Source: an optimization exercise on an open RTL-to-GDS flow (aim: small area and a short achievable clock period). Production flows keep margins and buffers that such runs may drop. Where RTL was checked, it was by simulation tests only, not by an equivalence proof against the original. The series may have gaps, and a smaller design here may also do less where the tests do not look. No functional check of the RTL was part of runs 2 to 10. No activity file was given, so power comes from the tool's default toggle rates.

Run 1, clock routing:
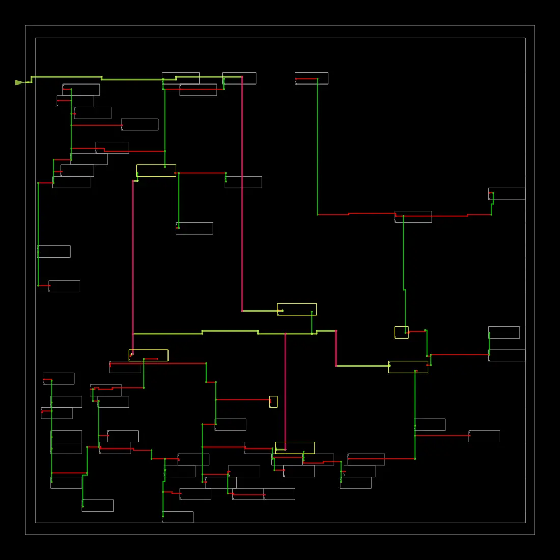
Run 1, critical path on the layout:
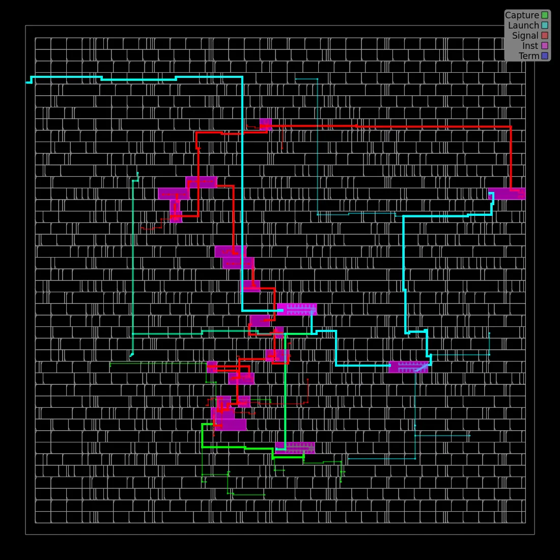
Run 1, M2 wires:
The bar under the picture is 20 um long.
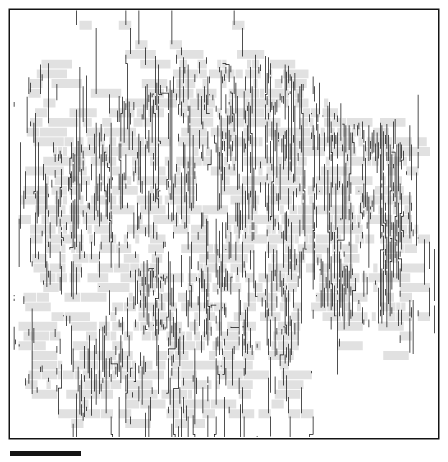
Run 1, the metal 4 layer:
The bar under the picture is 20 um long. Supply wires on this layer in gray.
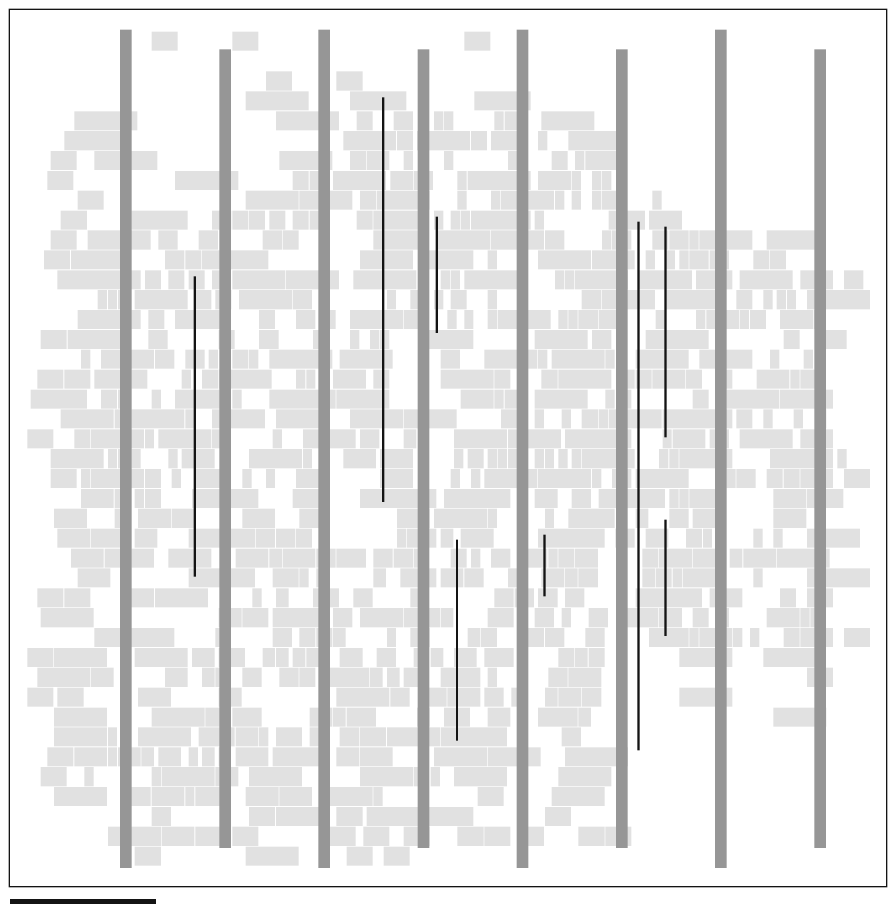
==> design/flow/design.v <==
module fp1(sig1, sig2, exp1, exp2, sign1, sign2, signew, expnew, signnew);
input wire [10:0] sig1, sig2; 
input wire [3:0] exp1, exp2;
input wire sign1, sign2;
output wire [21:0] signew;
output wire [4:0] expnew;
output wire signnew;
assign expnew = exp1 + exp2 - 3'b111;
assign signew = sig1 * sig2;
assign signnew = sign1 ^ sign2;
endmodule
module fp2(sig, exp, sign, fp_result, under, over);
input wire [21:0] sig;
input wire [4:0] exp;
input wire sign;
output wire [15:0] fp_result;
output wire under, over;
reg [21:0] tempsig;
reg [4:0] tempexp;
reg underflow;
reg overflow;
always @(*)
begin
	if(sig[20]==1'b0)
		begin
			tempsig = sig >> 1;
			tempexp = exp + 1'b1;
		end
	else 
		begin
			tempsig = sig;
			tempexp = exp;
		end
	if (tempexp > 5'd24) underflow = 1'b1;
	else underflow = 1'b0;
	if (tempexp[4]==1) overflow = 1'b1;
	else overflow =1'b0;
end
assign fp_result = {sign, tempexp[3:0], tempsig[19:9] };
assign under = underflow;
assign over = overflow;
endmodule
module fp_mul(clk, op1, op2, result, under, over);
input wire clk;
input wire [15:0] op1, op2;
output reg [15:0] result;
output reg under, over;
reg [15:0] op1reg, op2reg;
wire [21:0] signew;
wire [4:0] expnew;
wire signnew;
wire [15:0] fp_result;
wire fp_under, fp_over;
always @(posedge clk)
begin
	op1reg <= op1;
	op2reg <= op2;
	result <= fp_result;
	under <= fp_under;
	over <= fp_over;
end
fp1 stage1(.sig1(op1reg[10:0]), .sig2(op2reg[10:0]), .exp1(op1reg[14:11]), .exp2(op2reg[14:11]),
	.sign1(op1reg[15]), .sign2(op2reg[15]), .signew(signew), .expnew(expnew), .signnew(signnew));
fp2 stage2(.sig(signew), .exp(expnew), .sign(signnew), .fp_result(fp_result), .under(fp_under), .over(fp_over));
endmodule
==> design/flow/run.sh <==
#!/bin/bash
# synth_recipe.tcl (not shown) runs the flow's synth.tcl, then flattens the netlist and writes it again
# the make line also repeats each setting of config.mk as NAME=value (left out here)
make -C /OpenROAD-flow-scripts/flow DESIGN_CONFIG=/design/flow/config.mk WORK_HOME=/design/flow/orfs CLKGATE_MAP_FILE= SYNTH_SCRIPT=/design/flow/synth_recipe.tcl finish
==> design/flow/config.mk <==
export PLATFORM = sky130hd
export DESIGN_NAME = fp_mul
export DESIGN_NICKNAME = fp_mul
export VERILOG_FILES = /design/flow/design.v
export SDC_FILE = /design/flow/constraint.sdc
export NUM_CORES = 4
export LEC_CHECK = 0
export CAP_MARGIN = 20
export CORE_MARGIN = 2
export CORE_UTILIZATION = 40
export SLEW_MARGIN = 20
==> design/flow/constraint.sdc <==
create_clock -name core_clock -period 5.3 [get_ports {clk}]
set_input_delay 1.0600 -clock core_clock [delete_from_list [all_inputs] [get_ports {clk}]]
set_output_delay 1.0600 -clock core_clock [all_outputs]
set_load 0.01 [all_outputs]
==> summary.txt, run 1 <==
Status
  – Status: no timing/DRC/antenna violations

Logic synthesis
  – Post-synth EDFFs: 0
  – Xor/xnor cell area share of the yosys netlist: 3.07%
  – Largest area contributor in the netlist: fa_1
  – Netlist cell types: 53
  – Post-synth ARST share: 0%
  – Combinational family with the most area after synthesis: adder cells
  – Ys flop type: dfxtp_1
  – Yosys reg bits: 50
  – Mux contribution to synthesized area: 1.05%
  – Post-Synth Simple-Gate Area: 15.5%

Routing
  – Routed wl met3: 431 um
  – Routed vias/inst: 4.88
  – Wire per inst: 14.1 um
  – Remaining DRCs: 0
  – Drt first pass iters: 4

Min path
  – HP Class: register to register

Timing
  – Final worst path period share: 96.2%
  – FMAX: 196 MHz
  – Setup violators final: 0

Die
  – Die W: 120 um
  – Placement Rows: 42
  – I/O pin total: 51
  – DIE AREA: 14400 um2
  – Die height: 120 um

Global routing
  – Global Route met3 Usage: 2.95%
  – GRT Resource Usage Total: 17.1%
  – GR Overflow Total: 0
  – Pin count of the biggest net entering global routing: 16

Pwr
  – Power Sequential: 0.000510 W
  – Gate power share: 76.7%
  – Top pwr grp: combinational cells
  – PD cells: 539 nW/um2

Setup path
  – Bufs and invs on worst path: 3
  – FF-to-FF path depth: 17
  – CP max stage cell: fa_1
  – CP Launch Point: op2reg[5]
  – Crit path max-delay family: adder cells
  – Max FO, Critical Path: 6
  – CP cell instances: buf_4 -> buf_4 -> and2_1 -> fa_1 -> fa_1 -> fa_1 -> fa_1 -> ha_1 -> ha_1 -> a21oi_1 -> o21ai_1 -> a31o_2 -> o21ai_4 -> nand4_1 -> buf_4 -> a31o_2 -> a221oi_2
  – R2r startpoint: op2reg[5]
  – Worst path required time: 5.52 ns
  – R2r endpoint: result[7]

Clocking
  – Clk buf depth: 2
  – # H-tree levels: 2
  – CTS tree: yes
  – Post-CTS setup buffers: 0
  – Clk pin slew, worst setup/hold paths: 0.08 ns

Final layout
  – Number of nets in the layout: 823
  – Share of layout cells above drive strength 1: 17.6%
  – Commonest non-fill, non-tap cell in the layout: inv_1

Job
  – Max cap viols: 0

Place
  – Place WS: -0.114 ns
About 'clock routing':
Sink Count: 50
P_clk: 0.000331 W
CTS buffer count: 5
flip-flop and latch count: 50

About 'critical path on the layout':
Final min period: 5.10 ns
Final Core Density: 50.9%
post-route insts no fill: 825
final worst setup slack: 0.202 ns
TNS Setup: 0 ns

About 'M2 wires':
wire length on this layer	5880 um
main direction	vertical

About 'the metal 4 layer':
wire length on this layer	263 um
main direction	vertical
share of all routed wire	2.3%
longest straight run	72.1 um
via count: 4028
DRT Wirelength: 11.6 mm

[run 1: cell type report]
class / instances / area [um2] / area share (%)
inverter: 110 / 413 / 6.15
clock buffer: 5 / 125 / 1.86
clock inverter: 2 / 13.8 / 0.205
sequential: 50 / 1060 / 15.8
tap: 176 / 220 / 3.28
multi-input combinational: 382 / 3980 / 59.4
timing repair buffer: 100 / 896 / 13.3
[run 1: worst min-delay path by stage]
| stage | end | depth (start not counted) | slack, ns | from |
|---|---|---|---|---|
| 2_1_floorplan | result[15] | 1 | 0.41 | op1reg[15] |
| 3_3_place_gp | result[15] | 1 | 0.41 | op1reg[15] |
| 3_5_place_dp | result[15] | 1 | 0.42 | op1reg[15] |
| 4_1_cts | result[15] | 1 | 0.43 | op1reg[15] |
| 5_1_grt | result[15] | 1 | 0.46 | op1reg[15] |
| 6_report | result[15] | 1 | 0.43 | op1reg[15] |
[run 1: through the flow]
step | hold slack, ns | cell area, um2 | util [%] | std cells
floorplan | 0.406 | 5370 | - | 566
global placement | 0.415 | 6330 | 48.0 | 813
detailed placement | 0.416 | 6330 | 48.0 | 813
CTS | 0.434 | 6500 | 49.3 | 820
global route | 0.456 | 6710 | 50.9 | 825
finish | 0.425 | 6710 | 50.9 | 825
==> run 2: a larger rewrite; changed files in full <==
==> design/flow/design.v <==
module fp1(sig1, sig2, rx, ry);
input wire [10:0] sig1, sig2;
output wire [21:0] rx, ry;    
wire pp_0_0 = sig1[0] & sig2[0];
wire pp_0_1 = sig1[0] & sig2[1];
wire pp_0_2 = sig1[0] & sig2[2];
wire pp_0_3 = sig1[0] & sig2[3];
wire pp_0_4 = sig1[0] & sig2[4];
wire pp_0_5 = sig1[0] & sig2[5];
wire pp_0_6 = sig1[0] & sig2[6];
wire pp_0_7 = sig1[0] & sig2[7];
wire pp_0_8 = sig1[0] & sig2[8];
wire pp_0_9 = sig1[0] & sig2[9];
wire pp_0_10 = sig1[0] & sig2[10];
wire pp_1_0 = sig1[1] & sig2[0];
wire pp_1_1 = sig1[1] & sig2[1];
wire pp_1_2 = sig1[1] & sig2[2];
wire pp_1_3 = sig1[1] & sig2[3];
wire pp_1_4 = sig1[1] & sig2[4];
wire pp_1_5 = sig1[1] & sig2[5];
wire pp_1_6 = sig1[1] & sig2[6];
wire pp_1_7 = sig1[1] & sig2[7];
wire pp_1_8 = sig1[1] & sig2[8];
wire pp_1_9 = sig1[1] & sig2[9];
wire pp_1_10 = sig1[1] & sig2[10];
wire pp_2_0 = sig1[2] & sig2[0];
wire pp_2_1 = sig1[2] & sig2[1];
wire pp_2_2 = sig1[2] & sig2[2];
wire pp_2_3 = sig1[2] & sig2[3];
wire pp_2_4 = sig1[2] & sig2[4];
wire pp_2_5 = sig1[2] & sig2[5];
wire pp_2_6 = sig1[2] & sig2[6];
wire pp_2_7 = sig1[2] & sig2[7];
wire pp_2_8 = sig1[2] & sig2[8];
wire pp_2_9 = sig1[2] & sig2[9];
wire pp_2_10 = sig1[2] & sig2[10];
wire pp_3_0 = sig1[3] & sig2[0];
wire pp_3_1 = sig1[3] & sig2[1];
wire pp_3_2 = sig1[3] & sig2[2];
wire pp_3_3 = sig1[3] & sig2[3];
wire pp_3_4 = sig1[3] & sig2[4];
wire pp_3_5 = sig1[3] & sig2[5];
wire pp_3_6 = sig1[3] & sig2[6];
wire pp_3_7 = sig1[3] & sig2[7];
wire pp_3_8 = sig1[3] & sig2[8];
wire pp_3_9 = sig1[3] & sig2[9];
wire pp_3_10 = sig1[3] & sig2[10];
wire pp_4_0 = sig1[4] & sig2[0];
wire pp_4_1 = sig1[4] & sig2[1];
wire pp_4_2 = sig1[4] & sig2[2];
wire pp_4_3 = sig1[4] & sig2[3];
wire pp_4_4 = sig1[4] & sig2[4];
wire pp_4_5 = sig1[4] & sig2[5];
wire pp_4_6 = sig1[4] & sig2[6];
wire pp_4_7 = sig1[4] & sig2[7];
wire pp_4_8 = sig1[4] & sig2[8];
wire pp_4_9 = sig1[4] & sig2[9];
wire pp_4_10 = sig1[4] & sig2[10];
wire pp_5_0 = sig1[5] & sig2[0];
wire pp_5_1 = sig1[5] & sig2[1];
wire pp_5_2 = sig1[5] & sig2[2];
wire pp_5_3 = sig1[5] & sig2[3];
wire pp_5_4 = sig1[5] & sig2[4];
wire pp_5_5 = sig1[5] & sig2[5];
wire pp_5_6 = sig1[5] & sig2[6];
wire pp_5_7 = sig1[5] & sig2[7];
wire pp_5_8 = sig1[5] & sig2[8];
wire pp_5_9 = sig1[5] & sig2[9];
wire pp_5_10 = sig1[5] & sig2[10];
wire pp_6_0 = sig1[6] & sig2[0];
wire pp_6_1 = sig1[6] & sig2[1];
wire pp_6_2 = sig1[6] & sig2[2];
wire pp_6_3 = sig1[6] & sig2[3];
wire pp_6_4 = sig1[6] & sig2[4];
wire pp_6_5 = sig1[6] & sig2[5];
wire pp_6_6 = sig1[6] & sig2[6];
wire pp_6_7 = sig1[6] & sig2[7];
wire pp_6_8 = sig1[6] & sig2[8];
wire pp_6_9 = sig1[6] & sig2[9];
wire pp_6_10 = sig1[6] & sig2[10];
wire pp_7_0 = sig1[7] & sig2[0];
wire pp_7_1 = sig1[7] & sig2[1];
wire pp_7_2 = sig1[7] & sig2[2];
wire pp_7_3 = sig1[7] & sig2[3];
wire pp_7_4 = sig1[7] & sig2[4];
wire pp_7_5 = sig1[7] & sig2[5];
wire pp_7_6 = sig1[7] & sig2[6];
wire pp_7_7 = sig1[7] & sig2[7];
wire pp_7_8 = sig1[7] & sig2[8];
wire pp_7_9 = sig1[7] & sig2[9];
wire pp_7_10 = sig1[7] & sig2[10];
wire pp_8_0 = sig1[8] & sig2[0];
wire pp_8_1 = sig1[8] & sig2[1];
wire pp_8_2 = sig1[8] & sig2[2];
wire pp_8_3 = sig1[8] & sig2[3];
wire pp_8_4 = sig1[8] & sig2[4];
wire pp_8_5 = sig1[8] & sig2[5];
wire pp_8_6 = sig1[8] & sig2[6];
wire pp_8_7 = sig1[8] & sig2[7];
wire pp_8_8 = sig1[8] & sig2[8];
wire pp_8_9 = sig1[8] & sig2[9];
wire pp_8_10 = sig1[8] & sig2[10];
wire pp_9_0 = sig1[9] & sig2[0];
wire pp_9_1 = sig1[9] & sig2[1];
wire pp_9_2 = sig1[9] & sig2[2];
wire pp_9_3 = sig1[9] & sig2[3];
wire pp_9_4 = sig1[9] & sig2[4];
wire pp_9_5 = sig1[9] & sig2[5];
wire pp_9_6 = sig1[9] & sig2[6];
wire pp_9_7 = sig1[9] & sig2[7];
wire pp_9_8 = sig1[9] & sig2[8];
wire pp_9_9 = sig1[9] & sig2[9];
wire pp_9_10 = sig1[9] & sig2[10];
wire pp_10_0 = sig1[10] & sig2[0];
wire pp_10_1 = sig1[10] & sig2[1];
wire pp_10_2 = sig1[10] & sig2[2];
wire pp_10_3 = sig1[10] & sig2[3];
wire pp_10_4 = sig1[10] & sig2[4];
wire pp_10_5 = sig1[10] & sig2[5];
wire pp_10_6 = sig1[10] & sig2[6];
wire pp_10_7 = sig1[10] & sig2[7];
wire pp_10_8 = sig1[10] & sig2[8];
wire pp_10_9 = sig1[10] & sig2[9];
wire pp_10_10 = sig1[10] & sig2[10];
wire hs0;
wire hc0;
wire hs1;
wire hc1;
wire fs0;
wire fc0;
wire hs2;
wire hc2;
wire fs1;
wire fc1;
wire fs2;
wire fc2;
wire hs3;
wire hc3;
wire fs3;
wire fc3;
wire fs4;
wire fc4;
wire fs5;
wire fc5;
wire hs4;
wire hc4;
wire fs6;
wire fc6;
wire fs7;
wire fc7;
wire fs8;
wire fc8;
wire fs9;
wire fc9;
wire hs5;
wire hc5;
wire fs10;
wire fc10;
wire fs11;
wire fc11;
wire fs12;
wire fc12;
wire fs13;
wire fc13;
wire fs14;
wire fc14;
wire hs6;
wire hc6;
wire fs15;
wire fc15;
wire fs16;
wire fc16;
wire fs17;
wire fc17;
wire fs18;
wire fc18;
wire fs19;
wire fc19;
wire fs20;
wire fc20;
wire hs7;
wire hc7;
wire fs21;
wire fc21;
wire fs22;
wire fc22;
wire fs23;
wire fc23;
wire fs24;
wire fc24;
wire fs25;
wire fc25;
wire fs26;
wire fc26;
wire fs27;
wire fc27;
wire hs8;
wire hc8;
wire fs28;
wire fc28;
wire fs29;
wire fc29;
wire fs30;
wire fc30;
wire fs31;
wire fc31;
wire fs32;
wire fc32;
wire fs33;
wire fc33;
wire fs34;
wire fc34;
wire fs35;
wire fc35;
wire hs9;
wire hc9;
wire fs36;
wire fc36;
wire fs37;
wire fc37;
wire fs38;
wire fc38;
wire fs39;
wire fc39;
wire fs40;
wire fc40;
wire fs41;
wire fc41;
wire fs42;
wire fc42;
wire fs43;
wire fc43;
wire fs44;
wire fc44;
wire fs45;
wire fc45;
wire fs46;
wire fc46;
wire fs47;
wire fc47;
wire fs48;
wire fc48;
wire fs49;
wire fc49;
wire fs50;
wire fc50;
wire fs51;
wire fc51;
wire fs52;
wire fc52;
wire fs53;
wire fc53;
wire fs54;
wire fc54;
wire fs55;
wire fc55;
wire fs56;
wire fc56;
wire fs57;
wire fc57;
wire fs58;
wire fc58;
wire fs59;
wire fc59;
wire fs60;
wire fc60;
wire fs61;
wire fc61;
wire fs62;
wire fc62;
wire fs63;
wire fc63;
wire fs64;
wire fc64;
wire fs65;
wire fc65;
wire fs66;
wire fc66;
wire fs67;
wire fc67;
wire fs68;
wire fc68;
wire fs69;
wire fc69;
wire fs70;
wire fc70;
wire fs71;
wire fc71;
wire fs72;
wire fc72;
wire fs73;
wire fc73;
wire fs74;
wire fc74;
wire fs75;
wire fc75;
wire fs76;
wire fc76;
wire fs77;
wire fc77;
wire fs78;
wire fc78;
wire fs79;
wire fc79;
assign hs0 = pp_0_2 ^ pp_1_1;
assign hc0 = pp_0_2 & pp_1_1;
assign hs1 = pp_0_3 ^ pp_1_2;
assign hc1 = pp_0_3 & pp_1_2;
assign fs0 = pp_2_1 ^ pp_3_0 ^ hc0;
assign fc0 = (pp_2_1 & pp_3_0) | (hc0 & (pp_2_1 ^ pp_3_0));
assign hs2 = pp_0_4 ^ pp_1_3;
assign hc2 = pp_0_4 & pp_1_3;
assign fs1 = pp_2_2 ^ pp_3_1 ^ pp_4_0;
assign fc1 = (pp_2_2 & pp_3_1) | (pp_4_0 & (pp_2_2 ^ pp_3_1));
assign fs2 = hc1 ^ hs2 ^ fc0;
assign fc2 = (hc1 & hs2) | (fc0 & (hc1 ^ hs2));
assign hs3 = pp_0_5 ^ pp_1_4;
assign hc3 = pp_0_5 & pp_1_4;
assign fs3 = pp_2_3 ^ pp_3_2 ^ pp_4_1;
assign fc3 = (pp_2_3 & pp_3_2) | (pp_4_1 & (pp_2_3 ^ pp_3_2));
assign fs4 = pp_5_0 ^ hc2 ^ hs3;
assign fc4 = (pp_5_0 & hc2) | (hs3 & (pp_5_0 ^ hc2));
assign fs5 = fc1 ^ fs3 ^ fs4;
assign fc5 = (fc1 & fs3) | (fs4 & (fc1 ^ fs3));
assign hs4 = pp_0_6 ^ pp_1_5;
assign hc4 = pp_0_6 & pp_1_5;
assign fs6 = pp_2_4 ^ pp_3_3 ^ pp_4_2;
assign fc6 = (pp_2_4 & pp_3_3) | (pp_4_2 & (pp_2_4 ^ pp_3_3));
assign fs7 = pp_5_1 ^ pp_6_0 ^ hc3;
assign fc7 = (pp_5_1 & pp_6_0) | (hc3 & (pp_5_1 ^ pp_6_0));
assign fs8 = hs4 ^ fc3 ^ fs6;
assign fc8 = (hs4 & fc3) | (fs6 & (hs4 ^ fc3));
assign fs9 = fc4 ^ fs7 ^ fs8;
assign fc9 = (fc4 & fs7) | (fs8 & (fc4 ^ fs7));
assign hs5 = pp_0_7 ^ pp_1_6;
assign hc5 = pp_0_7 & pp_1_6;
assign fs10 = pp_2_5 ^ pp_3_4 ^ pp_4_3;
assign fc10 = (pp_2_5 & pp_3_4) | (pp_4_3 & (pp_2_5 ^ pp_3_4));
assign fs11 = pp_5_2 ^ pp_6_1 ^ pp_7_0;
assign fc11 = (pp_5_2 & pp_6_1) | (pp_7_0 & (pp_5_2 ^ pp_6_1));
assign fs12 = hc4 ^ hs5 ^ fc6;
assign fc12 = (hc4 & hs5) | (fc6 & (hc4 ^ hs5));
assign fs13 = fc7 ^ fs10 ^ fs11;
assign fc13 = (fc7 & fs10) | (fs11 & (fc7 ^ fs10));
assign fs14 = fc8 ^ fs12 ^ fs13;
assign fc14 = (fc8 & fs12) | (fs13 & (fc8 ^ fs12));
assign hs6 = pp_0_8 ^ pp_1_7;
assign hc6 = pp_0_8 & pp_1_7;
assign fs15 = pp_2_6 ^ pp_3_5 ^ pp_4_4;
assign fc15 = (pp_2_6 & pp_3_5) | (pp_4_4 & (pp_2_6 ^ pp_3_5));
assign fs16 = pp_5_3 ^ pp_6_2 ^ pp_7_1;
assign fc16 = (pp_5_3 & pp_6_2) | (pp_7_1 & (pp_5_3 ^ pp_6_2));
assign fs17 = pp_8_0 ^ hc5 ^ hs6;
assign fc17 = (pp_8_0 & hc5) | (hs6 & (pp_8_0 ^ hc5));
assign fs18 = fc10 ^ fc11 ^ fs15;
assign fc18 = (fc10 & fc11) | (fs15 & (fc10 ^ fc11));
assign fs19 = fs16 ^ fc12 ^ fs17;
assign fc19 = (fs16 & fc12) | (fs17 & (fs16 ^ fc12));
assign fs20 = fc13 ^ fs18 ^ fs19;
assign fc20 = (fc13 & fs18) | (fs19 & (fc13 ^ fs18));
assign hs7 = pp_0_9 ^ pp_1_8;
assign hc7 = pp_0_9 & pp_1_8;
assign fs21 = pp_2_7 ^ pp_3_6 ^ pp_4_5;
assign fc21 = (pp_2_7 & pp_3_6) | (pp_4_5 & (pp_2_7 ^ pp_3_6));
assign fs22 = pp_5_4 ^ pp_6_3 ^ pp_7_2;
assign fc22 = (pp_5_4 & pp_6_3) | (pp_7_2 & (pp_5_4 ^ pp_6_3));
assign fs23 = pp_8_1 ^ pp_9_0 ^ hc6;
assign fc23 = (pp_8_1 & pp_9_0) | (hc6 & (pp_8_1 ^ pp_9_0));
assign fs24 = hs7 ^ fc15 ^ fc16;
assign fc24 = (hs7 & fc15) | (fc16 & (hs7 ^ fc15));
assign fs25 = fs21 ^ fs22 ^ fc17;
assign fc25 = (fs21 & fs22) | (fc17 & (fs21 ^ fs22));
assign fs26 = fs23 ^ fc18 ^ fs24;
assign fc26 = (fs23 & fc18) | (fs24 & (fs23 ^ fc18));
assign fs27 = fs25 ^ fc19 ^ fs26;
assign fc27 = (fs25 & fc19) | (fs26 & (fs25 ^ fc19));
assign hs8 = pp_0_10 ^ pp_1_9;
assign hc8 = pp_0_10 & pp_1_9;
assign fs28 = pp_2_8 ^ pp_3_7 ^ pp_4_6;
assign fc28 = (pp_2_8 & pp_3_7) | (pp_4_6 & (pp_2_8 ^ pp_3_7));
assign fs29 = pp_5_5 ^ pp_6_4 ^ pp_7_3;
assign fc29 = (pp_5_5 & pp_6_4) | (pp_7_3 & (pp_5_5 ^ pp_6_4));
assign fs30 = pp_8_2 ^ pp_9_1 ^ pp_10_0;
assign fc30 = (pp_8_2 & pp_9_1) | (pp_10_0 & (pp_8_2 ^ pp_9_1));
assign fs31 = hc7 ^ hs8 ^ fc21;
assign fc31 = (hc7 & hs8) | (fc21 & (hc7 ^ hs8));
assign fs32 = fc22 ^ fc23 ^ fs28;
assign fc32 = (fc22 & fc23) | (fs28 & (fc22 ^ fc23));
assign fs33 = fs29 ^ fs30 ^ fc24;
assign fc33 = (fs29 & fs30) | (fc24 & (fs29 ^ fs30));
assign fs34 = fs31 ^ fc25 ^ fs32;
assign fc34 = (fs31 & fc25) | (fs32 & (fs31 ^ fc25));
assign fs35 = fc26 ^ fs33 ^ fs34;
assign fc35 = (fc26 & fs33) | (fs34 & (fc26 ^ fs33));
assign hs9 = pp_1_10 ^ pp_2_9;
assign hc9 = pp_1_10 & pp_2_9;
assign fs36 = pp_3_8 ^ pp_4_7 ^ pp_5_6;
assign fc36 = (pp_3_8 & pp_4_7) | (pp_5_6 & (pp_3_8 ^ pp_4_7));
assign fs37 = pp_6_5 ^ pp_7_4 ^ pp_8_3;
assign fc37 = (pp_6_5 & pp_7_4) | (pp_8_3 & (pp_6_5 ^ pp_7_4));
assign fs38 = pp_9_2 ^ pp_10_1 ^ hc8;
assign fc38 = (pp_9_2 & pp_10_1) | (hc8 & (pp_9_2 ^ pp_10_1));
assign fs39 = hs9 ^ fc28 ^ fc29;
assign fc39 = (hs9 & fc28) | (fc29 & (hs9 ^ fc28));
assign fs40 = fc30 ^ fs36 ^ fs37;
assign fc40 = (fc30 & fs36) | (fs37 & (fc30 ^ fs36));
assign fs41 = fs38 ^ fc31 ^ fc32;
assign fc41 = (fs38 & fc31) | (fc32 & (fs38 ^ fc31));
assign fs42 = fs39 ^ fs40 ^ fc33;
assign fc42 = (fs39 & fs40) | (fc33 & (fs39 ^ fs40));
assign fs43 = fs41 ^ fc34 ^ fs42;
assign fc43 = (fs41 & fc34) | (fs42 & (fs41 ^ fc34));
assign fs44 = pp_2_10 ^ pp_3_9 ^ pp_4_8;
assign fc44 = (pp_2_10 & pp_3_9) | (pp_4_8 & (pp_2_10 ^ pp_3_9));
assign fs45 = pp_5_7 ^ pp_6_6 ^ pp_7_5;
assign fc45 = (pp_5_7 & pp_6_6) | (pp_7_5 & (pp_5_7 ^ pp_6_6));
assign fs46 = pp_8_4 ^ pp_9_3 ^ pp_10_2;
assign fc46 = (pp_8_4 & pp_9_3) | (pp_10_2 & (pp_8_4 ^ pp_9_3));
assign fs47 = hc9 ^ fc36 ^ fc37;
assign fc47 = (hc9 & fc36) | (fc37 & (hc9 ^ fc36));
assign fs48 = fc38 ^ fs44 ^ fs45;
assign fc48 = (fc38 & fs44) | (fs45 & (fc38 ^ fs44));
assign fs49 = fs46 ^ fc39 ^ fc40;
assign fc49 = (fs46 & fc39) | (fc40 & (fs46 ^ fc39));
assign fs50 = fs47 ^ fs48 ^ fc41;
assign fc50 = (fs47 & fs48) | (fc41 & (fs47 ^ fs48));
assign fs51 = fs49 ^ fc42 ^ fs50;
assign fc51 = (fs49 & fc42) | (fs50 & (fs49 ^ fc42));
assign fs52 = pp_3_10 ^ pp_4_9 ^ pp_5_8;
assign fc52 = (pp_3_10 & pp_4_9) | (pp_5_8 & (pp_3_10 ^ pp_4_9));
assign fs53 = pp_6_7 ^ pp_7_6 ^ pp_8_5;
assign fc53 = (pp_6_7 & pp_7_6) | (pp_8_5 & (pp_6_7 ^ pp_7_6));
assign fs54 = pp_9_4 ^ pp_10_3 ^ fc44;
assign fc54 = (pp_9_4 & pp_10_3) | (fc44 & (pp_9_4 ^ pp_10_3));
assign fs55 = fc45 ^ fc46 ^ fs52;
assign fc55 = (fc45 & fc46) | (fs52 & (fc45 ^ fc46));
assign fs56 = fs53 ^ fc47 ^ fs54;
assign fc56 = (fs53 & fc47) | (fs54 & (fs53 ^ fc47));
assign fs57 = fc48 ^ fs55 ^ fc49;
assign fc57 = (fc48 & fs55) | (fc49 & (fc48 ^ fs55));
assign fs58 = fs56 ^ fc50 ^ fs57;
assign fc58 = (fs56 & fc50) | (fs57 & (fs56 ^ fc50));
assign fs59 = pp_4_10 ^ pp_5_9 ^ pp_6_8;
assign fc59 = (pp_4_10 & pp_5_9) | (pp_6_8 & (pp_4_10 ^ pp_5_9));
assign fs60 = pp_7_7 ^ pp_8_6 ^ pp_9_5;
assign fc60 = (pp_7_7 & pp_8_6) | (pp_9_5 & (pp_7_7 ^ pp_8_6));
assign fs61 = pp_10_4 ^ fc52 ^ fc53;
assign fc61 = (pp_10_4 & fc52) | (fc53 & (pp_10_4 ^ fc52));
assign fs62 = fs59 ^ fs60 ^ fc54;
assign fc62 = (fs59 & fs60) | (fc54 & (fs59 ^ fs60));
assign fs63 = fc55 ^ fs61 ^ fs62;
assign fc63 = (fc55 & fs61) | (fs62 & (fc55 ^ fs61));
assign fs64 = fc56 ^ fs63 ^ fc57;
assign fc64 = (fc56 & fs63) | (fc57 & (fc56 ^ fs63));
assign fs65 = pp_5_10 ^ pp_6_9 ^ pp_7_8;
assign fc65 = (pp_5_10 & pp_6_9) | (pp_7_8 & (pp_5_10 ^ pp_6_9));
assign fs66 = pp_8_7 ^ pp_9_6 ^ pp_10_5;
assign fc66 = (pp_8_7 & pp_9_6) | (pp_10_5 & (pp_8_7 ^ pp_9_6));
assign fs67 = fc59 ^ fc60 ^ fs65;
assign fc67 = (fc59 & fc60) | (fs65 & (fc59 ^ fc60));
assign fs68 = fs66 ^ fc61 ^ fs67;
assign fc68 = (fs66 & fc61) | (fs67 & (fs66 ^ fc61));
assign fs69 = fc62 ^ fs68 ^ fc63;
assign fc69 = (fc62 & fs68) | (fc63 & (fc62 ^ fs68));
assign fs70 = pp_6_10 ^ pp_7_9 ^ pp_8_8;
assign fc70 = (pp_6_10 & pp_7_9) | (pp_8_8 & (pp_6_10 ^ pp_7_9));
assign fs71 = pp_9_7 ^ pp_10_6 ^ fc65;
assign fc71 = (pp_9_7 & pp_10_6) | (fc65 & (pp_9_7 ^ pp_10_6));
assign fs72 = fc66 ^ fs70 ^ fc67;
assign fc72 = (fc66 & fs70) | (fc67 & (fc66 ^ fs70));
assign fs73 = fs71 ^ fc68 ^ fs72;
assign fc73 = (fs71 & fc68) | (fs72 & (fs71 ^ fc68));
assign fs74 = pp_7_10 ^ pp_8_9 ^ pp_9_8;
assign fc74 = (pp_7_10 & pp_8_9) | (pp_9_8 & (pp_7_10 ^ pp_8_9));
assign fs75 = pp_10_7 ^ fc70 ^ fs74;
assign fc75 = (pp_10_7 & fc70) | (fs74 & (pp_10_7 ^ fc70));
assign fs76 = fc71 ^ fs75 ^ fc72;
assign fc76 = (fc71 & fs75) | (fc72 & (fc71 ^ fs75));
assign fs77 = pp_8_10 ^ pp_9_9 ^ pp_10_8;
assign fc77 = (pp_8_10 & pp_9_9) | (pp_10_8 & (pp_8_10 ^ pp_9_9));
assign fs78 = fc74 ^ fs77 ^ fc75;
assign fc78 = (fc74 & fs77) | (fc75 & (fc74 ^ fs77));
assign fs79 = pp_9_10 ^ pp_10_9 ^ fc77;
assign fc79 = (pp_9_10 & pp_10_9) | (fc77 & (pp_9_10 ^ pp_10_9));
assign rx = {1'b0, pp_10_10, fc78, fc76, fc73, fc69, fc64, fc58, fc51, fc43, fc35, fc27, fc20, fc14, fc9, fc5, fc2, fs1, hs1, pp_2_0, pp_0_1, pp_0_0};
assign ry = {1'b0, fc79, fs79, fs78, fs76, fs73, fs69, fs64, fs58, fs51, fs43, fs35, fs27, fs20, fs14, fs9, fs5, fs2, fs0, hs0, pp_1_0, 1'b0};
endmodule
module fp2(s, e, sign, fp_result, under, over);
input wire [20:9] s;
input wire [4:0] e;
input wire sign;
output wire [15:0] fp_result;
output wire under, over;
wire [4:0] te = s[20] ? e : e + 5'd1;
wire [10:0] ts = s[20] ? s[19:9] : s[20:10];
assign fp_result = {sign, te[3:0], ts};
assign under = te > 5'd24;
assign over = te[4];
endmodule
module fp_mul(clk, op1, op2, result, under, over);
input wire clk;
input wire [15:0] op1, op2;
output wire [15:0] result;
output wire under, over;
reg [10:0] sa, sb;
reg [4:0] e1;
reg sg1;
always @(posedge clk)
begin
	sa <= op1[10:0];
	sb <= op2[10:0];
	e1 <= {1'b0, op1[14:11]} + {1'b0, op2[14:11]} - 5'd7;
	sg1 <= op1[15] ^ op2[15];
end
wire [21:0] rx, ry;
fp1 stage1(.sig1(sa), .sig2(sb), .rx(rx), .ry(ry));
wire [21:0] prod = rx + ry;
reg [20:9] s;
reg [4:0] e2;
reg sg2;
always @(posedge clk)
begin
	s <= prod[20:9];
	e2 <= e1;
	sg2 <= sg1;
end
fp2 stage2(.s(s), .e(e2), .sign(sg2), .fp_result(result), .under(under), .over(over));
endmodule
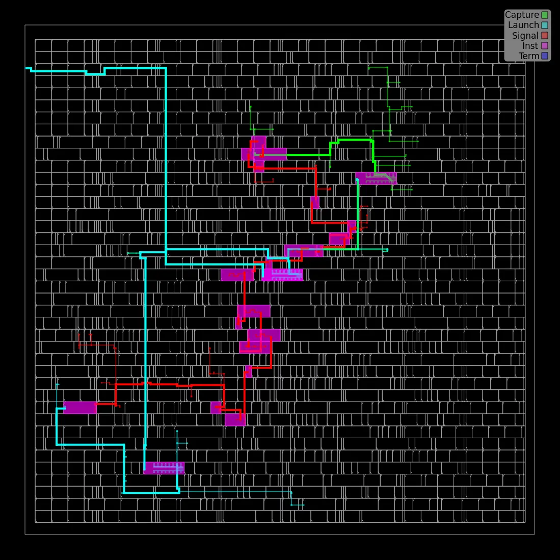
Run 2: critical path on the layout
final worst setup slack: 0.613 ns
Final min period: 4.69 ns
Final Core Density: 47.3%
post-route insts no fill: 703

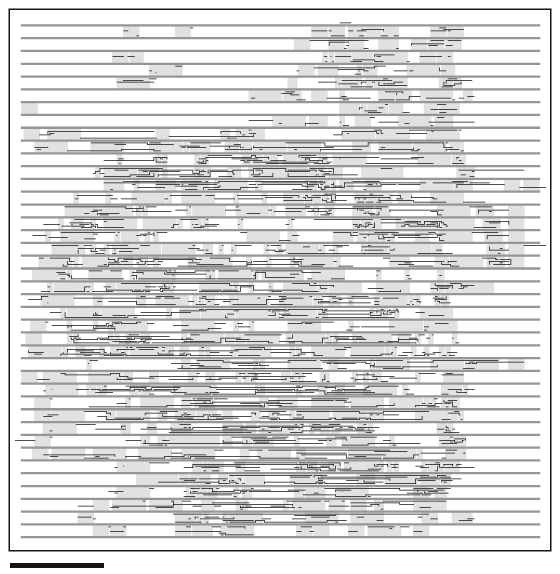
Run 2: M1 wires
The bar under the picture is 20 um long. Supply wires on this layer in gray.
nets with wire on the layer	633
wire length on this layer	4970 um
longest straight run	54.3 um

==> run 2 against run 1 <==
Cell count down 15%. Largest cell class unchanged. Critical path type unchanged. Combinational power decreased by about 40%. Maximum frequency is 8.8% higher. Via count down 16%. Register-to-register slack improved by 0.41 ns. Synthesized cell count decreased by 8.0%. Largest power group unchanged. Critical endpoint is now s[20]. Critical path depth did not move. Clock power rose by 13%. Global-route usage grew 0.93 points.
==> summary.txt, run 2 <==
Timing
  – TNS Setup: 0 ns (unchanged)
  – Setup violators final: 0 (unchanged)
  – Worst-Margin Slew: 0.643 ns (was 0.400 ns)
  – Final Max Tran Viols: 0 (unchanged)
  – FMAX: 213 MHz (was 196 MHz)
  – Final Hold Vio Count: 0 (unchanged)
  – Final worst path period share: 88.4% (was 96.2%)
  – RSZ-0062 raised after global routing: no
  – Hold slack: 0.328 ns (was 0.425 ns)

Pwr
  – Power Sequential: 0.000512 W (was 0.000510 W)
  – Peak supply drop: 0.000218 V (was 0.000286 V)
  – Clock power frac: 14.7% (was 9.2%)
  – Gate power share: 65.2% (was 76.7%)
  – Net switching fraction of the power: 41.7% (was 43.5%)
  – P_clk: 0.000373 W (was 0.000331 W)
  – Top pwr grp: combinational cells (unchanged)
  – PD cells: 447 nW/um2 (was 539 nW/um2)

Die
  – Die height: 115 um (was 120 um)
  – Placement Rows: 40 (was 42)
  – I/O pin total: 51 (unchanged)
  – Die W: 115 um (was 120 um)
  – DIE AREA: 13200 um2 (was 14400 um2)

Final layout
  – Commonest non-fill, non-tap cell in the layout: inv_1 (unchanged)
  – Final instance area: 5680 um2 (was 6710 um2)
  – Share of layout cells above drive strength 1: 5.04% (was 17.6%)
  – Number of nets in the layout: 705 (was 823)

Logic synthesis
  – Combinational family with the most area after synthesis: adder cells (unchanged)
  – Yosys top cell area share: 33.0% (was 29.4%)
  – Yosys reg bits: 46 (was 50)
  – Post-synth EDFFs: 0 (unchanged)
  – Mapped Cells: 521 (was 566)
  – Mux contribution to synthesized area: 2.52% (was 1.05%)
  – Xor/xnor cell area share of the yosys netlist: 3.57% (was 3.07%)
  – Post-synth ARST share: 0% (unchanged)
  – Ys flop type: dfxtp_1 (unchanged)
  – Post-Synth Simple-Gate Area: 16.3% (was 15.5%)
  – Post-Synth Adder-Cell Area: 42.2% (was 43.9%)
  – Largest area contributor in the netlist: fa_1 (unchanged)
  – Netlist cell types: 42 (was 53)

Job
  – Max cap viols: 0 (unchanged)

Global routing
  – GRT met2 Usage: 30.5% (was 29.4%)
  – Pin count of the biggest net entering global routing: 17 (was 16)
  – Vias in the first global route: 3714 (was 4181)
  – Global Route met3 Usage: 2.74% (was 2.95%)
  – GRT Resource Usage Total: 18.1% (was 17.1%)
  – GR Overflow Total: 0 (unchanged)

Place
  – Place WS: 0.631 ns (was -0.114 ns)
  – IO Port Bufs: 50 (unchanged)
  – DP Area: 5500 um2 (was 6330 um2)
  – Post-detail-place hpwl: 8.61 mm (was 9.71 mm)

Setup path
  – R2r startpoint: sb[8] (was op2reg[5])
  – Crit path max-delay family: adder cells (unchanged)
  – CP Class: register to register (unchanged)
  – Bufs and invs on worst path: 4 (was 3)
  – CP max stage cell: dfxtp_1 (was fa_1)
  – Worst path required time: 5.48 ns (was 5.52 ns)
  – Max FO, Critical Path: 11 (was 6)
  – CP Data Arrival Time: 4.87 ns (was 5.32 ns)
  – FF-to-FF path depth: 17 (unchanged)
  – Setup crit start kind: register (unchanged)
  – CP endpoint: s[20] (was result[7])
  – R2r endpoint: s[20] (was result[7])
  – CP cell instances: and2_1 -> ha_1 -> inv_1 -> fa_1 -> fa_1 -> fa_1 -> inv_1 -> fa_1 -> inv_1 -> fa_1 -> inv_1 -> ha_1 -> a21oi_1 -> o21ai_0 -> or2_2 -> o31ai_1 -> xnor2_1 (was buf_4 -> buf_4 -> and2_1 -> fa_1 -> fa_1 -> fa_1 -> fa_1 -> ha_1 -> ha_1 -> a21oi_1 -> o21ai_1 -> a31o_2 -> o21ai_4 -> nand4_1 -> buf_4 -> a31o_2 -> a221oi_2)
  – CP Launch Point: sb[8] (was op2reg[5])

Routing
  – Routed wl met3: 436 um (was 431 um)
  – WL met2: 4.98 mm (was 5.88 mm)
  – Max layer used: met4 (unchanged)
  – WL met1: 4.97 mm (was 5.05 mm)
  – Routed vias/inst: 4.83 (was 4.88)
  – DRT Wirelength: 10.6 mm (was 11.6 mm)
  – Wire per inst: 15.1 um (was 14.1 um)
  – Drt first pass iters: 4 (unchanged)
  – Remaining DRCs: 0 (unchanged)
  – Via count: 3395 (was 4028)

Clocking
  – CTS buffer count: 5 (unchanged)
  – Post-CTS Resized: 0 (was 17)
  – Root buf cell: clkbuf_16 (unchanged)
  – Sink Count: 46 (was 50)
  – Clk buf depth: 2 (unchanged)
  – # H-tree levels: 2 (unchanged)
  – CTS tree: yes (unchanged)
  – CTS Hold Bufs: 0 (unchanged)
  – Post-CTS setup buffers: 0 (unchanged)
  – Clk pin slew, worst setup/hold paths: 0.07 ns (was 0.08 ns)

Min path
  – HP Class: register to register (unchanged)

Status
  – Status: no timing/DRC/antenna violations (unchanged)
-- run 2: cell count changes after synthesis, sizes merged, moves of 4 or more --
cell   change
mux2       +9
nor3       -6
nand2     -11
dfxtp      -4
nand3      -4
and2       +9
inv        +4
ha        -26
-- run 2: cell type report --
class,count,area [um2],share of cell area (%)
Inverter,114,428,7.54
Tap cell,147,184,3.24
Multi-Input combinational cell,336,3460,60.9
Sequential cell,46,921,16.2
Timing Repair Buffer,52,515,9.08
Clock buffer,5,125,2.20
Clock inverter,3,48.8,0.859
-- run 2: metrics by stage --
stage | instances | power [W]
after floorplan | 521 | 0.00172
after global placement | 695 | 0.00216
after detailed placement | 695 | 0.00218
after CTS | 703 | 0.00257
after global routing | 703 | 0.00281
final | 703 | 0.00254
-- run 2: worst min path at each step --
stage	startpoint	to	slack [ns]	depth (start not counted)
final	e1[3]	e2[3]	0.33	0
after global routing	sg1	sg2	0.33	0
after CTS	e1[1]	e2[1]	0.33	0
after detailed placement	e1[0]	e2[0]	0.31	0
after global placement	sg1	sg2	0.31	0
after floorplan	e1[0]	e2[0]	0.31	0
==> inputs of run 3 (changes only) <==
--- a/design/flow/config.mk
+++ b/design/flow/config.mk
@@ -9,3 +9,4 @@
 export CORE_MARGIN = 2
 export CORE_UTILIZATION = 40
+export SETUP_SLACK_MARGIN = 1.6
 export SLEW_MARGIN = 20
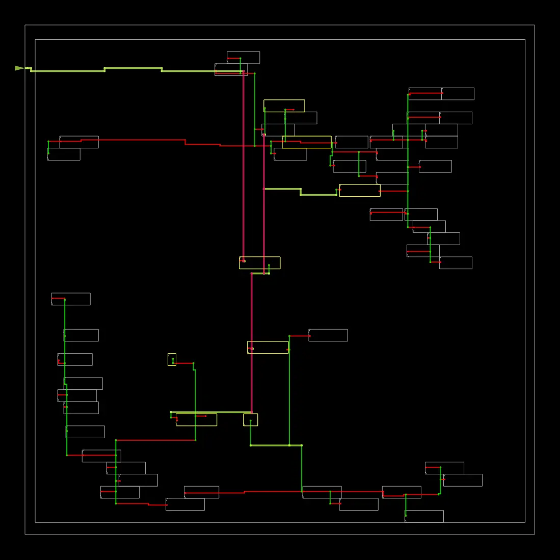
Run 3: clock routing
clk_buf instances: 5
P_clk: 0.000367 W

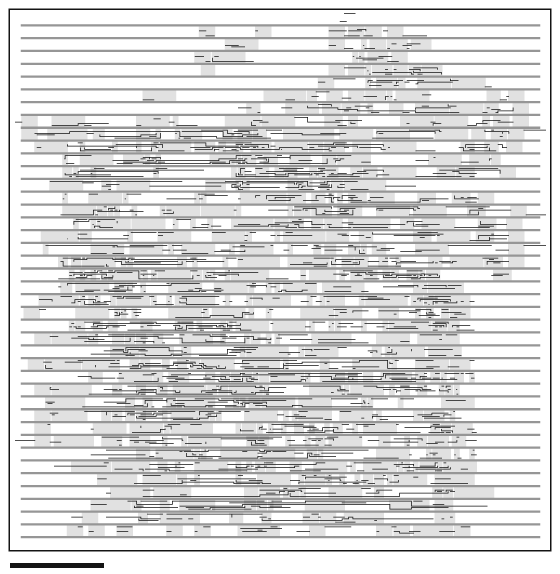
Run 3: M1 wires
The bar under the picture is 20 um long. Supply wires on this layer in gray.
nets with wire on the layer	658
longest straight run	31.3 um
share of all routed wire	45%
main direction	horizontal

==> run 3 against run 2 <==
Via count increased by 3.6%. First-iteration DRC count decreased by 7.9%. Worst setup slack improved by 0.69 ns. Sequential share of layout area decreased by 0.43 points. Largest power group unchanged. Global-route usage decreased by 0.098 points. Core utilization increased by 4.9 points. Clock skew increased by 0.0018 ns.
==> summary.txt, run 3 <==
Timing
  – Final worst setup slack: 1.30 ns (was 0.613 ns)
  – FMAX: 250 MHz (was 213 MHz)
  – Final Max Tran Viols: 0 (unchanged)
  – Worst-Margin Slew: 0.584 ns (was 0.643 ns)
  – Final min period: 4.00 ns (was 4.69 ns)
  – Final Hold Vio Count: 0 (unchanged)

Final layout
  – Commonest non-fill, non-tap cell in the layout: inv_1 (unchanged)
  – Final instance area: 6270 um2 (was 5680 um2)
  – Final Core Density: 52.2% (was 47.3%)
  – Post-route insts no fill: 729 (was 703)
  – Share of layout cells above drive strength 1: 23.2% (was 5.04%)

Global routing
  – Pin count of the biggest net entering global routing: 16 (was 17)
  – Vias in the first global route: 3852 (was 3714)
  – GR Overflow Total: 0 (unchanged)

Setup path
  – Bufs and invs on worst path: 3 (was 4)
  – Crit path max-delay family: adder cells (unchanged)
  – FF-to-FF path depth: 15 (was 17)
  – R2r startpoint: sb[10] (was sb[8])
  – CP endpoint: s[15] (was s[20])
  – CP Data Arrival Time: 4.18 ns (was 4.87 ns)

Logic synthesis
  – Xor/xnor cell area share of the yosys netlist: 3.57% (unchanged)
  – Post-synth ARST share: 0% (unchanged)
  – Largest area contributor in the netlist: fa_1 (unchanged)
  – Post-Synth Adder-Cell Area: 42.2% (unchanged)
  – Yosys top cell area share: 33.0% (unchanged)
  – Post-synth EDFFs: 0 (unchanged)
  – Post-Synth Simple-Gate Area: 16.3% (unchanged)
  – Yosys reg bits: 46 (unchanged)
  – Ys flop type: dfxtp_1 (unchanged)

Clocking
  – CTS buffer count: 5 (unchanged)
  – Sink Count: 46 (unchanged)
  – Clk buf depth: 2 (unchanged)
  – CTS tree: yes (unchanged)
  – Root buf cell: clkbuf_16 (unchanged)

Job
  – Max cap viols: 0 (unchanged)

Pwr
  – Peak supply drop: 0.000328 V (was 0.000218 V)
  – Gate power share: 72.9% (was 65.2%)
  – Final Power: 0.00323 W (was 0.00254 W)

Status
  – Status: no timing/DRC/antenna violations (unchanged)

Routing
  – Via count: 3518 (was 3395)
  – Routed vias/inst: 4.83 (about the same)
  – Drt first pass iters: 4 (unchanged)
  – Remaining DRCs: 0 (unchanged)

Place
  – Place WS: 0.931 ns (was 0.631 ns)
  – Post-detail-place hpwl: 8.16 mm (was 8.61 mm)
  – DP Area: 5580 um2 (was 5500 um2)
  – Placed Cells: 693 (was 695)

Min path
  – HP Class: register to register (unchanged)

Die
  – Placement Rows: 40 (unchanged)
run 3: layout make-up:
| cell class | instances | area [um2] | share of cell area, % |
|---|---|---|---|
| Tap cell | 147 | 184 | 2.93 |
| Multi-Input combinational cell | 336 | 3750 | 59.8 |
| Clock inverter | 3 | 43.8 | 0.698 |
| Clock buffer | 5 | 125 | 2.00 |
| Sequential cell | 46 | 990 | 15.8 |
| Timing Repair Buffer | 78 | 749 | 12.0 |
| Inverter | 114 | 428 | 6.82 |
run 3: per-layer routing:
layer / track usage (%) / wire length (um) / up-vias
met2: 30.8 / 5200 / 79
met5: 0 / 0 / -
met1: 23.4 / 4850 / 1741
met4: 6.51 / 261 / 0
li1: - / - / 1676
met3: 2.48 / 466 / 22
run 3: power groups by stage:
stage               combinational, W  sequential (W)  clock [W]
floorplan                    0.00142        0.000470          0
global route                 0.00260        0.000521   0.000392
global placement             0.00182        0.000522          0
detailed placement           0.00183        0.000525          0
CTS                          0.00226        0.000512   0.000374
finish                       0.00236        0.000510   0.000367
run 3: timing repair:
action | 4_1_cts | 5_1_grt
setup endpoints to repair | 12 | 12
buffers inserted | 23 | 5
pin swaps | 28 | 15
gates resized for setup | 74 | 20
==> inputs of run 4 (changes only) <==
--- a/design/flow/config.mk
+++ b/design/flow/config.mk
@@ -9,4 +9,4 @@
 export CORE_MARGIN = 2
 export CORE_UTILIZATION = 40
-export SETUP_SLACK_MARGIN = 1.6
+export SETUP_SLACK_MARGIN = 1.0
 export SLEW_MARGIN = 20
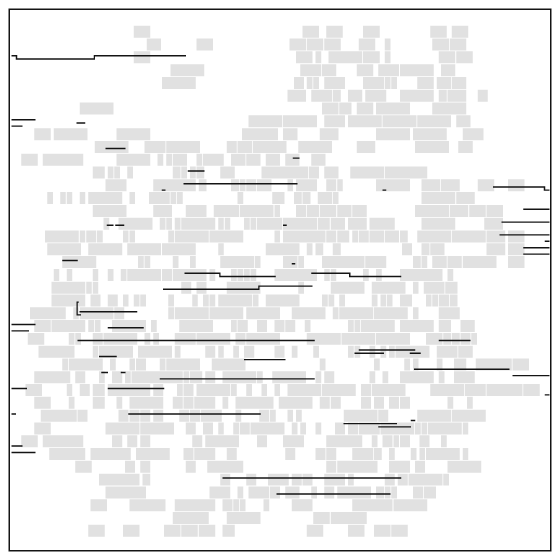
Run 4: met3 routing
wire length on this layer	519 um
nets with wire on the layer	37
longest straight run	50.1 um
main direction	horizontal
DRT Wirelength: 10.7 mm
via count: 3475
Global Route met3 Usage: 3.32%

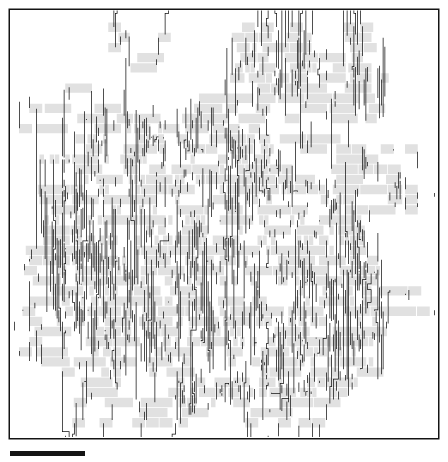
Run 4: M2 wires
The bar under the picture is 20 um long.
share of all routed wire	47%
wire length on this layer	5050 um
nets with wire on the layer	613
GRT met2 Usage: 30.3%

==> run 4 against run 3 <==
Cell area shrank 7.0%. Global-route usage grew 0.11 points. Synthesized cell count is the same. Area after synthesis is the same. Routed wire length shrank 0.97%. Largest power group unchanged.
==> summary.txt, run 4 <==
Status
  – Status: no timing/DRC/antenna violations (unchanged)

Logic synthesis
  – Synthesized area: 4910 um2 (unchanged)
  – Xor/xnor cell area share of the yosys netlist: 3.57% (unchanged)
  – Yosys reg bits: 46 (unchanged)
  – Ys flop type: dfxtp_1 (unchanged)
  – Syn_nets: 671 (unchanged)
  – Yosys top cell area share: 33.0% (unchanged)
  – Post-synth ARST share: 0% (unchanged)
  – Commonest cells post-synth: 114 x inv_1, 81 x fa_1, 74 x and2_1 (unchanged)
  – Mapped Cells: 521 (unchanged)
  – Post-Synth Simple-Gate Area: 16.3% (unchanged)
  – Post-synth EDFFs: 0 (unchanged)
  – Mux contribution to synthesized area: 2.52% (unchanged)
  – Netlist cell types: 42 (unchanged)
  – Largest area contributor in the netlist: fa_1 (unchanged)
  – Combinational family with the most area after synthesis: adder cells (unchanged)
  – Post-Synth Adder-Cell Area: 42.2% (unchanged)

Clocking
  – Clk buf depth: 2 (unchanged)
  – Clk pin slew, worst setup/hold paths: 0.07 ns (about the same)
  – CTS buffer count: 5 (unchanged)
  – Root buf cell: clkbuf_16 (unchanged)
  – Sink Count: 46 (unchanged)
  – # H-tree levels: 2 (unchanged)
  – CTS tree: yes (unchanged)
  – CTS Hold Bufs: 0 (unchanged)

Routing
  – Drt first pass iters: 4 (unchanged)
  – Remaining DRCs: 0 (unchanged)
  – Wire per inst: 15.1 um (was 14.8 um)
  – Routed vias/inst: 4.90 (was 4.83)

Place
  – DP Area: 5500 um2 (was 5580 um2)
  – Placed Cells: 694 (was 693)
  – IO Port Bufs: 50 (unchanged)
  – Place WS: 0.762 ns (was 0.931 ns)
  – Post-detail-place hpwl: 8.44 mm (was 8.16 mm)

Timing
  – FMAX: 241 MHz (was 250 MHz)
  – Hold slack: 0.328 ns (was 0.326 ns)
  – Final worst path period share: 78.1% (was 75.4%)
  – Final min period: 4.14 ns (was 4.00 ns)
  – Worst-Margin Slew: 0.595 ns (was 0.584 ns)
  – Final worst setup slack: 1.16 ns (was 1.30 ns)
  – TNS Setup: 0 ns (unchanged)
  – Setup violators final: 0 (unchanged)
  – Final Hold Vio Count: 0 (unchanged)
  – Final Max Tran Viols: 0 (unchanged)
  – Setup Skew: 0.00731 ns (was 0.00710 ns)
  – RSZ-0062 raised after global routing: no (was yes)

Global routing
  – Pin count of the biggest net entering global routing: 17 (was 16)
  – GRT Resource Usage Total: 18.1% (was 18.0%)
  – Vias in the first global route: 3882 (was 3852)
  – GR Overflow Total: 0 (unchanged)

Final layout
  – Final Core Density: 48.6% (was 52.2%)
  – Share of layout cells above drive strength 1: 11.7% (was 23.2%)
  – Commonest non-fill, non-tap cell in the layout: inv_1 (unchanged)
  – Max reg flops: 12 (unchanged)
  – Final instance area: 5830 um2 (was 6270 um2)
  – Multi-input combinational cell area: 3530 um2 (was 3750 um2)
  – Sequential cell area: 966 um2 (was 990 um2)
  – Number of nets in the layout: 711 (was 731)
  – Post-route insts no fill: 709 (was 729)

Pwr
  – Clock power frac: 13.8% (was 11.3%)
  – Top pwr grp: combinational cells (unchanged)
  – Final Power: 0.00270 W (was 0.00323 W)
  – Power Sequential: 0.000509 W (was 0.000510 W)
  – Net switching fraction of the power: 41.6% (was 40.5%)
  – Power Combinational: 0.00181 W (was 0.00236 W)
  – Psw: 0.00112 W (was 0.00131 W)
  – PD cells: 462 nW/um2 (was 516 nW/um2)
  – Internal power: 0.00157 W (was 0.00192 W)
  – Peak supply drop: 0.000268 V (was 0.000328 V)
  – P_clk: 0.000374 W (was 0.000367 W)
  – Gate power share: 67.3% (was 72.9%)

Setup path
  – Setup crit start kind: register (unchanged)
  – CP Class: register to register (unchanged)
  – Bufs and invs on worst path: 4 (was 3)
  – CP Data Arrival Time: 4.33 ns (was 4.18 ns)
  – Max FO, Critical Path: 11 (was 9)
  – Flop2flop setup slack: 1.16 ns (was 1.30 ns)
  – FF-to-FF path depth: 16 (was 15)
  – Worst path required time: 5.49 ns (about the same)
  – R2r startpoint: sb[9] (was sb[10])
  – Crit path max-delay family: adder cells (unchanged)
  – CP endpoint: s[20] (was s[15])
  – CP cell instances: and2_1 -> fa_1 -> fa_1 -> inv_1 -> fa_1 -> inv_1 -> fa_1 -> inv_1 -> fa_1 -> inv_1 -> ha_2 -> a21oi_2 -> o21ai_2 -> or2_4 -> o31ai_4 -> xnor2_1 (was and2_1 -> ha_1 -> fa_2 -> fa_1 -> fa_1 -> inv_2 -> fa_1 -> inv_2 -> ha_4 -> and3_4 -> and3_4 -> o21a_4 -> buf_4 -> nor2_2 -> xnor2_1)
  – CP Launch Point: sb[9] (was sb[10])
  – CP max stage cell: fa_1 (unchanged)
  – R2r endpoint: s[20] (was s[15])

Die
  – DIE AREA: 13200 um2 (unchanged)
  – Placement Rows: 40 (unchanged)
  – Die height: 115 um (unchanged)
  – Core Area: 12000 um2 (unchanged)
  – Die W: 115 um (unchanged)
  – I/O pin total: 51 (unchanged)

Min path
  – HP Class: register to register (unchanged)

Job
  – Max cap viols: 0 (unchanged)
run 4: cell counts after synthesis:
Identical to the previous run, type by type.
run 4: routing by layer:
layer | part of all wire [%] | global-route usage (%)
met4 | 3.2 | 7.79
met3 | 4.9 | 3.32
met5 | 0 | 0
met1 | 45 | 23.1
met2 | 47 | 30.3
run 4: how the worst min path moves through the flow:
stage | slack, ns | endpoint | depth (start not counted) | startpoint
floorplan | 0.31 | e2[0] | 0 | e1[0]
global placement | 0.31 | sg2 | 0 | sg1
detailed placement | 0.31 | e2[3] | 0 | e1[3]
CTS | 0.33 | e2[3] | 0 | e1[3]
global route | 0.34 | e2[2] | 0 | e1[2]
finish | 0.33 | e2[0] | 0 | e1[0]
run 4: what timing repair did:
item,in CTS,in global routing
setup buffers,0,7
pin swaps,0,4
endpoints found under the setup margin,5,9
gates resized for setup,22,21
run 4: cell type report:
type	instances	share of cell area [%]
Clock buffer	5	2.15
Inverter	114	7.34
Timing Repair Buffer	58	9.52
Clock inverter	3	0.837
Sequential cell	46	16.6
Tap cell	147	3.15
Multi-Input combinational cell	336	60.4
## Run 5: files that changed since run 4, shown whole
==> design/flow/design.v <==
module fp1(sig1, sig2, rx, ry);
input wire [10:0] sig1, sig2;
output wire [21:0] rx, ry;    
wire pp_0_0 = sig1[0] & sig2[0];
wire pp_0_1 = sig1[0] & sig2[1];
wire pp_0_2 = sig1[0] & sig2[2];
wire pp_0_3 = sig1[0] & sig2[3];
wire pp_0_4 = sig1[0] & sig2[4];
wire pp_0_5 = sig1[0] & sig2[5];
wire pp_0_6 = sig1[0] & sig2[6];
wire pp_0_7 = sig1[0] & sig2[7];
wire pp_0_8 = sig1[0] & sig2[8];
wire pp_0_9 = sig1[0] & sig2[9];
wire pp_0_10 = sig1[0] & sig2[10];
wire pp_1_0 = sig1[1] & sig2[0];
wire pp_1_1 = sig1[1] & sig2[1];
wire pp_1_2 = sig1[1] & sig2[2];
wire pp_1_3 = sig1[1] & sig2[3];
wire pp_1_4 = sig1[1] & sig2[4];
wire pp_1_5 = sig1[1] & sig2[5];
wire pp_1_6 = sig1[1] & sig2[6];
wire pp_1_7 = sig1[1] & sig2[7];
wire pp_1_8 = sig1[1] & sig2[8];
wire pp_1_9 = sig1[1] & sig2[9];
wire pp_1_10 = sig1[1] & sig2[10];
wire pp_2_0 = sig1[2] & sig2[0];
wire pp_2_1 = sig1[2] & sig2[1];
wire pp_2_2 = sig1[2] & sig2[2];
wire pp_2_3 = sig1[2] & sig2[3];
wire pp_2_4 = sig1[2] & sig2[4];
wire pp_2_5 = sig1[2] & sig2[5];
wire pp_2_6 = sig1[2] & sig2[6];
wire pp_2_7 = sig1[2] & sig2[7];
wire pp_2_8 = sig1[2] & sig2[8];
wire pp_2_9 = sig1[2] & sig2[9];
wire pp_2_10 = sig1[2] & sig2[10];
wire pp_3_0 = sig1[3] & sig2[0];
wire pp_3_1 = sig1[3] & sig2[1];
wire pp_3_2 = sig1[3] & sig2[2];
wire pp_3_3 = sig1[3] & sig2[3];
wire pp_3_4 = sig1[3] & sig2[4];
wire pp_3_5 = sig1[3] & sig2[5];
wire pp_3_6 = sig1[3] & sig2[6];
wire pp_3_7 = sig1[3] & sig2[7];
wire pp_3_8 = sig1[3] & sig2[8];
wire pp_3_9 = sig1[3] & sig2[9];
wire pp_3_10 = sig1[3] & sig2[10];
wire pp_4_0 = sig1[4] & sig2[0];
wire pp_4_1 = sig1[4] & sig2[1];
wire pp_4_2 = sig1[4] & sig2[2];
wire pp_4_3 = sig1[4] & sig2[3];
wire pp_4_4 = sig1[4] & sig2[4];
wire pp_4_5 = sig1[4] & sig2[5];
wire pp_4_6 = sig1[4] & sig2[6];
wire pp_4_7 = sig1[4] & sig2[7];
wire pp_4_8 = sig1[4] & sig2[8];
wire pp_4_9 = sig1[4] & sig2[9];
wire pp_4_10 = sig1[4] & sig2[10];
wire pp_5_0 = sig1[5] & sig2[0];
wire pp_5_1 = sig1[5] & sig2[1];
wire pp_5_2 = sig1[5] & sig2[2];
wire pp_5_3 = sig1[5] & sig2[3];
wire pp_5_4 = sig1[5] & sig2[4];
wire pp_5_5 = sig1[5] & sig2[5];
wire pp_5_6 = sig1[5] & sig2[6];
wire pp_5_7 = sig1[5] & sig2[7];
wire pp_5_8 = sig1[5] & sig2[8];
wire pp_5_9 = sig1[5] & sig2[9];
wire pp_5_10 = sig1[5] & sig2[10];
wire pp_6_0 = sig1[6] & sig2[0];
wire pp_6_1 = sig1[6] & sig2[1];
wire pp_6_2 = sig1[6] & sig2[2];
wire pp_6_3 = sig1[6] & sig2[3];
wire pp_6_4 = sig1[6] & sig2[4];
wire pp_6_5 = sig1[6] & sig2[5];
wire pp_6_6 = sig1[6] & sig2[6];
wire pp_6_7 = sig1[6] & sig2[7];
wire pp_6_8 = sig1[6] & sig2[8];
wire pp_6_9 = sig1[6] & sig2[9];
wire pp_6_10 = sig1[6] & sig2[10];
wire pp_7_0 = sig1[7] & sig2[0];
wire pp_7_1 = sig1[7] & sig2[1];
wire pp_7_2 = sig1[7] & sig2[2];
wire pp_7_3 = sig1[7] & sig2[3];
wire pp_7_4 = sig1[7] & sig2[4];
wire pp_7_5 = sig1[7] & sig2[5];
wire pp_7_6 = sig1[7] & sig2[6];
wire pp_7_7 = sig1[7] & sig2[7];
wire pp_7_8 = sig1[7] & sig2[8];
wire pp_7_9 = sig1[7] & sig2[9];
wire pp_7_10 = sig1[7] & sig2[10];
wire pp_8_0 = sig1[8] & sig2[0];
wire pp_8_1 = sig1[8] & sig2[1];
wire pp_8_2 = sig1[8] & sig2[2];
wire pp_8_3 = sig1[8] & sig2[3];
wire pp_8_4 = sig1[8] & sig2[4];
wire pp_8_5 = sig1[8] & sig2[5];
wire pp_8_6 = sig1[8] & sig2[6];
wire pp_8_7 = sig1[8] & sig2[7];
wire pp_8_8 = sig1[8] & sig2[8];
wire pp_8_9 = sig1[8] & sig2[9];
wire pp_8_10 = sig1[8] & sig2[10];
wire pp_9_0 = sig1[9] & sig2[0];
wire pp_9_1 = sig1[9] & sig2[1];
wire pp_9_2 = sig1[9] & sig2[2];
wire pp_9_3 = sig1[9] & sig2[3];
wire pp_9_4 = sig1[9] & sig2[4];
wire pp_9_5 = sig1[9] & sig2[5];
wire pp_9_6 = sig1[9] & sig2[6];
wire pp_9_7 = sig1[9] & sig2[7];
wire pp_9_8 = sig1[9] & sig2[8];
wire pp_9_9 = sig1[9] & sig2[9];
wire pp_9_10 = sig1[9] & sig2[10];
wire pp_10_0 = sig1[10] & sig2[0];
wire pp_10_1 = sig1[10] & sig2[1];
wire pp_10_2 = sig1[10] & sig2[2];
wire pp_10_3 = sig1[10] & sig2[3];
wire pp_10_4 = sig1[10] & sig2[4];
wire pp_10_5 = sig1[10] & sig2[5];
wire pp_10_6 = sig1[10] & sig2[6];
wire pp_10_7 = sig1[10] & sig2[7];
wire pp_10_8 = sig1[10] & sig2[8];
wire pp_10_9 = sig1[10] & sig2[9];
wire pp_10_10 = sig1[10] & sig2[10];
wire hs0;
wire hc0;
wire hs1;
wire hc1;
wire fs0;
wire fc0;
wire hs2;
wire hc2;
wire fs1;
wire fc1;
wire fs2;
wire fc2;
wire hs3;
wire hc3;
wire fs3;
wire fc3;
wire fs4;
wire fc4;
wire fs5;
wire fc5;
wire hs4;
wire hc4;
wire fs6;
wire fc6;
wire fs7;
wire fc7;
wire fs8;
wire fc8;
wire fs9;
wire fc9;
wire hs5;
wire hc5;
wire fs10;
wire fc10;
wire fs11;
wire fc11;
wire fs12;
wire fc12;
wire fs13;
wire fc13;
wire fs14;
wire fc14;
wire hs6;
wire hc6;
wire fs15;
wire fc15;
wire fs16;
wire fc16;
wire fs17;
wire fc17;
wire fs18;
wire fc18;
wire fs19;
wire fc19;
wire fs20;
wire fc20;
wire hs7;
wire hc7;
wire fs21;
wire fc21;
wire fs22;
wire fc22;
wire fs23;
wire fc23;
wire fs24;
wire fc24;
wire fs25;
wire fc25;
wire fs26;
wire fc26;
wire fs27;
wire fc27;
wire hs8;
wire hc8;
wire fs28;
wire fc28;
wire fs29;
wire fc29;
wire fs30;
wire fc30;
wire fs31;
wire fc31;
wire fs32;
wire fc32;
wire fs33;
wire fc33;
wire fs34;
wire fc34;
wire fs35;
wire fc35;
wire hs9;
wire hc9;
wire fs36;
wire fc36;
wire fs37;
wire fc37;
wire fs38;
wire fc38;
wire fs39;
wire fc39;
wire fs40;
wire fc40;
wire fs41;
wire fc41;
wire fs42;
wire fc42;
wire fs43;
wire fc43;
wire fs44;
wire fc44;
wire fs45;
wire fc45;
wire fs46;
wire fc46;
wire fs47;
wire fc47;
wire fs48;
wire fc48;
wire fs49;
wire fc49;
wire fs50;
wire fc50;
wire fs51;
wire fc51;
wire fs52;
wire fc52;
wire fs53;
wire fc53;
wire fs54;
wire fc54;
wire fs55;
wire fc55;
wire fs56;
wire fc56;
wire fs57;
wire fc57;
wire fs58;
wire fc58;
wire fs59;
wire fc59;
wire fs60;
wire fc60;
wire fs61;
wire fc61;
wire fs62;
wire fc62;
wire fs63;
wire fc63;
wire fs64;
wire fc64;
wire fs65;
wire fc65;
wire fs66;
wire fc66;
wire fs67;
wire fc67;
wire fs68;
wire fc68;
wire fs69;
wire fc69;
wire fs70;
wire fc70;
wire fs71;
wire fc71;
wire fs72;
wire fc72;
wire fs73;
wire fc73;
wire fs74;
wire fc74;
wire fs75;
wire fc75;
wire fs76;
wire fc76;
wire fs77;
wire fc77;
wire fs78;
wire fc78;
wire fs79;
wire fc79;
ha_c u_h0(.a(pp_0_2), .b(pp_1_1), .s(hs0), .co(hc0));
ha_c u_h1(.a(pp_0_3), .b(pp_1_2), .s(hs1), .co(hc1));
fa_c u_f0(.a(pp_2_1), .b(pp_3_0), .c(hc0), .s(fs0), .co(fc0));
ha_c u_h2(.a(pp_0_4), .b(pp_1_3), .s(hs2), .co(hc2));
fa_c u_f1(.a(pp_2_2), .b(pp_3_1), .c(pp_4_0), .s(fs1), .co(fc1));
fa_c u_f2(.a(hc1), .b(hs2), .c(fc0), .s(fs2), .co(fc2));
ha_c u_h3(.a(pp_0_5), .b(pp_1_4), .s(hs3), .co(hc3));
fa_c u_f3(.a(pp_2_3), .b(pp_3_2), .c(pp_4_1), .s(fs3), .co(fc3));
fa_c u_f4(.a(pp_5_0), .b(hc2), .c(hs3), .s(fs4), .co(fc4));
fa_c u_f5(.a(fc1), .b(fs3), .c(fs4), .s(fs5), .co(fc5));
ha_c u_h4(.a(pp_0_6), .b(pp_1_5), .s(hs4), .co(hc4));
fa_c u_f6(.a(pp_2_4), .b(pp_3_3), .c(pp_4_2), .s(fs6), .co(fc6));
fa_c u_f7(.a(pp_5_1), .b(pp_6_0), .c(hc3), .s(fs7), .co(fc7));
fa_c u_f8(.a(hs4), .b(fc3), .c(fs6), .s(fs8), .co(fc8));
fa_c u_f9(.a(fc4), .b(fs7), .c(fs8), .s(fs9), .co(fc9));
ha_c u_h5(.a(pp_0_7), .b(pp_1_6), .s(hs5), .co(hc5));
fa_c u_f10(.a(pp_2_5), .b(pp_3_4), .c(pp_4_3), .s(fs10), .co(fc10));
fa_c u_f11(.a(pp_5_2), .b(pp_6_1), .c(pp_7_0), .s(fs11), .co(fc11));
fa_c u_f12(.a(hc4), .b(hs5), .c(fc6), .s(fs12), .co(fc12));
fa_c u_f13(.a(fc7), .b(fs10), .c(fs11), .s(fs13), .co(fc13));
fa_c u_f14(.a(fc8), .b(fs12), .c(fs13), .s(fs14), .co(fc14));
ha_c u_h6(.a(pp_0_8), .b(pp_1_7), .s(hs6), .co(hc6));
fa_c u_f15(.a(pp_2_6), .b(pp_3_5), .c(pp_4_4), .s(fs15), .co(fc15));
fa_c u_f16(.a(pp_5_3), .b(pp_6_2), .c(pp_7_1), .s(fs16), .co(fc16));
fa_c u_f17(.a(pp_8_0), .b(hc5), .c(hs6), .s(fs17), .co(fc17));
fa_c u_f18(.a(fc10), .b(fc11), .c(fs15), .s(fs18), .co(fc18));
fa_c u_f19(.a(fs16), .b(fc12), .c(fs17), .s(fs19), .co(fc19));
fa_c u_f20(.a(fc13), .b(fs18), .c(fs19), .s(fs20), .co(fc20));
ha_c u_h7(.a(pp_0_9), .b(pp_1_8), .s(hs7), .co(hc7));
fa_c u_f21(.a(pp_2_7), .b(pp_3_6), .c(pp_4_5), .s(fs21), .co(fc21));
fa_c u_f22(.a(pp_5_4), .b(pp_6_3), .c(pp_7_2), .s(fs22), .co(fc22));
fa_c u_f23(.a(pp_8_1), .b(pp_9_0), .c(hc6), .s(fs23), .co(fc23));
fa_c u_f24(.a(hs7), .b(fc15), .c(fc16), .s(fs24), .co(fc24));
fa_c u_f25(.a(fs21), .b(fs22), .c(fc17), .s(fs25), .co(fc25));
fa_c u_f26(.a(fs23), .b(fc18), .c(fs24), .s(fs26), .co(fc26));
fa_c u_f27(.a(fs25), .b(fc19), .c(fs26), .s(fs27), .co(fc27));
ha_c u_h8(.a(pp_0_10), .b(pp_1_9), .s(hs8), .co(hc8));
fa_c u_f28(.a(pp_2_8), .b(pp_3_7), .c(pp_4_6), .s(fs28), .co(fc28));
fa_c u_f29(.a(pp_5_5), .b(pp_6_4), .c(pp_7_3), .s(fs29), .co(fc29));
fa_c u_f30(.a(pp_8_2), .b(pp_9_1), .c(pp_10_0), .s(fs30), .co(fc30));
fa_c u_f31(.a(hc7), .b(hs8), .c(fc21), .s(fs31), .co(fc31));
fa_c u_f32(.a(fc22), .b(fc23), .c(fs28), .s(fs32), .co(fc32));
fa_c u_f33(.a(fs29), .b(fs30), .c(fc24), .s(fs33), .co(fc33));
fa_c u_f34(.a(fs31), .b(fc25), .c(fs32), .s(fs34), .co(fc34));
fa_c u_f35(.a(fc26), .b(fs33), .c(fs34), .s(fs35), .co(fc35));
ha_c u_h9(.a(pp_1_10), .b(pp_2_9), .s(hs9), .co(hc9));
fa_c u_f36(.a(pp_3_8), .b(pp_4_7), .c(pp_5_6), .s(fs36), .co(fc36));
fa_c u_f37(.a(pp_6_5), .b(pp_7_4), .c(pp_8_3), .s(fs37), .co(fc37));
fa_c u_f38(.a(pp_9_2), .b(pp_10_1), .c(hc8), .s(fs38), .co(fc38));
fa_c u_f39(.a(hs9), .b(fc28), .c(fc29), .s(fs39), .co(fc39));
fa_c u_f40(.a(fc30), .b(fs36), .c(fs37), .s(fs40), .co(fc40));
fa_c u_f41(.a(fs38), .b(fc31), .c(fc32), .s(fs41), .co(fc41));
fa_c u_f42(.a(fs39), .b(fs40), .c(fc33), .s(fs42), .co(fc42));
fa_c u_f43(.a(fs41), .b(fc34), .c(fs42), .s(fs43), .co(fc43));
fa_c u_f44(.a(pp_2_10), .b(pp_3_9), .c(pp_4_8), .s(fs44), .co(fc44));
fa_c u_f45(.a(pp_5_7), .b(pp_6_6), .c(pp_7_5), .s(fs45), .co(fc45));
fa_c u_f46(.a(pp_8_4), .b(pp_9_3), .c(pp_10_2), .s(fs46), .co(fc46));
fa_c u_f47(.a(hc9), .b(fc36), .c(fc37), .s(fs47), .co(fc47));
fa_c u_f48(.a(fc38), .b(fs44), .c(fs45), .s(fs48), .co(fc48));
fa_c u_f49(.a(fs46), .b(fc39), .c(fc40), .s(fs49), .co(fc49));
fa_c u_f50(.a(fs47), .b(fs48), .c(fc41), .s(fs50), .co(fc50));
fa_c u_f51(.a(fs49), .b(fc42), .c(fs50), .s(fs51), .co(fc51));
fa_c u_f52(.a(pp_3_10), .b(pp_4_9), .c(pp_5_8), .s(fs52), .co(fc52));
fa_c u_f53(.a(pp_6_7), .b(pp_7_6), .c(pp_8_5), .s(fs53), .co(fc53));
fa_c u_f54(.a(pp_9_4), .b(pp_10_3), .c(fc44), .s(fs54), .co(fc54));
fa_c u_f55(.a(fc45), .b(fc46), .c(fs52), .s(fs55), .co(fc55));
fa_c u_f56(.a(fs53), .b(fc47), .c(fs54), .s(fs56), .co(fc56));
fa_c u_f57(.a(fc48), .b(fs55), .c(fc49), .s(fs57), .co(fc57));
fa_c u_f58(.a(fs56), .b(fc50), .c(fs57), .s(fs58), .co(fc58));
fa_c u_f59(.a(pp_4_10), .b(pp_5_9), .c(pp_6_8), .s(fs59), .co(fc59));
fa_c u_f60(.a(pp_7_7), .b(pp_8_6), .c(pp_9_5), .s(fs60), .co(fc60));
fa_c u_f61(.a(pp_10_4), .b(fc52), .c(fc53), .s(fs61), .co(fc61));
fa_c u_f62(.a(fs59), .b(fs60), .c(fc54), .s(fs62), .co(fc62));
fa_c u_f63(.a(fc55), .b(fs61), .c(fs62), .s(fs63), .co(fc63));
fa_c u_f64(.a(fc56), .b(fs63), .c(fc57), .s(fs64), .co(fc64));
fa_c u_f65(.a(pp_5_10), .b(pp_6_9), .c(pp_7_8), .s(fs65), .co(fc65));
fa_c u_f66(.a(pp_8_7), .b(pp_9_6), .c(pp_10_5), .s(fs66), .co(fc66));
fa_c u_f67(.a(fc59), .b(fc60), .c(fs65), .s(fs67), .co(fc67));
fa_c u_f68(.a(fs66), .b(fc61), .c(fs67), .s(fs68), .co(fc68));
fa_c u_f69(.a(fc62), .b(fs68), .c(fc63), .s(fs69), .co(fc69));
fa_c u_f70(.a(pp_6_10), .b(pp_7_9), .c(pp_8_8), .s(fs70), .co(fc70));
fa_c u_f71(.a(pp_9_7), .b(pp_10_6), .c(fc65), .s(fs71), .co(fc71));
fa_c u_f72(.a(fc66), .b(fs70), .c(fc67), .s(fs72), .co(fc72));
fa_c u_f73(.a(fs71), .b(fc68), .c(fs72), .s(fs73), .co(fc73));
fa_c u_f74(.a(pp_7_10), .b(pp_8_9), .c(pp_9_8), .s(fs74), .co(fc74));
fa_c u_f75(.a(pp_10_7), .b(fc70), .c(fs74), .s(fs75), .co(fc75));
fa_c u_f76(.a(fc71), .b(fs75), .c(fc72), .s(fs76), .co(fc76));
fa_c u_f77(.a(pp_8_10), .b(pp_9_9), .c(pp_10_8), .s(fs77), .co(fc77));
fa_c u_f78(.a(fc74), .b(fs77), .c(fc75), .s(fs78), .co(fc78));
fa_c u_f79(.a(pp_9_10), .b(pp_10_9), .c(fc77), .s(fs79), .co(fc79));
assign rx = {1'b0, pp_10_10, fc78, fc76, fc73, fc69, fc64, fc58, fc51, fc43, fc35, fc27, fc20, fc14, fc9, fc5, fc2, fs1, hs1, pp_2_0, pp_0_1, pp_0_0};
assign ry = {1'b0, fc79, fs79, fs78, fs76, fs73, fs69, fs64, fs58, fs51, fs43, fs35, fs27, fs20, fs14, fs9, fs5, fs2, fs0, hs0, pp_1_0, 1'b0};
endmodule
module fa_c(a, b, c, s, co);
input wire a, b, c;
output wire s, co;
assign s = a ^ b ^ c;
assign co = (a & b) | (c & (a ^ b));
endmodule
module ha_c(a, b, s, co);
input wire a, b;
output wire s, co;
assign s = a ^ b;
assign co = a & b;
endmodule
module fp2(s, e, sign, fp_result, under, over);
input wire [20:9] s;
input wire [4:0] e;
input wire sign;
output wire [15:0] fp_result;
output wire under, over;
wire [4:0] te = s[20] ? e : e + 5'd1;
wire [10:0] ts = s[20] ? s[19:9] : s[20:10];
assign fp_result = {sign, te[3:0], ts};
assign under = te > 5'd24;
assign over = te[4];
endmodule
module fp_mul(clk, op1, op2, result, under, over);
input wire clk;
input wire [15:0] op1, op2;
output wire [15:0] result;
output wire under, over;
reg [10:0] sa, sb;
reg [4:0] e1;
reg sg1;
always @(posedge clk)
begin
	sa <= op1[10:0];
	sb <= op2[10:0];
	e1 <= {1'b0, op1[14:11]} + {1'b0, op2[14:11]} - 5'd7;
	sg1 <= op1[15] ^ op2[15];
end
wire [21:0] rx, ry;
fp1 stage1(.sig1(sa), .sig2(sb), .rx(rx), .ry(ry));
wire [21:0] prod = rx + ry;
reg [20:9] s;
reg [4:0] e2;
reg sg2;
always @(posedge clk)
begin
	s <= prod[20:9];
	e2 <= e1;
	sg2 <= sg1;
end
fp2 stage2(.s(s), .e(e2), .sign(sg2), .fp_result(result), .under(under), .over(over));
endmodule
==> design/flow/config.mk <==
export PLATFORM = sky130hd
export DESIGN_NAME = fp_mul
export DESIGN_NICKNAME = fp_mul
export VERILOG_FILES = /design/flow/design.v
export SDC_FILE = /design/flow/constraint.sdc
export NUM_CORES = 4
export LEC_CHECK = 0
export CAP_MARGIN = 20
export CORE_MARGIN = 2
export CORE_UTILIZATION = 40
export SLEW_MARGIN = 20
export SYNTH_HIERARCHICAL = 1
export SYNTH_MINIMUM_KEEP_SIZE = 0
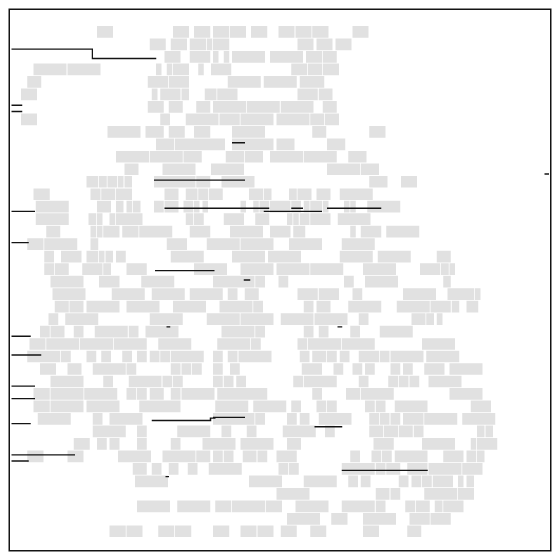
Run 5: met3 routing
DRT Wirelength: 9.21 mm
Global Route met3 Usage: 1.89%
via count: 3000

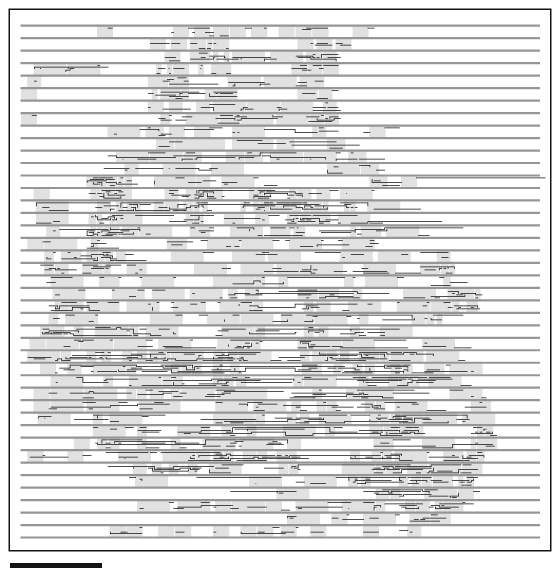
Run 5: M1 wires
The bar under the picture is 20 um long. Supply wires on this layer in gray.
met1 Use GR: 17.3%

==> run 5 against run 4 <==
Cell area fell by 5.8%. Global-route usage fell by 3.4 points. Count of clock-buffer cells in the layout unchanged. Die area up 5.1%. Critical endpoint is now s[18]. Clock power increased by 7.8%. Sequential power is essentially flat. Sequential cell count unchanged. Area after synthesis rose by 5.2%. Clock skew decreased by 0.0011 ns. Critical path depth decreased by 2. Register-to-register slack got worse by 0.39 ns.
==> summary.txt, run 5 <==
Routing
  – Remaining DRCs: 0 (unchanged)
  – Wire per inst: 14.7 um (was 15.1 um)
  – Drt first pass iters: 4 (unchanged)

Status
  – Status: no timing/DRC/antenna violations (unchanged)

Logic synthesis
  – Syn_nets: 615 (was 671)
  – Mapped Cells: 464 (was 521)
  – Synthesized area: 5170 um2 (was 4910 um2)

Final layout
  – Final instance area: 5490 um2 (was 5830 um2)
  – Number of nets in the layout: 605 (was 711)
  – Share of layout cells above drive strength 1: 10.5% (was 11.7%)
  – Final Core Density: 43.5% (was 48.6%)
  – Max reg flops: 12 (unchanged)
  – Commonest non-fill, non-tap cell in the layout: and2_1 (was inv_1)

Timing
  – Final Max Tran Viols: 0 (unchanged)
  – Hold slack: 0.326 ns (was 0.328 ns)
  – Setup Skew: 0.00623 ns (was 0.00731 ns)
  – TNS Setup: 0 ns (unchanged)
  – Final Hold Vio Count: 0 (unchanged)
  – RSZ-0062 raised after global routing: no (unchanged)
  – Final worst path period share: 85.4% (was 78.1%)
  – Worst-Margin Slew: 0.600 ns (was 0.595 ns)

Clocking
  – # H-tree levels: 2 (unchanged)
  – Post-CTS Resized: 0 (was 22)
  – CTS tree: yes (unchanged)
  – Root buf cell: clkbuf_16 (unchanged)
  – Clk buf depth: 2 (unchanged)
  – Clk pin slew, worst setup/hold paths: 0.06 ns (was 0.07 ns)
  – CTS buffer count: 5 (unchanged)
  – Post-CTS setup buffers: 0 (unchanged)
  – Sink Count: 46 (unchanged)

Pwr
  – Power Combinational: 0.00151 W (was 0.00181 W)
  – Final Power: 0.00243 W (was 0.00270 W)
  – Top pwr grp: combinational cells (unchanged)
  – Internal power: 0.00150 W (was 0.00157 W)
  – Clock power frac: 16.6% (was 13.8%)
  – Net switching fraction of the power: 38.2% (was 41.6%)
  – P_clk: 0.000403 W (was 0.000374 W)

Place
  – IO Port Bufs: 50 (unchanged)
  – Placed Cells: 619 (was 694)
  – Post-detail-place hpwl: 7.66 mm (was 8.44 mm)

Setup path
  – CP Class: register to register (unchanged)
  – Max FO, Critical Path: 11 (unchanged)
  – Setup crit start kind: register (unchanged)

Die
  – Placement Rows: 41 (was 40)
  – I/O pin total: 51 (unchanged)
  – Die height: 118 um (was 115 um)
  – DIE AREA: 13800 um2 (was 13200 um2)

Global routing
  – Vias in the first global route: 3333 (was 3882)
  – GR Overflow Total: 0 (unchanged)
  – Pin count of the biggest net entering global routing: 17 (unchanged)
==> run 5: critical path, stage by stage (launching register included) <==
cell and delay, ns:
dfxtp_1 0.44, and2_4 0.22, ha_1 0.21, fa_1 0.41, fa_1 0.43, fa_1 0.39, fa_1 0.50, fa_1 0.41
ha_1 0.34, o21ai_0 0.09, a32oi_1 0.31, nand4_1 0.15, a21oi_2 0.24, mux2i_1 0.21, nand2_1 0.06
==> run 5: layout make-up <==
cell class                 instances  area (um2)  share of cell area, %
clock buffer                       5         125                   2.28
clock inverter                     3        68.8                   1.25
inverter                          11        41.3                  0.752
multi-input combinational        340        3620                   65.9
sequential                        46         921                   16.8
tap                              172         215                   3.92
timing repair buffer              50         500                   9.11
==> run 5: path summary, 6_finish.rpt <==
check / start / to / depth (start not counted)
max: sb[8] / s[18] / 14
min reg2reg: e1[2] / e2[2] / 0
max reg2reg: sb[8] / s[18] / 14
min: e1[2] / e2[2] / 0
==> run 5: per-layer routing <==
layer | vias up | global-route usage, % | wire length [um]
met1 | 1541 | 17.3 | 3770
met5 | - | 0 | 0
met2 | 33 | 27.6 | 5060
met4 | 0 | 4.22 | 160
li1 | 1416 | - | -
met3 | 10 | 1.89 | 218
==> inputs of run 6 (changes only) <==
--- a/design/flow/config.mk
+++ b/design/flow/config.mk
@@ -9,4 +9,5 @@
 export CORE_MARGIN = 2
 export CORE_UTILIZATION = 40
+export SETUP_SLACK_MARGIN = 1.2
 export SLEW_MARGIN = 20
 export SYNTH_HIERARCHICAL = 1
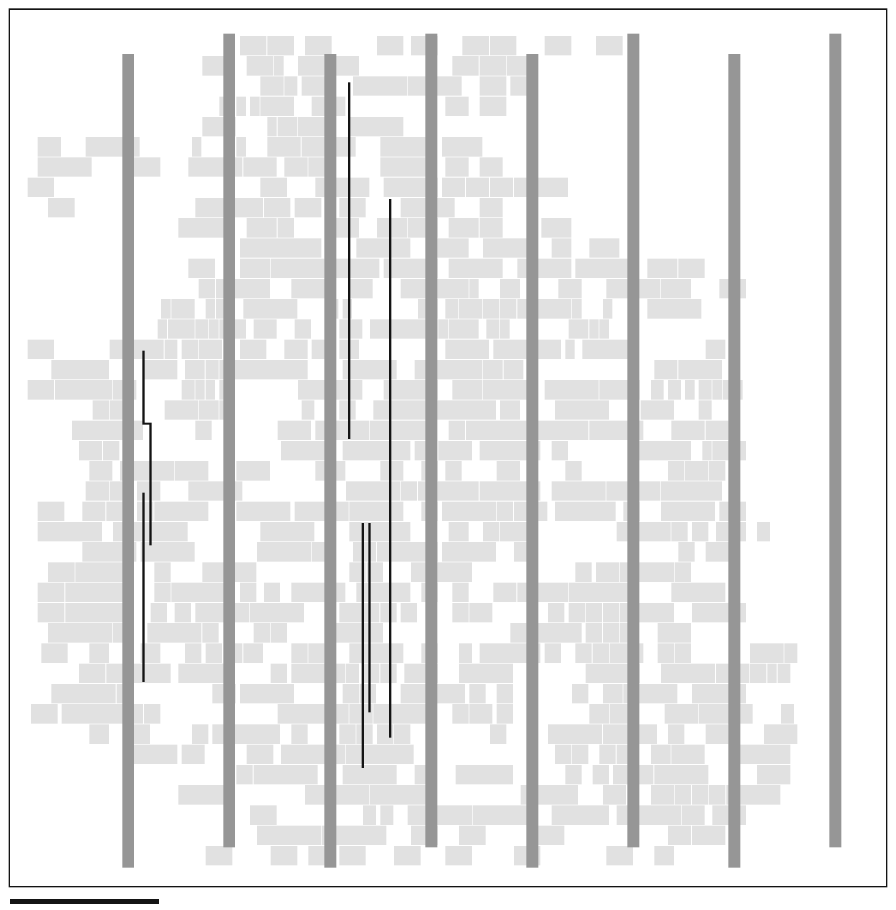
Run 6: the metal 4 layer
The bar under the picture is 20 um long. Supply wires on this layer in gray.
longest straight run	72.1 um
share of all routed wire	2.2%
nets with wire on the layer	6
main direction	vertical

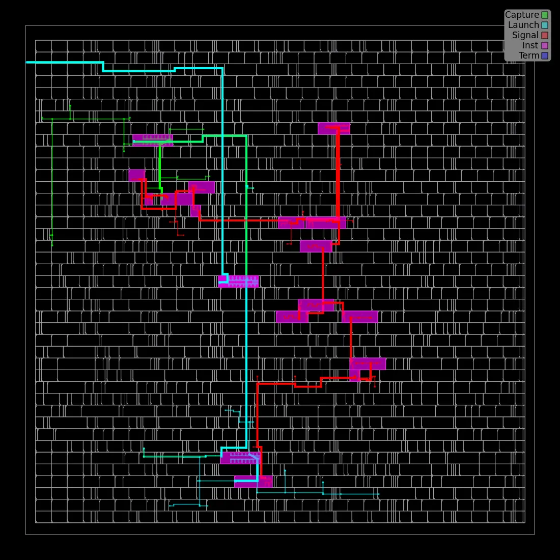
Run 6: critical path on the layout
Final min period: 4.17 ns
post-route insts no fill: 650
Final Core Density: 46.3%
final worst setup slack: 1.13 ns

==> run 6 against run 5 <==
Still clean. Cell count rose by 3.7%. Power increased by 13%. Combinational power is 25% higher. Global-route usage increased by 1.1 points. Sequential cell count unchanged. Synthesized cell count did not move. Maximum frequency rose by 8.7%. Cell area increased by 6.3%. Via count up 3.3%. Critical path depth fell by 1. Critical path type unchanged.
==> summary.txt, run 6 <==
Setup path
  – Setup crit start kind: register (unchanged)
  – CP Class: register to register (unchanged)
  – Crit path max-delay family: adder cells (unchanged)
  – CP Data Arrival Time: 4.40 ns (was 4.71 ns)
  – Cell mode on critical path: fa_2 (was fa_1)
  – Max FO, Critical Path: 8 (was 11)
  – CP max stage cell: fa_1 (unchanged)
  – Worst path required time: 5.53 ns (was 5.48 ns)
  – Crit path largest cell delay: 0.54 ns (was 0.50 ns)
  – Flop2flop setup slack: 1.13 ns (was 0.77 ns)
  – R2r endpoint: s[20] (was s[18])
  – CP cell instances: and2_1 -> fa_2 -> fa_2 -> fa_2 -> fa_1 -> fa_1 -> ha_4 -> a211oi_4 -> a32oi_2 -> nand4_1 -> a21oi_4 -> or4b_1 -> nand3_1 (was and2_4 -> ha_1 -> fa_1 -> fa_1 -> fa_1 -> fa_1 -> fa_1 -> ha_1 -> o21ai_0 -> a32oi_1 -> nand4_1 -> a21oi_2 -> mux2i_1 -> nand2_1)
  – R2r startpoint: sa[2] (was sb[8])
  – FF-to-FF path depth: 13 (was 14)

Timing
  – Final Hold Vio Count: 0 (unchanged)
  – Final Max Tran Viols: 0 (unchanged)
  – Worst-Margin Slew: 0.595 ns (was 0.600 ns)
  – TNS Setup: 0 ns (unchanged)
  – Final worst path period share: 78.6% (was 85.4%)
  – FMAX: 240 MHz (was 221 MHz)
  – Setup violators final: 0 (unchanged)

Place
  – Post-detail-place hpwl: 7.93 mm (was 7.66 mm)
  – IO Port Bufs: 50 (unchanged)
  – Place WS: 0.868 ns (was 0.763 ns)
  – Placed Cells: 619 (unchanged)

Logic synthesis
  – Syn_nets: 615 (unchanged)
  – Synthesized area: 5170 um2 (unchanged)
  – Mapped Cells: 464 (unchanged)

Final layout
  – Fraction of area in multi-input gates: 64.5% (was 65.9%)
  – Flip-flop and latch count: 46 (unchanged)
  – Clk_buf instances: 5 (unchanged)
  – Multi-input combinational cell area: 3770 um2 (was 3620 um2)
  – Sequential share of cell area: 17.0% (was 16.8%)
  – Layout clock area frac: 2.89% (was 3.53%)
  – Sequential cell area: 991 um2 (was 921 um2)
  – Most flops, register: s (unchanged)
  – Share of layout cells above drive strength 1: 25.3% (was 10.5%)
  – Non-Clock Buffer Count: 73 (was 50)
  – Number of nets in the layout: 628 (was 605)
  – Max reg flops: 12 (unchanged)
  – Final instance area: 5840 um2 (was 5490 um2)
  – Top class by area: multi-input gates (unchanged)
  – Commonest non-fill, non-tap cell in the layout: and2_1 (unchanged)

Clocking
  – Clk pin slew, worst setup/hold paths: 0.06 ns (about the same)
  – Root buf cell: clkbuf_16 (unchanged)
  – # H-tree levels: 2 (unchanged)
  – CTS tree: yes (unchanged)
  – CTS buffer count: 5 (unchanged)
  – Clk buf depth: 2 (unchanged)

Die
  – Placement Rows: 41 (unchanged)
  – DIE AREA: 13800 um2 (unchanged)
  – Die height: 118 um (unchanged)
  – Core Area: 12600 um2 (unchanged)
  – Tapcells: 172 (unchanged)
  – Die W: 118 um (unchanged)
  – I/O pin total: 51 (unchanged)

Routing
  – Via count: 3099 (was 3000)
  – Routed vias/inst: 4.77 (was 4.78)
  – WL met2: 5.65 mm (was 5.06 mm)
  – Remaining DRCs: 0 (unchanged)
  – Max layer used: met4 (unchanged)
  – Drt first pass iters: 4 (unchanged)
  – Wire per inst: 15.7 um (was 14.7 um)
  – DRT Wirelength: 10.2 mm (was 9.21 mm)
  – WL met1: 4.09 mm (was 3.77 mm)

Status
  – Status: no timing/DRC/antenna violations (unchanged)

Global routing
  – GR Overflow Total: 0 (unchanged)
  – GRT Resource Usage Total: 15.7% (was 14.6%)
  – Pin count of the biggest net entering global routing: 17 (unchanged)
  – Vias in the first global route: 3575 (was 3333)

Min path
  – HP Class: register to register (unchanged)
  – Worst Hold Depth: 0 (unchanged)

Pwr
  – PD cells: 469 nW/um2 (was 442 nW/um2)
  – Final Power: 0.00274 W (was 0.00243 W)
  – Peak supply drop: 0.000260 V (was 0.000224 V)

Job
  – Max cap viols: 0 (unchanged)
==> run 6: cell count changes in the layout (fill, tap and decap cells not counted), sizes merged <==
cell / change
buf: +18
clkbuf: +5
bufinv: -1
inv: +1
==> run 6: what timing repair did <==
action | in CTS | in global routing
pin swaps | 3 | 12
buffers inserted | 2 | 21
endpoints found under the hold margin | 0 | 0
setup endpoints to repair | 7 | 8
gates resized for setup | 31 | 28
==> run 6: worst max path at each step <==
stage | slack [ns] | end | cells past startpoint | from
6_report | 1.13 | s[20] | 13 | sa[2]
5_1_grt | 1.01 | s[20] | 13 | sa[3]
4_1_cts | 1.10 | s[20] | 13 | sb[3]
3_5_place_dp | 0.87 | s[20] | 13 | sa[7]
3_3_place_gp | 0.95 | s[20] | 12 | sa[7]
2_1_floorplan | 1.16 | s[20] | 15 | sa[5]
==> run 6: power breakdown <==
part           internal, W  switching, W  total (W)
registers         0.000439     0.0000681   0.000507
clock network     0.000223      0.000130   0.000353
logic              0.00101      0.000868    0.00188
total              0.00168       0.00107    0.00274
==> run 6: metal layers <==
layer  vias to the layer above  track usage (%)
met1                      1575             17.7
li1                       1468                -
met4                         0             5.65
met2                        42             29.8
met3                        14             2.37
met5                         -                0
==> inputs of run 7 (changes only) <==
--- a/design/flow/config.mk
+++ b/design/flow/config.mk
@@ -6,4 +6,5 @@
 export NUM_CORES = 4
 export LEC_CHECK = 0
+export ABC_AREA = 1
 export CAP_MARGIN = 20
 export CORE_MARGIN = 2
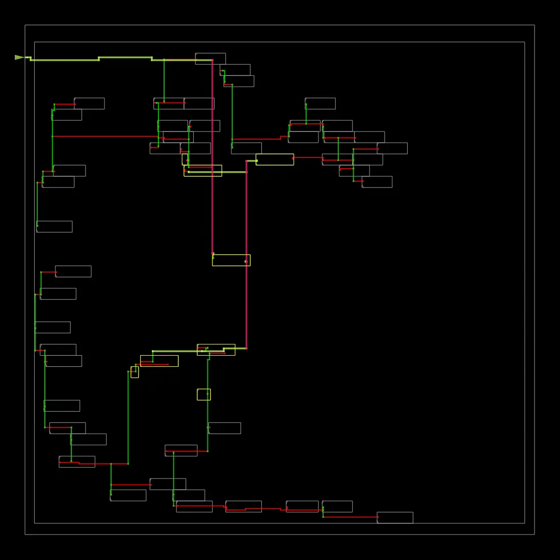
Run 7: clock routing
Setup Skew: 0.00417 ns
P_clk: 0.000304 W
flip-flop and latch count: 46
Worst-Skew Late Latency: 0.29 ns

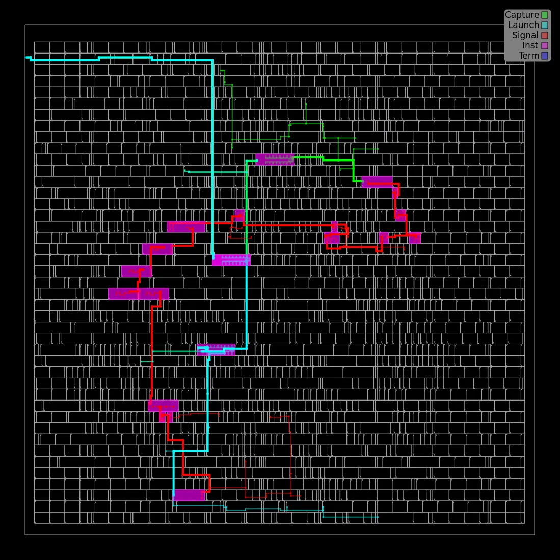
Run 7: critical path on the layout
final worst setup slack: 1.39 ns
Final min period: 3.91 ns

==> run 7 against run 6 <==
Still clean on timing, DRC and antenna. Register-to-register slack better by 0.26 ns. Critical path depth up 2. Count of clock-buffer cells in the layout rose by 1. Sequential share of layout area decreased by 1.4 points. Core utilization shrank 0.97 points. Cell count up 46%. Hold slack about the same. Clock power down 14%. Sequential power rose by 0.8%. Critical endpoint is now s[19]. Largest cell class unchanged.
==> summary.txt, run 7 <==
Status
  – Status: no timing/DRC/antenna violations (unchanged)

Routing
  – Initial DRC count: 158 (was 81)
  – Remaining DRCs: 0 (unchanged)
  – Antenna Nets Post-Route: 0 (unchanged)
  – Via count: 4213 (was 3099)
  – DRT Wirelength: 11.7 mm (was 10.2 mm)
  – Drt first pass iters: 4 (unchanged)
  – Wire per inst: 12.4 um (was 15.7 um)
  – Routed vias/inst: 4.44 (was 4.77)

Clocking
  – Clk buf depth: 2 (unchanged)
  – CTS buffer count: 5 (unchanged)
  – Post-CTS Resized: 17 (was 31)
  – CTS Hold Bufs: 0 (unchanged)
  – # H-tree levels: 2 (unchanged)
  – Sink Count: 46 (unchanged)
  – Root buf cell: clkbuf_16 (unchanged)
  – Post-CTS setup buffers: 0 (was 2)
  – CTS tree: yes (unchanged)
  – Clk pin slew, worst setup/hold paths: 0.06 ns (about the same)

Setup path
  – Cell mode on critical path: fa_1 (was fa_2)
  – Critical Path Sink Type: register (unchanged)
  – CP Class: register to register (unchanged)
  – FF-to-FF path depth: 15 (was 13)
  – R2r startpoint: sa[2] (unchanged)
  – Bufs and invs on worst path: 2 (was 0)
  – R2r endpoint: s[19] (was s[20])
  – Crit path largest cell delay: 0.50 ns (was 0.54 ns)
  – Crit path max-delay family: adder cells (unchanged)
  – Flop2flop setup slack: 1.39 ns (was 1.13 ns)
  – CP endpoint: s[19] (was s[20])
  – CP cell instances: nand2_1 -> inv_1 -> fa_1 -> fa_1 -> fa_1 -> fa_1 -> fa_1 -> ha_4 -> nand2_2 -> inv_2 -> nand3_2 -> nor2_2 -> nand3b_1 -> nand4_1 -> nand2_1 (was and2_1 -> fa_2 -> fa_2 -> fa_2 -> fa_1 -> fa_1 -> ha_4 -> a211oi_4 -> a32oi_2 -> nand4_1 -> a21oi_4 -> or4b_1 -> nand3_1)
  – Crit path depth: 15 (was 13)
  – Worst path required time: 5.48 ns (was 5.53 ns)
  – Max FO, Critical Path: 11 (was 8)
  – CP Launch Point: sa[2] (unchanged)
  – CP max stage cell: fa_1 (unchanged)
  – Setup crit start kind: register (unchanged)
  – CP Data Arrival Time: 4.08 ns (was 4.40 ns)

Timing
  – Setup violators final: 0 (unchanged)
  – FMAX: 256 MHz (was 240 MHz)
  – Final worst path period share: 73.7% (was 78.6%)
  – Hold slack: 0.326 ns (about the same)
  – Final Hold Vio Count: 0 (unchanged)
  – TNS Setup: 0 ns (unchanged)
  – Final Max Tran Viols: 0 (unchanged)
  – Worst-Margin Slew: 0.658 ns (was 0.595 ns)
  – RSZ-0062 raised after global routing: no (was yes)

Pwr
  – Peak supply drop: 0.000290 V (was 0.000260 V)
  – Final Power: 0.00303 W (was 0.00274 W)
  – PD cells: 480 nW/um2 (was 469 nW/um2)

Final layout
  – Max reg flops: 12 (unchanged)
  – Share of layout cells above drive strength 1: 9.23% (was 25.3%)
  – Area grow syn2layout: 10.0% (was 13.1%)
  – Final instance area: 6320 um2 (was 5840 um2)
  – Final Core Density: 45.3% (was 46.3%)
  – Commonest non-fill, non-tap cell in the layout: nand2_1 (was and2_1)
  – N_diodes: 0 (unchanged)
  – Most flops, register: s (unchanged)
  – Number of nets in the layout: 919 (was 628)
  – Post-route insts no fill: 949 (was 650)

Place
  – Gpl congestion: 0.914 (was 0.781)
  – Post-detail-place hpwl: 9.64 mm (was 7.93 mm)
  – Place WS: 1.11 ns (was 0.868 ns)
  – Placed Cells: 935 (was 619)
  – IO Port Bufs: 50 (unchanged)
  – DP Area: 5960 um2 (was 5370 um2)

Global routing
  – Pin count of the biggest net entering global routing: 19 (was 17)
  – GRT Resource Usage Total: 17.0% (was 15.7%)
  – Vias in the first global route: 4248 (was 3575)
  – Initial antenna violation count: 0 (unchanged)
  – GR Overflow Total: 0 (unchanged)

Min path
  – Hold path start: sg1 (was e1[4])
  – WHS Endpoint: sg2 (was e2[4])
  – HP Class: register to register (unchanged)
  – Worst Hold Depth: 0 (unchanged)

Die
  – Starting Density: 41.2% (was 40.9%)
  – Die W: 124 um (was 118 um)
  – Core Area: 13900 um2 (was 12600 um2)
  – I/O pin total: 51 (unchanged)
  – Placement Rows: 43 (was 41)
  – Die height: 124 um (was 118 um)
  – DIE AREA: 15300 um2 (was 13800 um2)

Logic synthesis
  – Mapped Cells: 772 (was 464)
  – Syn_nets: 923 (was 615)
  – Synthesized area: 5740 um2 (was 5170 um2)

Job
  – Max cap viols: 0 (unchanged)
-- run 7: layer usage --
layer	vias to the layer above	GRT usage, %	part of all wire, %
met2	77	28.9	49
met4	0	5.40	1.9
met5	-	0	0
met1	1955	22.7	46
met3	18	1.83	3.1
li1	2163	-	-
-- run 7: worst register-to-register path: stages, from the launching register on --
cell and delay (ns):
dfxtp_2 0.39, nand2_1 0.09, inv_1 0.05, fa_1 0.46
fa_1 0.39, fa_1 0.50, fa_1 0.43, fa_1 0.49
ha_4 0.33, nand2_2 0.09, inv_2 0.07, nand3_2 0.09
nor2_2 0.14, nand3b_1 0.11, nand4_1 0.11, nand2_1 0.06
-- run 7: power by group --
group / internal [W] / switching, W / total (W) / leakage, nW
clock network: 0.000175 / 0.000129 / 0.000304 / 0.0708
registers: 0.000435 / 0.0000754 / 0.000511 / 0.393
logic: 0.000961 / 0.00126 / 0.00222 / 3.36
-- run 7: final cells by class --
class,instances,area [um2],share of cell area (%)
clock buffer,6,129,2.04
clock inverter,2,13.8,0.218
inverter,191,717,11.4
multi-input combinational,468,3700,58.6
sequential,46,985,15.6
tap,180,225,3.57
timing repair buffer,56,546,8.64
==> run 8: too many edits to list; what changed since run 7 <==
design/flow/design.v: 450 -> 574 lines; modules unchanged: 1
  fp1: edited, 397 -> 518 lines
  hai_c: new, 6 lines
  fp2: edited, 12 -> 15 lines
  fp_mul: edited, 29 -> 29 lines
  removed: ha_c
==> module fp_mul as of run 8 <==
module fp_mul(clk, op1, op2, result, under, over);
input wire clk;
input wire [15:0] op1, op2;
output wire [15:0] result;
output wire under, over;
reg [10:0] sa, sb;
reg [4:0] e1;
reg sg1;
always @(posedge clk)
begin
	sa <= op1[10:0];
	sb <= op2[10:0];
	e1 <= {1'b0, op1[14:11]} + {1'b0, op2[14:11]} - 5'd7;
	sg1 <= op1[15] ^ op2[15];
end
wire [20:0] rx, ry;
fp1 stage1(.a(sa), .b(sb), .rx(rx), .ry(ry));
wire [20:0] prod = ~rx + ~ry;
reg [20:9] s;
reg [4:0] e2;
reg sg2;
always @(posedge clk)
begin
	s <= prod[20:9];
	e2 <= e1;
	sg2 <= sg1;
end
fp2 stage2(.s(s), .e(e2), .sign(sg2), .fp_result(result), .under(under), .over(over));
endmodule
==> module hai_c as of run 8 <==
module hai_c(a, b, s, co);
input wire a, b;
output wire s, co;
assign s = ~(a ^ b);
assign co = a | b;
endmodule
==> module fp2 as of run 8 <==
module fp2(s, e, sign, fp_result, under, over);
input wire [20:9] s;
input wire [4:0] e;
input wire sign;
output wire [15:0] fp_result;
output wire under, over;
wire [4:0] e_inc = e + 5'd1;
wire u0 = e > 5'd24;
wire u1 = (e > 5'd23) && (e != 5'd31);    
wire [4:0] te = s[20] ? e : e_inc;
wire [10:0] ts = s[20] ? s[19:9] : s[20:10];
assign fp_result = {sign, te[3:0], ts};
assign under = s[20] ? u0 : u1;
assign over = te[4];
endmodule
==> design/flow/flow/run.sh (new file) <==
#!/bin/bash
# The standard layout (standard.sh), with plain buf_1 cells as the
# input and output port buffers instead of the ones buffer_ports picks.
export BUFFER_PORTS_ARGS="-buffer_cell sky130_fd_sc_hd__buf_1"
bash standard.sh > standard.log 2>&1
==> design/flow/standard.sh (new file) <==
#!/bin/bash
# synth_recipe.tcl (not shown) runs the flow's synth.tcl, then flattens the netlist and writes it again
# the make line also repeats each setting of config.mk as NAME=value (left out here)
make -C /OpenROAD-flow-scripts/flow DESIGN_CONFIG=/design/flow/config.mk WORK_HOME=/design/flow/orfs CLKGATE_MAP_FILE= SYNTH_SCRIPT=/design/flow/synth_recipe.tcl "${@:-finish}"
--- a/design/flow/config.mk
+++ b/design/flow/config.mk
@@ -6,9 +6,8 @@
 export NUM_CORES = 4
 export LEC_CHECK = 0
-export ABC_AREA = 1
 export CAP_MARGIN = 20
 export CORE_MARGIN = 2
 export CORE_UTILIZATION = 40
-export SETUP_SLACK_MARGIN = 1.2
+export CTS_BUF_LIST = sky130_fd_sc_hd__clkbuf_8
 export SLEW_MARGIN = 20
 export SYNTH_HIERARCHICAL = 1
removed: design/flow/run.sh
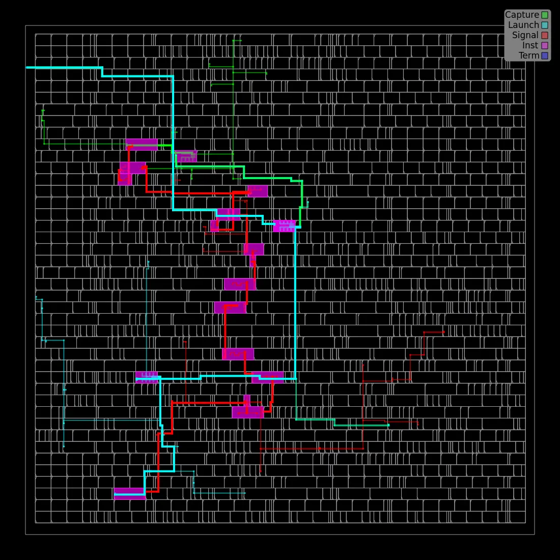
Run 8: critical path on the layout
Final min period: 4.66 ns
Final Core Density: 39.9%

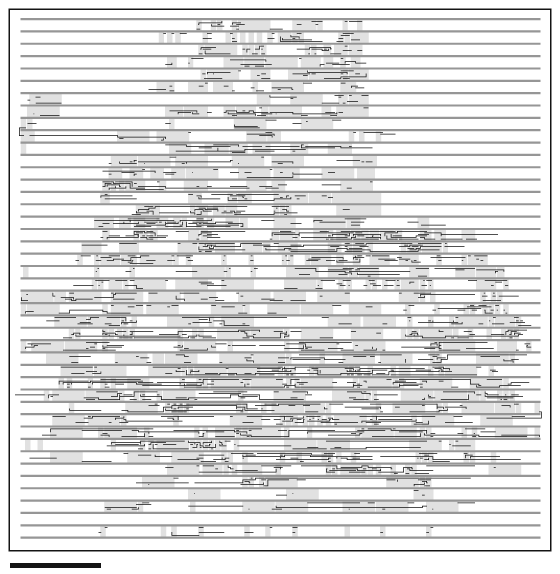
Run 8: M1 wires
The bar under the picture is 20 um long. Supply wires on this layer in gray.
share of all routed wire	40%
nets with wire on the layer	619
main direction	horizontal
wire length on this layer	3970 um

==> run 8 against run 7 <==
Still clean on timing, DRC and antenna. Area after synthesis fell by 7.9%. Sequential cell count stayed put. Critical path depth fell by 1. Count of clock-buffer cells in the layout shrank 1. Die area fell by 7.7%. Largest cell class unchanged. Highest routed layer unchanged.
==> summary.txt, run 8 <==
Final layout
  – Multi-input combinational cell area: 3420 um2 (was 3700 um2)
  – Max reg flops: 12 (unchanged)
  – Area grow syn2layout: -1.25% (was 10.0%)
  – Commonest non-fill, non-tap cell in the layout: nand2_1 (unchanged)
  – Sequential cell area: 921 um2 (was 985 um2)
  – Post-route insts no fill: 721 (was 949)
  – Most flops, register: s (unchanged)
  – N_diodes: 0 (unchanged)
  – Final instance area: 5220 um2 (was 6320 um2)

Logic synthesis
  – Largest area contributor in the netlist: fa_1
  – Yosys reg bits: 46
  – Xor/xnor cell area share of the yosys netlist: 2.65%
  – Post-Synth Simple-Gate Area: 12.2%
  – Syn_nets: 705 (was 923)
  – Commonest cells post-synth: 125 x nand2_1, 91 x inv_1, 81 x fa_1
  – Yosys top cell area share: 30.7%
  – Synthesized area: 5290 um2 (was 5740 um2)
  – Ys flop type: dfxtp_1
  – Mux contribution to synthesized area: 2.91%
  – Post-synth EDFFs: 0
  – Post-synth ARST share: 0%
  – Netlist cell types: 51

Clocking
  – # H-tree levels: 2 (unchanged)
  – CTS Hold Bufs: 0 (unchanged)
  – Worst-Skew Late Latency: 0.33 ns (was 0.29 ns)
  – Post-CTS Resized: 0 (was 17)
  – CTS tree: yes (unchanged)
  – Post-CTS setup buffers: 0 (unchanged)
  – CTS buffer count: 5 (unchanged)
  – Sink Count: 46 (unchanged)
  – Clk buf depth: 2 (unchanged)

Setup path
  – Cell mode on critical path: fa_1 (unchanged)
  – FF-to-FF path depth: 14 (was 15)
  – CP cell instances: nand2_1 -> fa_1 -> fa_1 -> fa_1 -> fa_1 -> fa_1 -> inv_1 -> ha_1 -> a21o_1 -> a21o_1 -> a21oi_1 -> o211ai_2 -> a41oi_2 -> xnor2_1 (was nand2_1 -> inv_1 -> fa_1 -> fa_1 -> fa_1 -> fa_1 -> fa_1 -> ha_4 -> nand2_2 -> inv_2 -> nand3_2 -> nor2_2 -> nand3b_1 -> nand4_1 -> nand2_1)
  – Crit path largest cell delay: 0.66 ns (was 0.50 ns)
  – Flop2flop setup slack: 0.64 ns (was 1.39 ns)
  – Max FO, Critical Path: 11 (unchanged)
  – Critical Path Sink Type: register (unchanged)
  – CP Data Arrival Time: 4.92 ns (was 4.08 ns)
  – R2r startpoint: sa[4] (was sa[2])
  – CP Class: register to register (unchanged)
  – CP endpoint: s[19] (unchanged)
  – R2r endpoint: s[19] (unchanged)
  – CP Launch Point: sa[4] (was sa[2])
  – Worst path required time: 5.55 ns (was 5.48 ns)
  – Crit path depth: 14 (was 15)

Pwr
  – Peak supply drop: 0.000251 V (was 0.000290 V)
  – PD cells: 469 nW/um2 (was 480 nW/um2)
  – Final Power: 0.00245 W (was 0.00303 W)

Min path
  – HP Class: register to register (unchanged)
  – Hold path start: e1[2] (was sg1)
  – Worst Hold Depth: 0 (unchanged)

Timing
  – RSZ-0062 raised after global routing: no (unchanged)
  – Setup violators final: 0 (unchanged)
  – Setup Skew: 0.0163 ns (was 0.00417 ns)
  – TNS Setup: 0 ns (unchanged)
  – FMAX: 215 MHz (was 256 MHz)
  – Final Max Tran Viols: 0 (unchanged)
  – Final Hold Vio Count: 0 (unchanged)
  – Worst-Margin Slew: 0.828 ns (was 0.658 ns)

Routing
  – Antenna Nets Post-Route: 0 (unchanged)
  – Via count: 3414 (was 4213)
  – Wire per inst: 13.8 um (was 12.4 um)
  – Drt first pass iters: 4 (unchanged)
  – DRT Wirelength: 9.97 mm (was 11.7 mm)
  – Initial DRC count: 132 (was 158)
  – Remaining DRCs: 0 (unchanged)

Place
  – Placed Cells: 713 (was 935)
  – Gpl congestion: 0.900 (was 0.914)

Global routing
  – GR Overflow Total: 0 (unchanged)
  – Pin count of the biggest net entering global routing: 19 (unchanged)
  – GRT Resource Usage Total: 15.8% (was 17.0%)

Die
  – Starting Density: 40.4% (was 41.2%)
  – Die height: 119 um (was 124 um)

Job
  – Max cap viols: 0 (unchanged)

Status
  – Status: no timing/DRC/antenna violations (unchanged)
==> run 8: cell type report <==
class                   count  area share (%)
flip-flops and latches     46            17.6
inverters                  91            6.54
clock inverters             3           0.791
repair buffers             53            4.03
clock buffers               5            1.32
well taps                 176            4.22
multi-input cells         347            65.5
==> run 8: routing by layer <==
metal,global-route usage (%),share of wire [%]
met5,0,0
met4,5.73,2.6
met3,3.40,4.7
met2,29.0,53
met1,18.1,40
==> run 8: power breakdown <==
part           internal (W)  total (W)  switching [W]  leakage, nW
sequential         0.000440   0.000524      0.0000842        0.388
combinational      0.000752    0.00166       0.000906         1.97
clock              0.000139   0.000268       0.000129       0.0556
==> run 8: per-module statistics from Yosys, one instance, submodules excluded <==
module / times used / cells inside / flip-flops and latches / cell area, um2
fp_mul: 1 / 203 / 46 / 2060
hai_c: 10 / 5 / 0 / 27.5
fa_c: 80 / 1 / 0 / 20.0
fp2: 1 / 33 / 0 / 330
fp1: 1 / 186 / 0 / 1020
==> run 8: per-stage QoR <==
step,hold WS (ns),worst slack [ns]
finish,0.332,0.640
global route,0.338,0.399
CTS,0.334,0.616
detailed placement,0.315,0.649
global placement,0.313,0.741
floorplan,0.310,1.06
## Run 9: large edit since run 8, in outline
design/flow/design.v: 574 -> 580 lines; modules unchanged: 2
  fp1: edited, 518 -> 518 lines
  ha_c: new, 6 lines
  ha1_c: new, 6 lines
  fp_mul: edited, 29 -> 29 lines
  removed: hai_c
==> module ha_c as of run 9 <==
module ha_c(a, b, s, co);
input wire a, b;
output wire s, co;
assign s = a ^ b;
assign co = a & b;
endmodule
==> module ha1_c as of run 9 <==
module ha1_c(a, b, s, co);
input wire a, b;
output wire s, co;
assign s = ~(a ^ b);
assign co = a | b;
endmodule
==> module fp_mul as of run 9 <==
module fp_mul(clk, op1, op2, result, under, over);
input wire clk;
input wire [15:0] op1, op2;
output wire [15:0] result;
output wire under, over;
reg [10:0] sa, sb;
reg [4:0] e1;
reg sg1;
always @(posedge clk)
begin
	sa <= op1[10:0];
	sb <= op2[10:0];
	e1 <= {1'b0, op1[14:11]} + {1'b0, op2[14:11]} - 5'd7;
	sg1 <= op1[15] ^ op2[15];
end
wire [20:0] rx, ry;
fp1 stage1(.a(sa), .b(sb), .rx(rx), .ry(ry));
wire [20:0] prod = rx + ry;
reg [20:9] s;
reg [4:0] e2;
reg sg2;
always @(posedge clk)
begin
	s <= prod[20:9];
	e2 <= e1;
	sg2 <= sg1;
end
fp2 stage2(.s(s), .e(e2), .sign(sg2), .fp_result(result), .under(under), .over(over));
endmodule
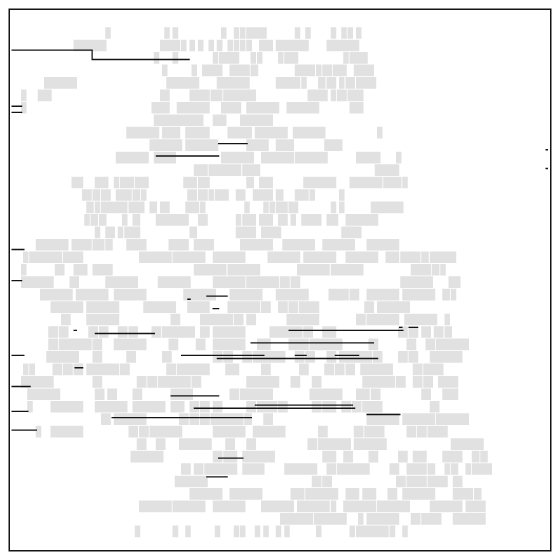
Run 9: met3 routing
longest straight run	35.0 um
nets with wire on the layer	25
wire length on this layer	333 um
via count: 3010
Global Route met3 Usage: 1.94%

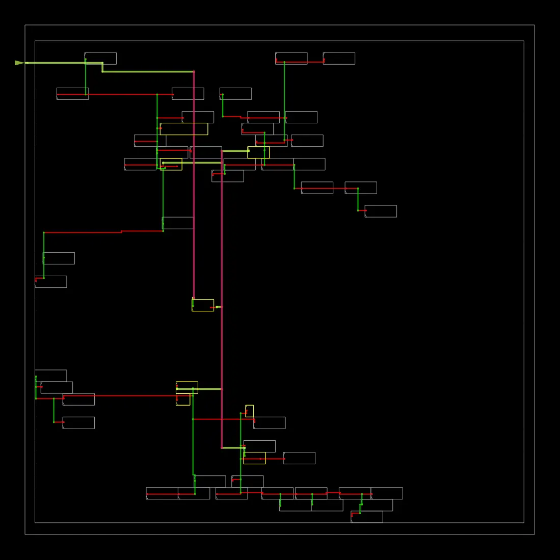
Run 9: clock routing
Setup Skew: 0.00789 ns
Sink Count: 46
Worst-Skew Late Latency: 0.31 ns

==> run 9 against run 8 <==
Routed wire length shrank 6.3%. Clock power is essentially flat. Largest power group unchanged. Count of clock-buffer cells in the layout stayed put. Highest routed layer unchanged. Area after synthesis decreased by 1.8%. Still clean on timing, DRC and antenna. Core utilization grew 0.91 points. Power decreased by 9.7%. Sequential share of layout area rose by 0.24 points. Die area fell by 1.8%. Sequential cell count unchanged. Maximum frequency increased by 3.2%.
==> summary.txt, run 9 <==
Status
  – Status: no timing/DRC/antenna violations (unchanged)

Setup path
  – Bufs and invs on worst path: 0 (was 1)
  – Crit path largest cell delay: 0.60 ns (was 0.66 ns)
  – Crit path max-delay family: adder cells (unchanged)
  – FF-to-FF path depth: 13 (was 14)
  – Critical Path Sink Type: register (unchanged)
  – Flop2flop setup slack: 0.79 ns (was 0.64 ns)
  – Cell mode on critical path: fa_1 (unchanged)

Clocking
  – Post-CTS Resized: 0 (unchanged)
  – CTS tree: yes (unchanged)
  – Clk pin slew, worst setup/hold paths: 0.09 ns (about the same)
  – # H-tree levels: 2 (unchanged)
  – Root buf cell: clkbuf_8 (unchanged)
  – CTS Hold Bufs: 0 (unchanged)
  – Post-CTS setup buffers: 0 (unchanged)

Global routing
  – GRT met2 Usage: 27.5% (was 29.0%)
  – GRT Resource Usage Total: 15.1% (was 15.8%)
  – GRT Max-Usage Layer: met2 (unchanged)
  – Met1 Use GR: 18.3% (was 18.1%)
  – GR Overflow Total: 0 (unchanged)
  – Pin count of the biggest net entering global routing: 19 (unchanged)
  – Vias in the first global route: 3413 (was 3772)

Die
  – Die height: 118 um (was 119 um)
  – Placement Rows: 41 (was 42)
  – Die W: 118 um (was 119 um)
  – DIE AREA: 13900 um2 (was 14200 um2)

Routing
  – Antenna Nets Post-Route: 0 (unchanged)
  – Wire per inst: 14.7 um (was 13.8 um)
  – WL met2: 4.88 mm (was 5.27 mm)
  – DRT Wirelength: 9.35 mm (was 9.97 mm)
  – Drt first pass iters: 4 (unchanged)
  – Initial DRC count: 63 (was 132)
  – Remaining DRCs: 0 (unchanged)
  – Max layer used: met4 (unchanged)
  – Routed vias/inst: 4.73 (was 4.74)

Logic synthesis
  – Commonest cells post-synth: 111 x and2_1, 81 x fa_1, 55 x buf_4 (was 125 x nand2_1, 91 x inv_1, 81 x fa_1)
  – Post-Synth Simple-Gate Area: 19.3% (was 12.2%)
  – Syn_nets: 626 (was 705)
  – Yosys top cell area share: 31.2% (was 30.7%)
  – Xor/xnor cell area share of the yosys netlist: 2.70% (was 2.65%)
  – Post-synth ARST share: 0% (unchanged)
  – Post-Synth Adder-Cell Area: 40.6% (was 39.9%)
  – Mapped Cells: 473 (was 552)
  – Post-synth EDFFs: 0 (unchanged)
  – Combinational family with the most area after synthesis: adder cells (unchanged)
  – Netlist cell types: 45 (was 51)
  – Largest area contributor in the netlist: fa_1 (unchanged)
  – Ys flop type: dfxtp_1 (unchanged)
  – Yosys reg bits: 46 (unchanged)
  – Mux contribution to synthesized area: 3.35% (was 2.91%)
  – Synthesized area: 5190 um2 (was 5290 um2)

Timing
  – Worst-Margin Slew: 0.831 ns (was 0.828 ns)
  – Final Hold Vio Count: 0 (unchanged)
  – Final min period: 4.51 ns (was 4.66 ns)
  – Final Max Tran Viols: 0 (unchanged)
  – Hold slack: 0.335 ns (was 0.332 ns)
  – Final worst path period share: 85.2% (was 87.9%)

Place
  – Gpl congestion: 0.823 (was 0.900)
  – IO Port Bufs: 50 (unchanged)
  – Placed Cells: 628 (was 713)
  – Place WS: 0.782 ns (was 0.649 ns)

Final layout
  – Area grow syn2layout: -0.796% (was -1.25%)
  – Number of nets in the layout: 616 (was 697)
  – Post-route insts no fill: 636 (was 721)
  – Share of layout cells above drive strength 1: 8.62% (was 6.97%)
  – Final instance area: 5150 um2 (was 5220 um2)
  – Commonest non-fill, non-tap cell in the layout: and2_1 (was nand2_1)
  – Final Core Density: 40.8% (was 39.9%)
  – Max reg flops: 12 (unchanged)

Min path
  – Worst Hold Depth: 0 (unchanged)
  – Hold path start: e1[2] (unchanged)

Pwr
  – Final Power: 0.00221 W (was 0.00245 W)
  – Peak supply drop: 0.000198 V (was 0.000251 V)
## run 9: cell types whose count changed after synthesis, sizes merged, moves of 3 or more
cell | previous run | this run
xor2 | 7 | 4
a21o | 7 | 3
nand2 | 127 | 13
xnor2 | 9 | 12
and2 | 1 | 122
o21ai | 8 | 5
inv | 91 | 13
## run 9: where the power goes
group / switching [W] / internal (W) / leakage (nW)
clock: 0.000128 / 0.000141 / 0.0585
combinational: 0.000728 / 0.000692 / 1.86
sequential: 0.0000826 / 0.000441 / 0.388
## run 9: cell type report
class                           instances  area share, %
Clock buffer                            5           1.34
Inverter                               13          0.948
Clock inverter                          3          0.851
Multi-Input combinational cell        347           71.2
Tap cell                              172           4.18
Sequential cell                        46           17.9
Timing Repair Buffer                   50           3.65
## run 9: worst max path at each step
| stage | slack, ns | endpoint | start | cells after the start |
|---|---|---|---|---|
| final | 0.79 | s[18] | sa[3] | 13 |
| after global routing | 0.49 | s[19] | sa[3] | 13 |
| after CTS | 0.79 | s[18] | sa[3] | 13 |
| after detailed placement | 0.78 | s[18] | sa[3] | 13 |
| after global placement | 0.85 | s[18] | sb[7] | 13 |
| after floorplan | 0.93 | s[20] | sb[6] | 15 |
==> inputs of run 10 (changes only) <==
--- a/design/flow/design.v
+++ b/design/flow/design.v
@@ -567,14 +567,22 @@
 wire [20:0] rx, ry;
 fp1 stage1(.a(sa), .b(sb), .rx(rx), .ry(ry));
-wire [20:0] prod = rx + ry;
-reg [20:9] s;
+wire [20:0] px = rx, py = ry;
+wire [15:0] lo = {1'b0, px[14:0]} + {1'b0, py[14:0]};
+reg [5:0] hx, hy;
+reg hc;
+reg [5:0] lo2;
 reg [4:0] e2;
 reg sg2;
 always @(posedge clk)
 begin
-	s <= prod[20:9];
+	hx <= px[20:15];
+	hy <= py[20:15];
+	hc <= lo[15];
+	lo2 <= lo[14:9];
 	e2 <= e1;
 	sg2 <= sg1;
 end
+wire [5:0] hi = hx + hy + hc;
+wire [20:9] s = {hi, lo2};
 fp2 stage2(.s(s), .e(e2), .sign(sg2), .fp_result(result), .under(under), .over(over));
 endmodule
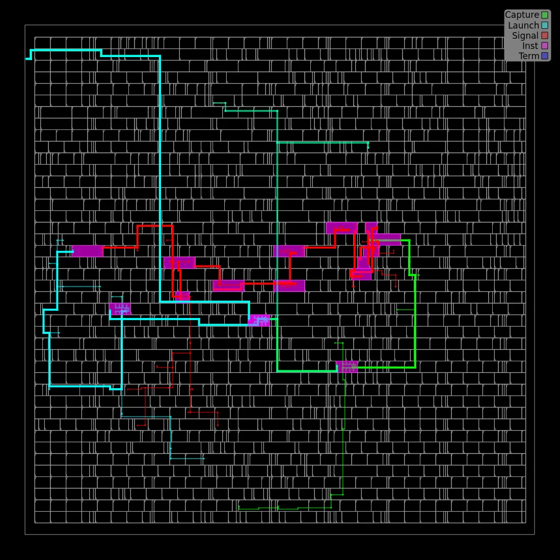
Run 10: critical path on the layout
final worst setup slack: 1.02 ns
post-route insts no fill: 655
Final min period: 4.28 ns
Final Core Density: 40.3%

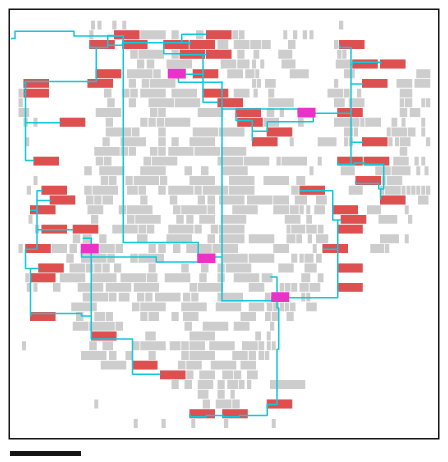
Run 10: clock wires, drivers and flops
The bar under the picture is 20 um long.
[flip-flops] red | count: 53
[clock wires] cyan | length: 825 um
[clock drivers] magenta | count: 5
routed clock nets	6
flops lie	widely spread

==> run 10 against run 9 <==
Register-to-register slack improved by 0.23 ns. Power up 4.1%. Count of clock-buffer cells in the layout unchanged. First-iteration DRC count rose by 89%. Non-clock buffer count is 1 higher. Sequential cell count up 7. Critical endpoint is now hc. Largest power group unchanged. Highest routed layer unchanged.
==> summary.txt, run 10 <==
Status
  – Status: no timing/DRC/antenna violations (unchanged)

Die
  – Starting Density: 40.7% (was 41.1%)
  – I/O pin total: 51 (unchanged)
  – Die W: 120 um (was 118 um)
  – Die height: 120 um (was 118 um)
  – Placement Rows: 42 (was 41)
  – Core Area: 13200 um2 (was 12600 um2)

Clocking
  – Worst-Skew Late Latency: 0.33 ns (was 0.31 ns)
  – Post-CTS Resized: 0 (unchanged)
  – Root buf cell: clkbuf_8 (unchanged)
  – # H-tree levels: 2 (unchanged)
  – CTS buffer count: 5 (unchanged)
  – Clk pin slew, worst setup/hold paths: 0.10 ns (was 0.09 ns)
  – CTS Hold Bufs: 0 (unchanged)
  – Clk buf depth: 2 (unchanged)

Logic synthesis
  – Syn_nets: 641 (was 626)
  – Largest area contributor in the netlist: fa_1 (unchanged)
  – Yosys top cell area share: 31.0% (was 31.2%)
  – Ys flop type: dfxtp_1 (unchanged)
  – Synthesized area: 5370 um2 (was 5190 um2)
  – Commonest cells post-synth: 111 x and2_1, 83 x fa_1, 55 x buf_4 (was 111 x and2_1, 81 x fa_1, 55 x buf_4)
  – Post-synth EDFFs: 0 (unchanged)

Pwr
  – Clock power frac: 10.5% (was 12.2%)
  – Peak supply drop: 0.000176 V (was 0.000198 V)
  – Top pwr grp: combinational cells (unchanged)
  – Final Power: 0.00230 W (was 0.00221 W)
  – Power Combinational: 0.00151 W (was 0.00142 W)
  – Internal power: 0.00129 W (was 0.00127 W)
  – Psw: 0.00101 W (was 0.000938 W)
  – Net switching fraction of the power: 44.0% (was 42.4%)
  – Power Sequential: 0.000555 W (was 0.000523 W)

Place
  – Place WS: 1.06 ns (was 0.782 ns)
  – Gpl congestion: 0.789 (was 0.823)

Final layout
  – Clk_buf instances: 5 (unchanged)
  – NonClk Buf Share: 3.67% (was 3.65%)
  – N_diodes: 0 (unchanged)
  – Commonest non-fill, non-tap cell in the layout: and2_1 (unchanged)
  – Layout inverter count without the clock tree: 19 (was 13)
  – Multi-input combinational cell area: 3680 um2 (was 3660 um2)
  – Top class by area: multi-input gates (unchanged)
  – Fraction of area in multi-input gates: 69.2% (was 71.2%)
  – Number of nets in the layout: 632 (was 616)
  – Share of layout cells above drive strength 1: 8.14% (was 8.62%)
  – Non-Clock Buffer Count: 51 (was 50)

Global routing
  – GRT met2 Usage: 24.3% (was 27.5%)
  – GRT Resource Usage Total: 15.1% (about the same)
  – Initial antenna violation count: 0 (unchanged)
  – Vias in the first global route: 3452 (was 3413)

Routing
  – Initial DRC count: 119 (was 63)
  – Routed vias/inst: 4.69 (was 4.73)
  – Remaining DRCs: 0 (unchanged)
  – Max layer used: met4 (unchanged)
  – DRT Wirelength: 9.81 mm (was 9.35 mm)
  – WL met1: 4.89 mm (was 3.95 mm)
  – Antenna Nets Post-Route: 0 (unchanged)
  – Via count: 3071 (was 3010)

Timing
  – Worst-Margin Slew: 0.544 ns (was 0.831 ns)
  – Setup Skew: 0.00481 ns (was 0.00789 ns)
  – TNS Setup: 0 ns (unchanged)
  – Final Hold Vio Count: 0 (unchanged)

Setup path
  – CP Class: register to register (unchanged)
  – CP max stage cell: dfxtp_1 (unchanged)
  – CP cell instances: and2_4 -> fa_1 -> fa_1 -> fa_1 -> fa_1 -> fa_1 -> ha_1 -> a21o_1 -> a21o_1 -> a221o_1 (was and2_4 -> fa_1 -> fa_1 -> fa_1 -> fa_1 -> fa_1 -> ha_1 -> o21ai_0 -> a32oi_1 -> nand4_1 -> a21oi_2 -> mux2i_1 -> nand2_1)
  – Critical Path Sink Type: register (unchanged)
  – Worst path required time: 5.53 ns (was 5.51 ns)
  – CP Data Arrival Time: 4.51 ns (was 4.72 ns)
  – Crit path largest cell delay: 0.61 ns (was 0.60 ns)
  – Max FO, Critical Path: 11 (unchanged)

Job
  – Max cap viols: 0 (unchanged)
## run 10: changes by cell type after synthesis, moves of 3 or more
cell | before | now
dfxtp_1 | 46 | 53
xnor2_1 | 12 | 5
inv_1 | 13 | 19
xor2_1 | 4 | 9
nand3_1 | 5 | 2
nor2_1 | 8 | 11
o21ai_0 | 4 | 7
## run 10: final timing paths
kind	cells after the start	start	end	slack [ns]
worst min register to register	0	e1[1]	e2[1]	0.34
worst max register to register	10	sa[3]	hc	1.02
worst min-delay path	0	e1[1]	e2[1]	0.34
worst max-delay path	10	sa[3]	hc	1.02
## run 10: logic make-up (layout without fill, tap and decap cells)
kind of cell | after synthesis | count (layout) | share of synthesized area (%)
flops | 53 | 53 | 19.8
compound gates | 38 | 38 | 5.20
other cells | 1 | 1 | 0.0699
simple gates | 161 | 161 | 18.1
xor+xnor | 14 | 14 | 2.28
mux | 13 | 13 | 3.05
fa+ha+maj | 121 | 121 | 39.8
buf+inv | 86 | 78 | 11.7
## run 10: per-stage QoR
step	instances	utilization, %	area (um2)
floorplan	487	-	5370
global placement	647	39.7	5230
detailed placement	647	39.7	5230
CTS	655	40.3	5320
global route	655	40.3	5320
finish	655	40.3	5320

==> re-timing with driven ports <==
The flow's constraints put no driver on any port. The routed layouts listed below were extracted and timed again, unchanged, in two steps. Step 1 assumes that a clkbuf_16 drives the clock port and a buf_2 every other input. Step 2 adds t to the input delays and takes it off the output delays; t is the mean of the earliest and latest rising clock arrival at the registers after step 1. Input paths then give back, and output paths get back, about the clock's delay inside the block. Slacks: ideal ports / drivers / drivers and shift; pairs: ideal ports / drivers.
run | t (ns) | slack for setup (ns) | worst setup path at the end
run 1 | 0.342 | 0.202 / 0.202 / 0.202 | register to register
run 2 | 0.333 | 0.613 / 0.613 / 0.613 | register to register
run 3 | 0.327 | 1.304 / 1.304 / 1.304 | register to register
run 4 | 0.332 | 1.159 / 1.159 / 1.159 | register to register
run 5 | 0.323 | 0.771 / 0.771 / 0.771 | register to register
run 6 | 0.326 | 1.135 / 1.135 / 1.135 | register to register
run 7 | 0.321 | 1.394 / 1.394 / 1.394 | register to register
run 8 | 0.350 | 0.640 / 0.640 / 0.640 | register to register
run 9 | 0.336 | 0.785 / 0.785 / 0.785 | register to register
run 10 | 0.366 | 1.017 / 1.017 / 1.017 | register to register
After both steps setup and hold are still met in every run listed.
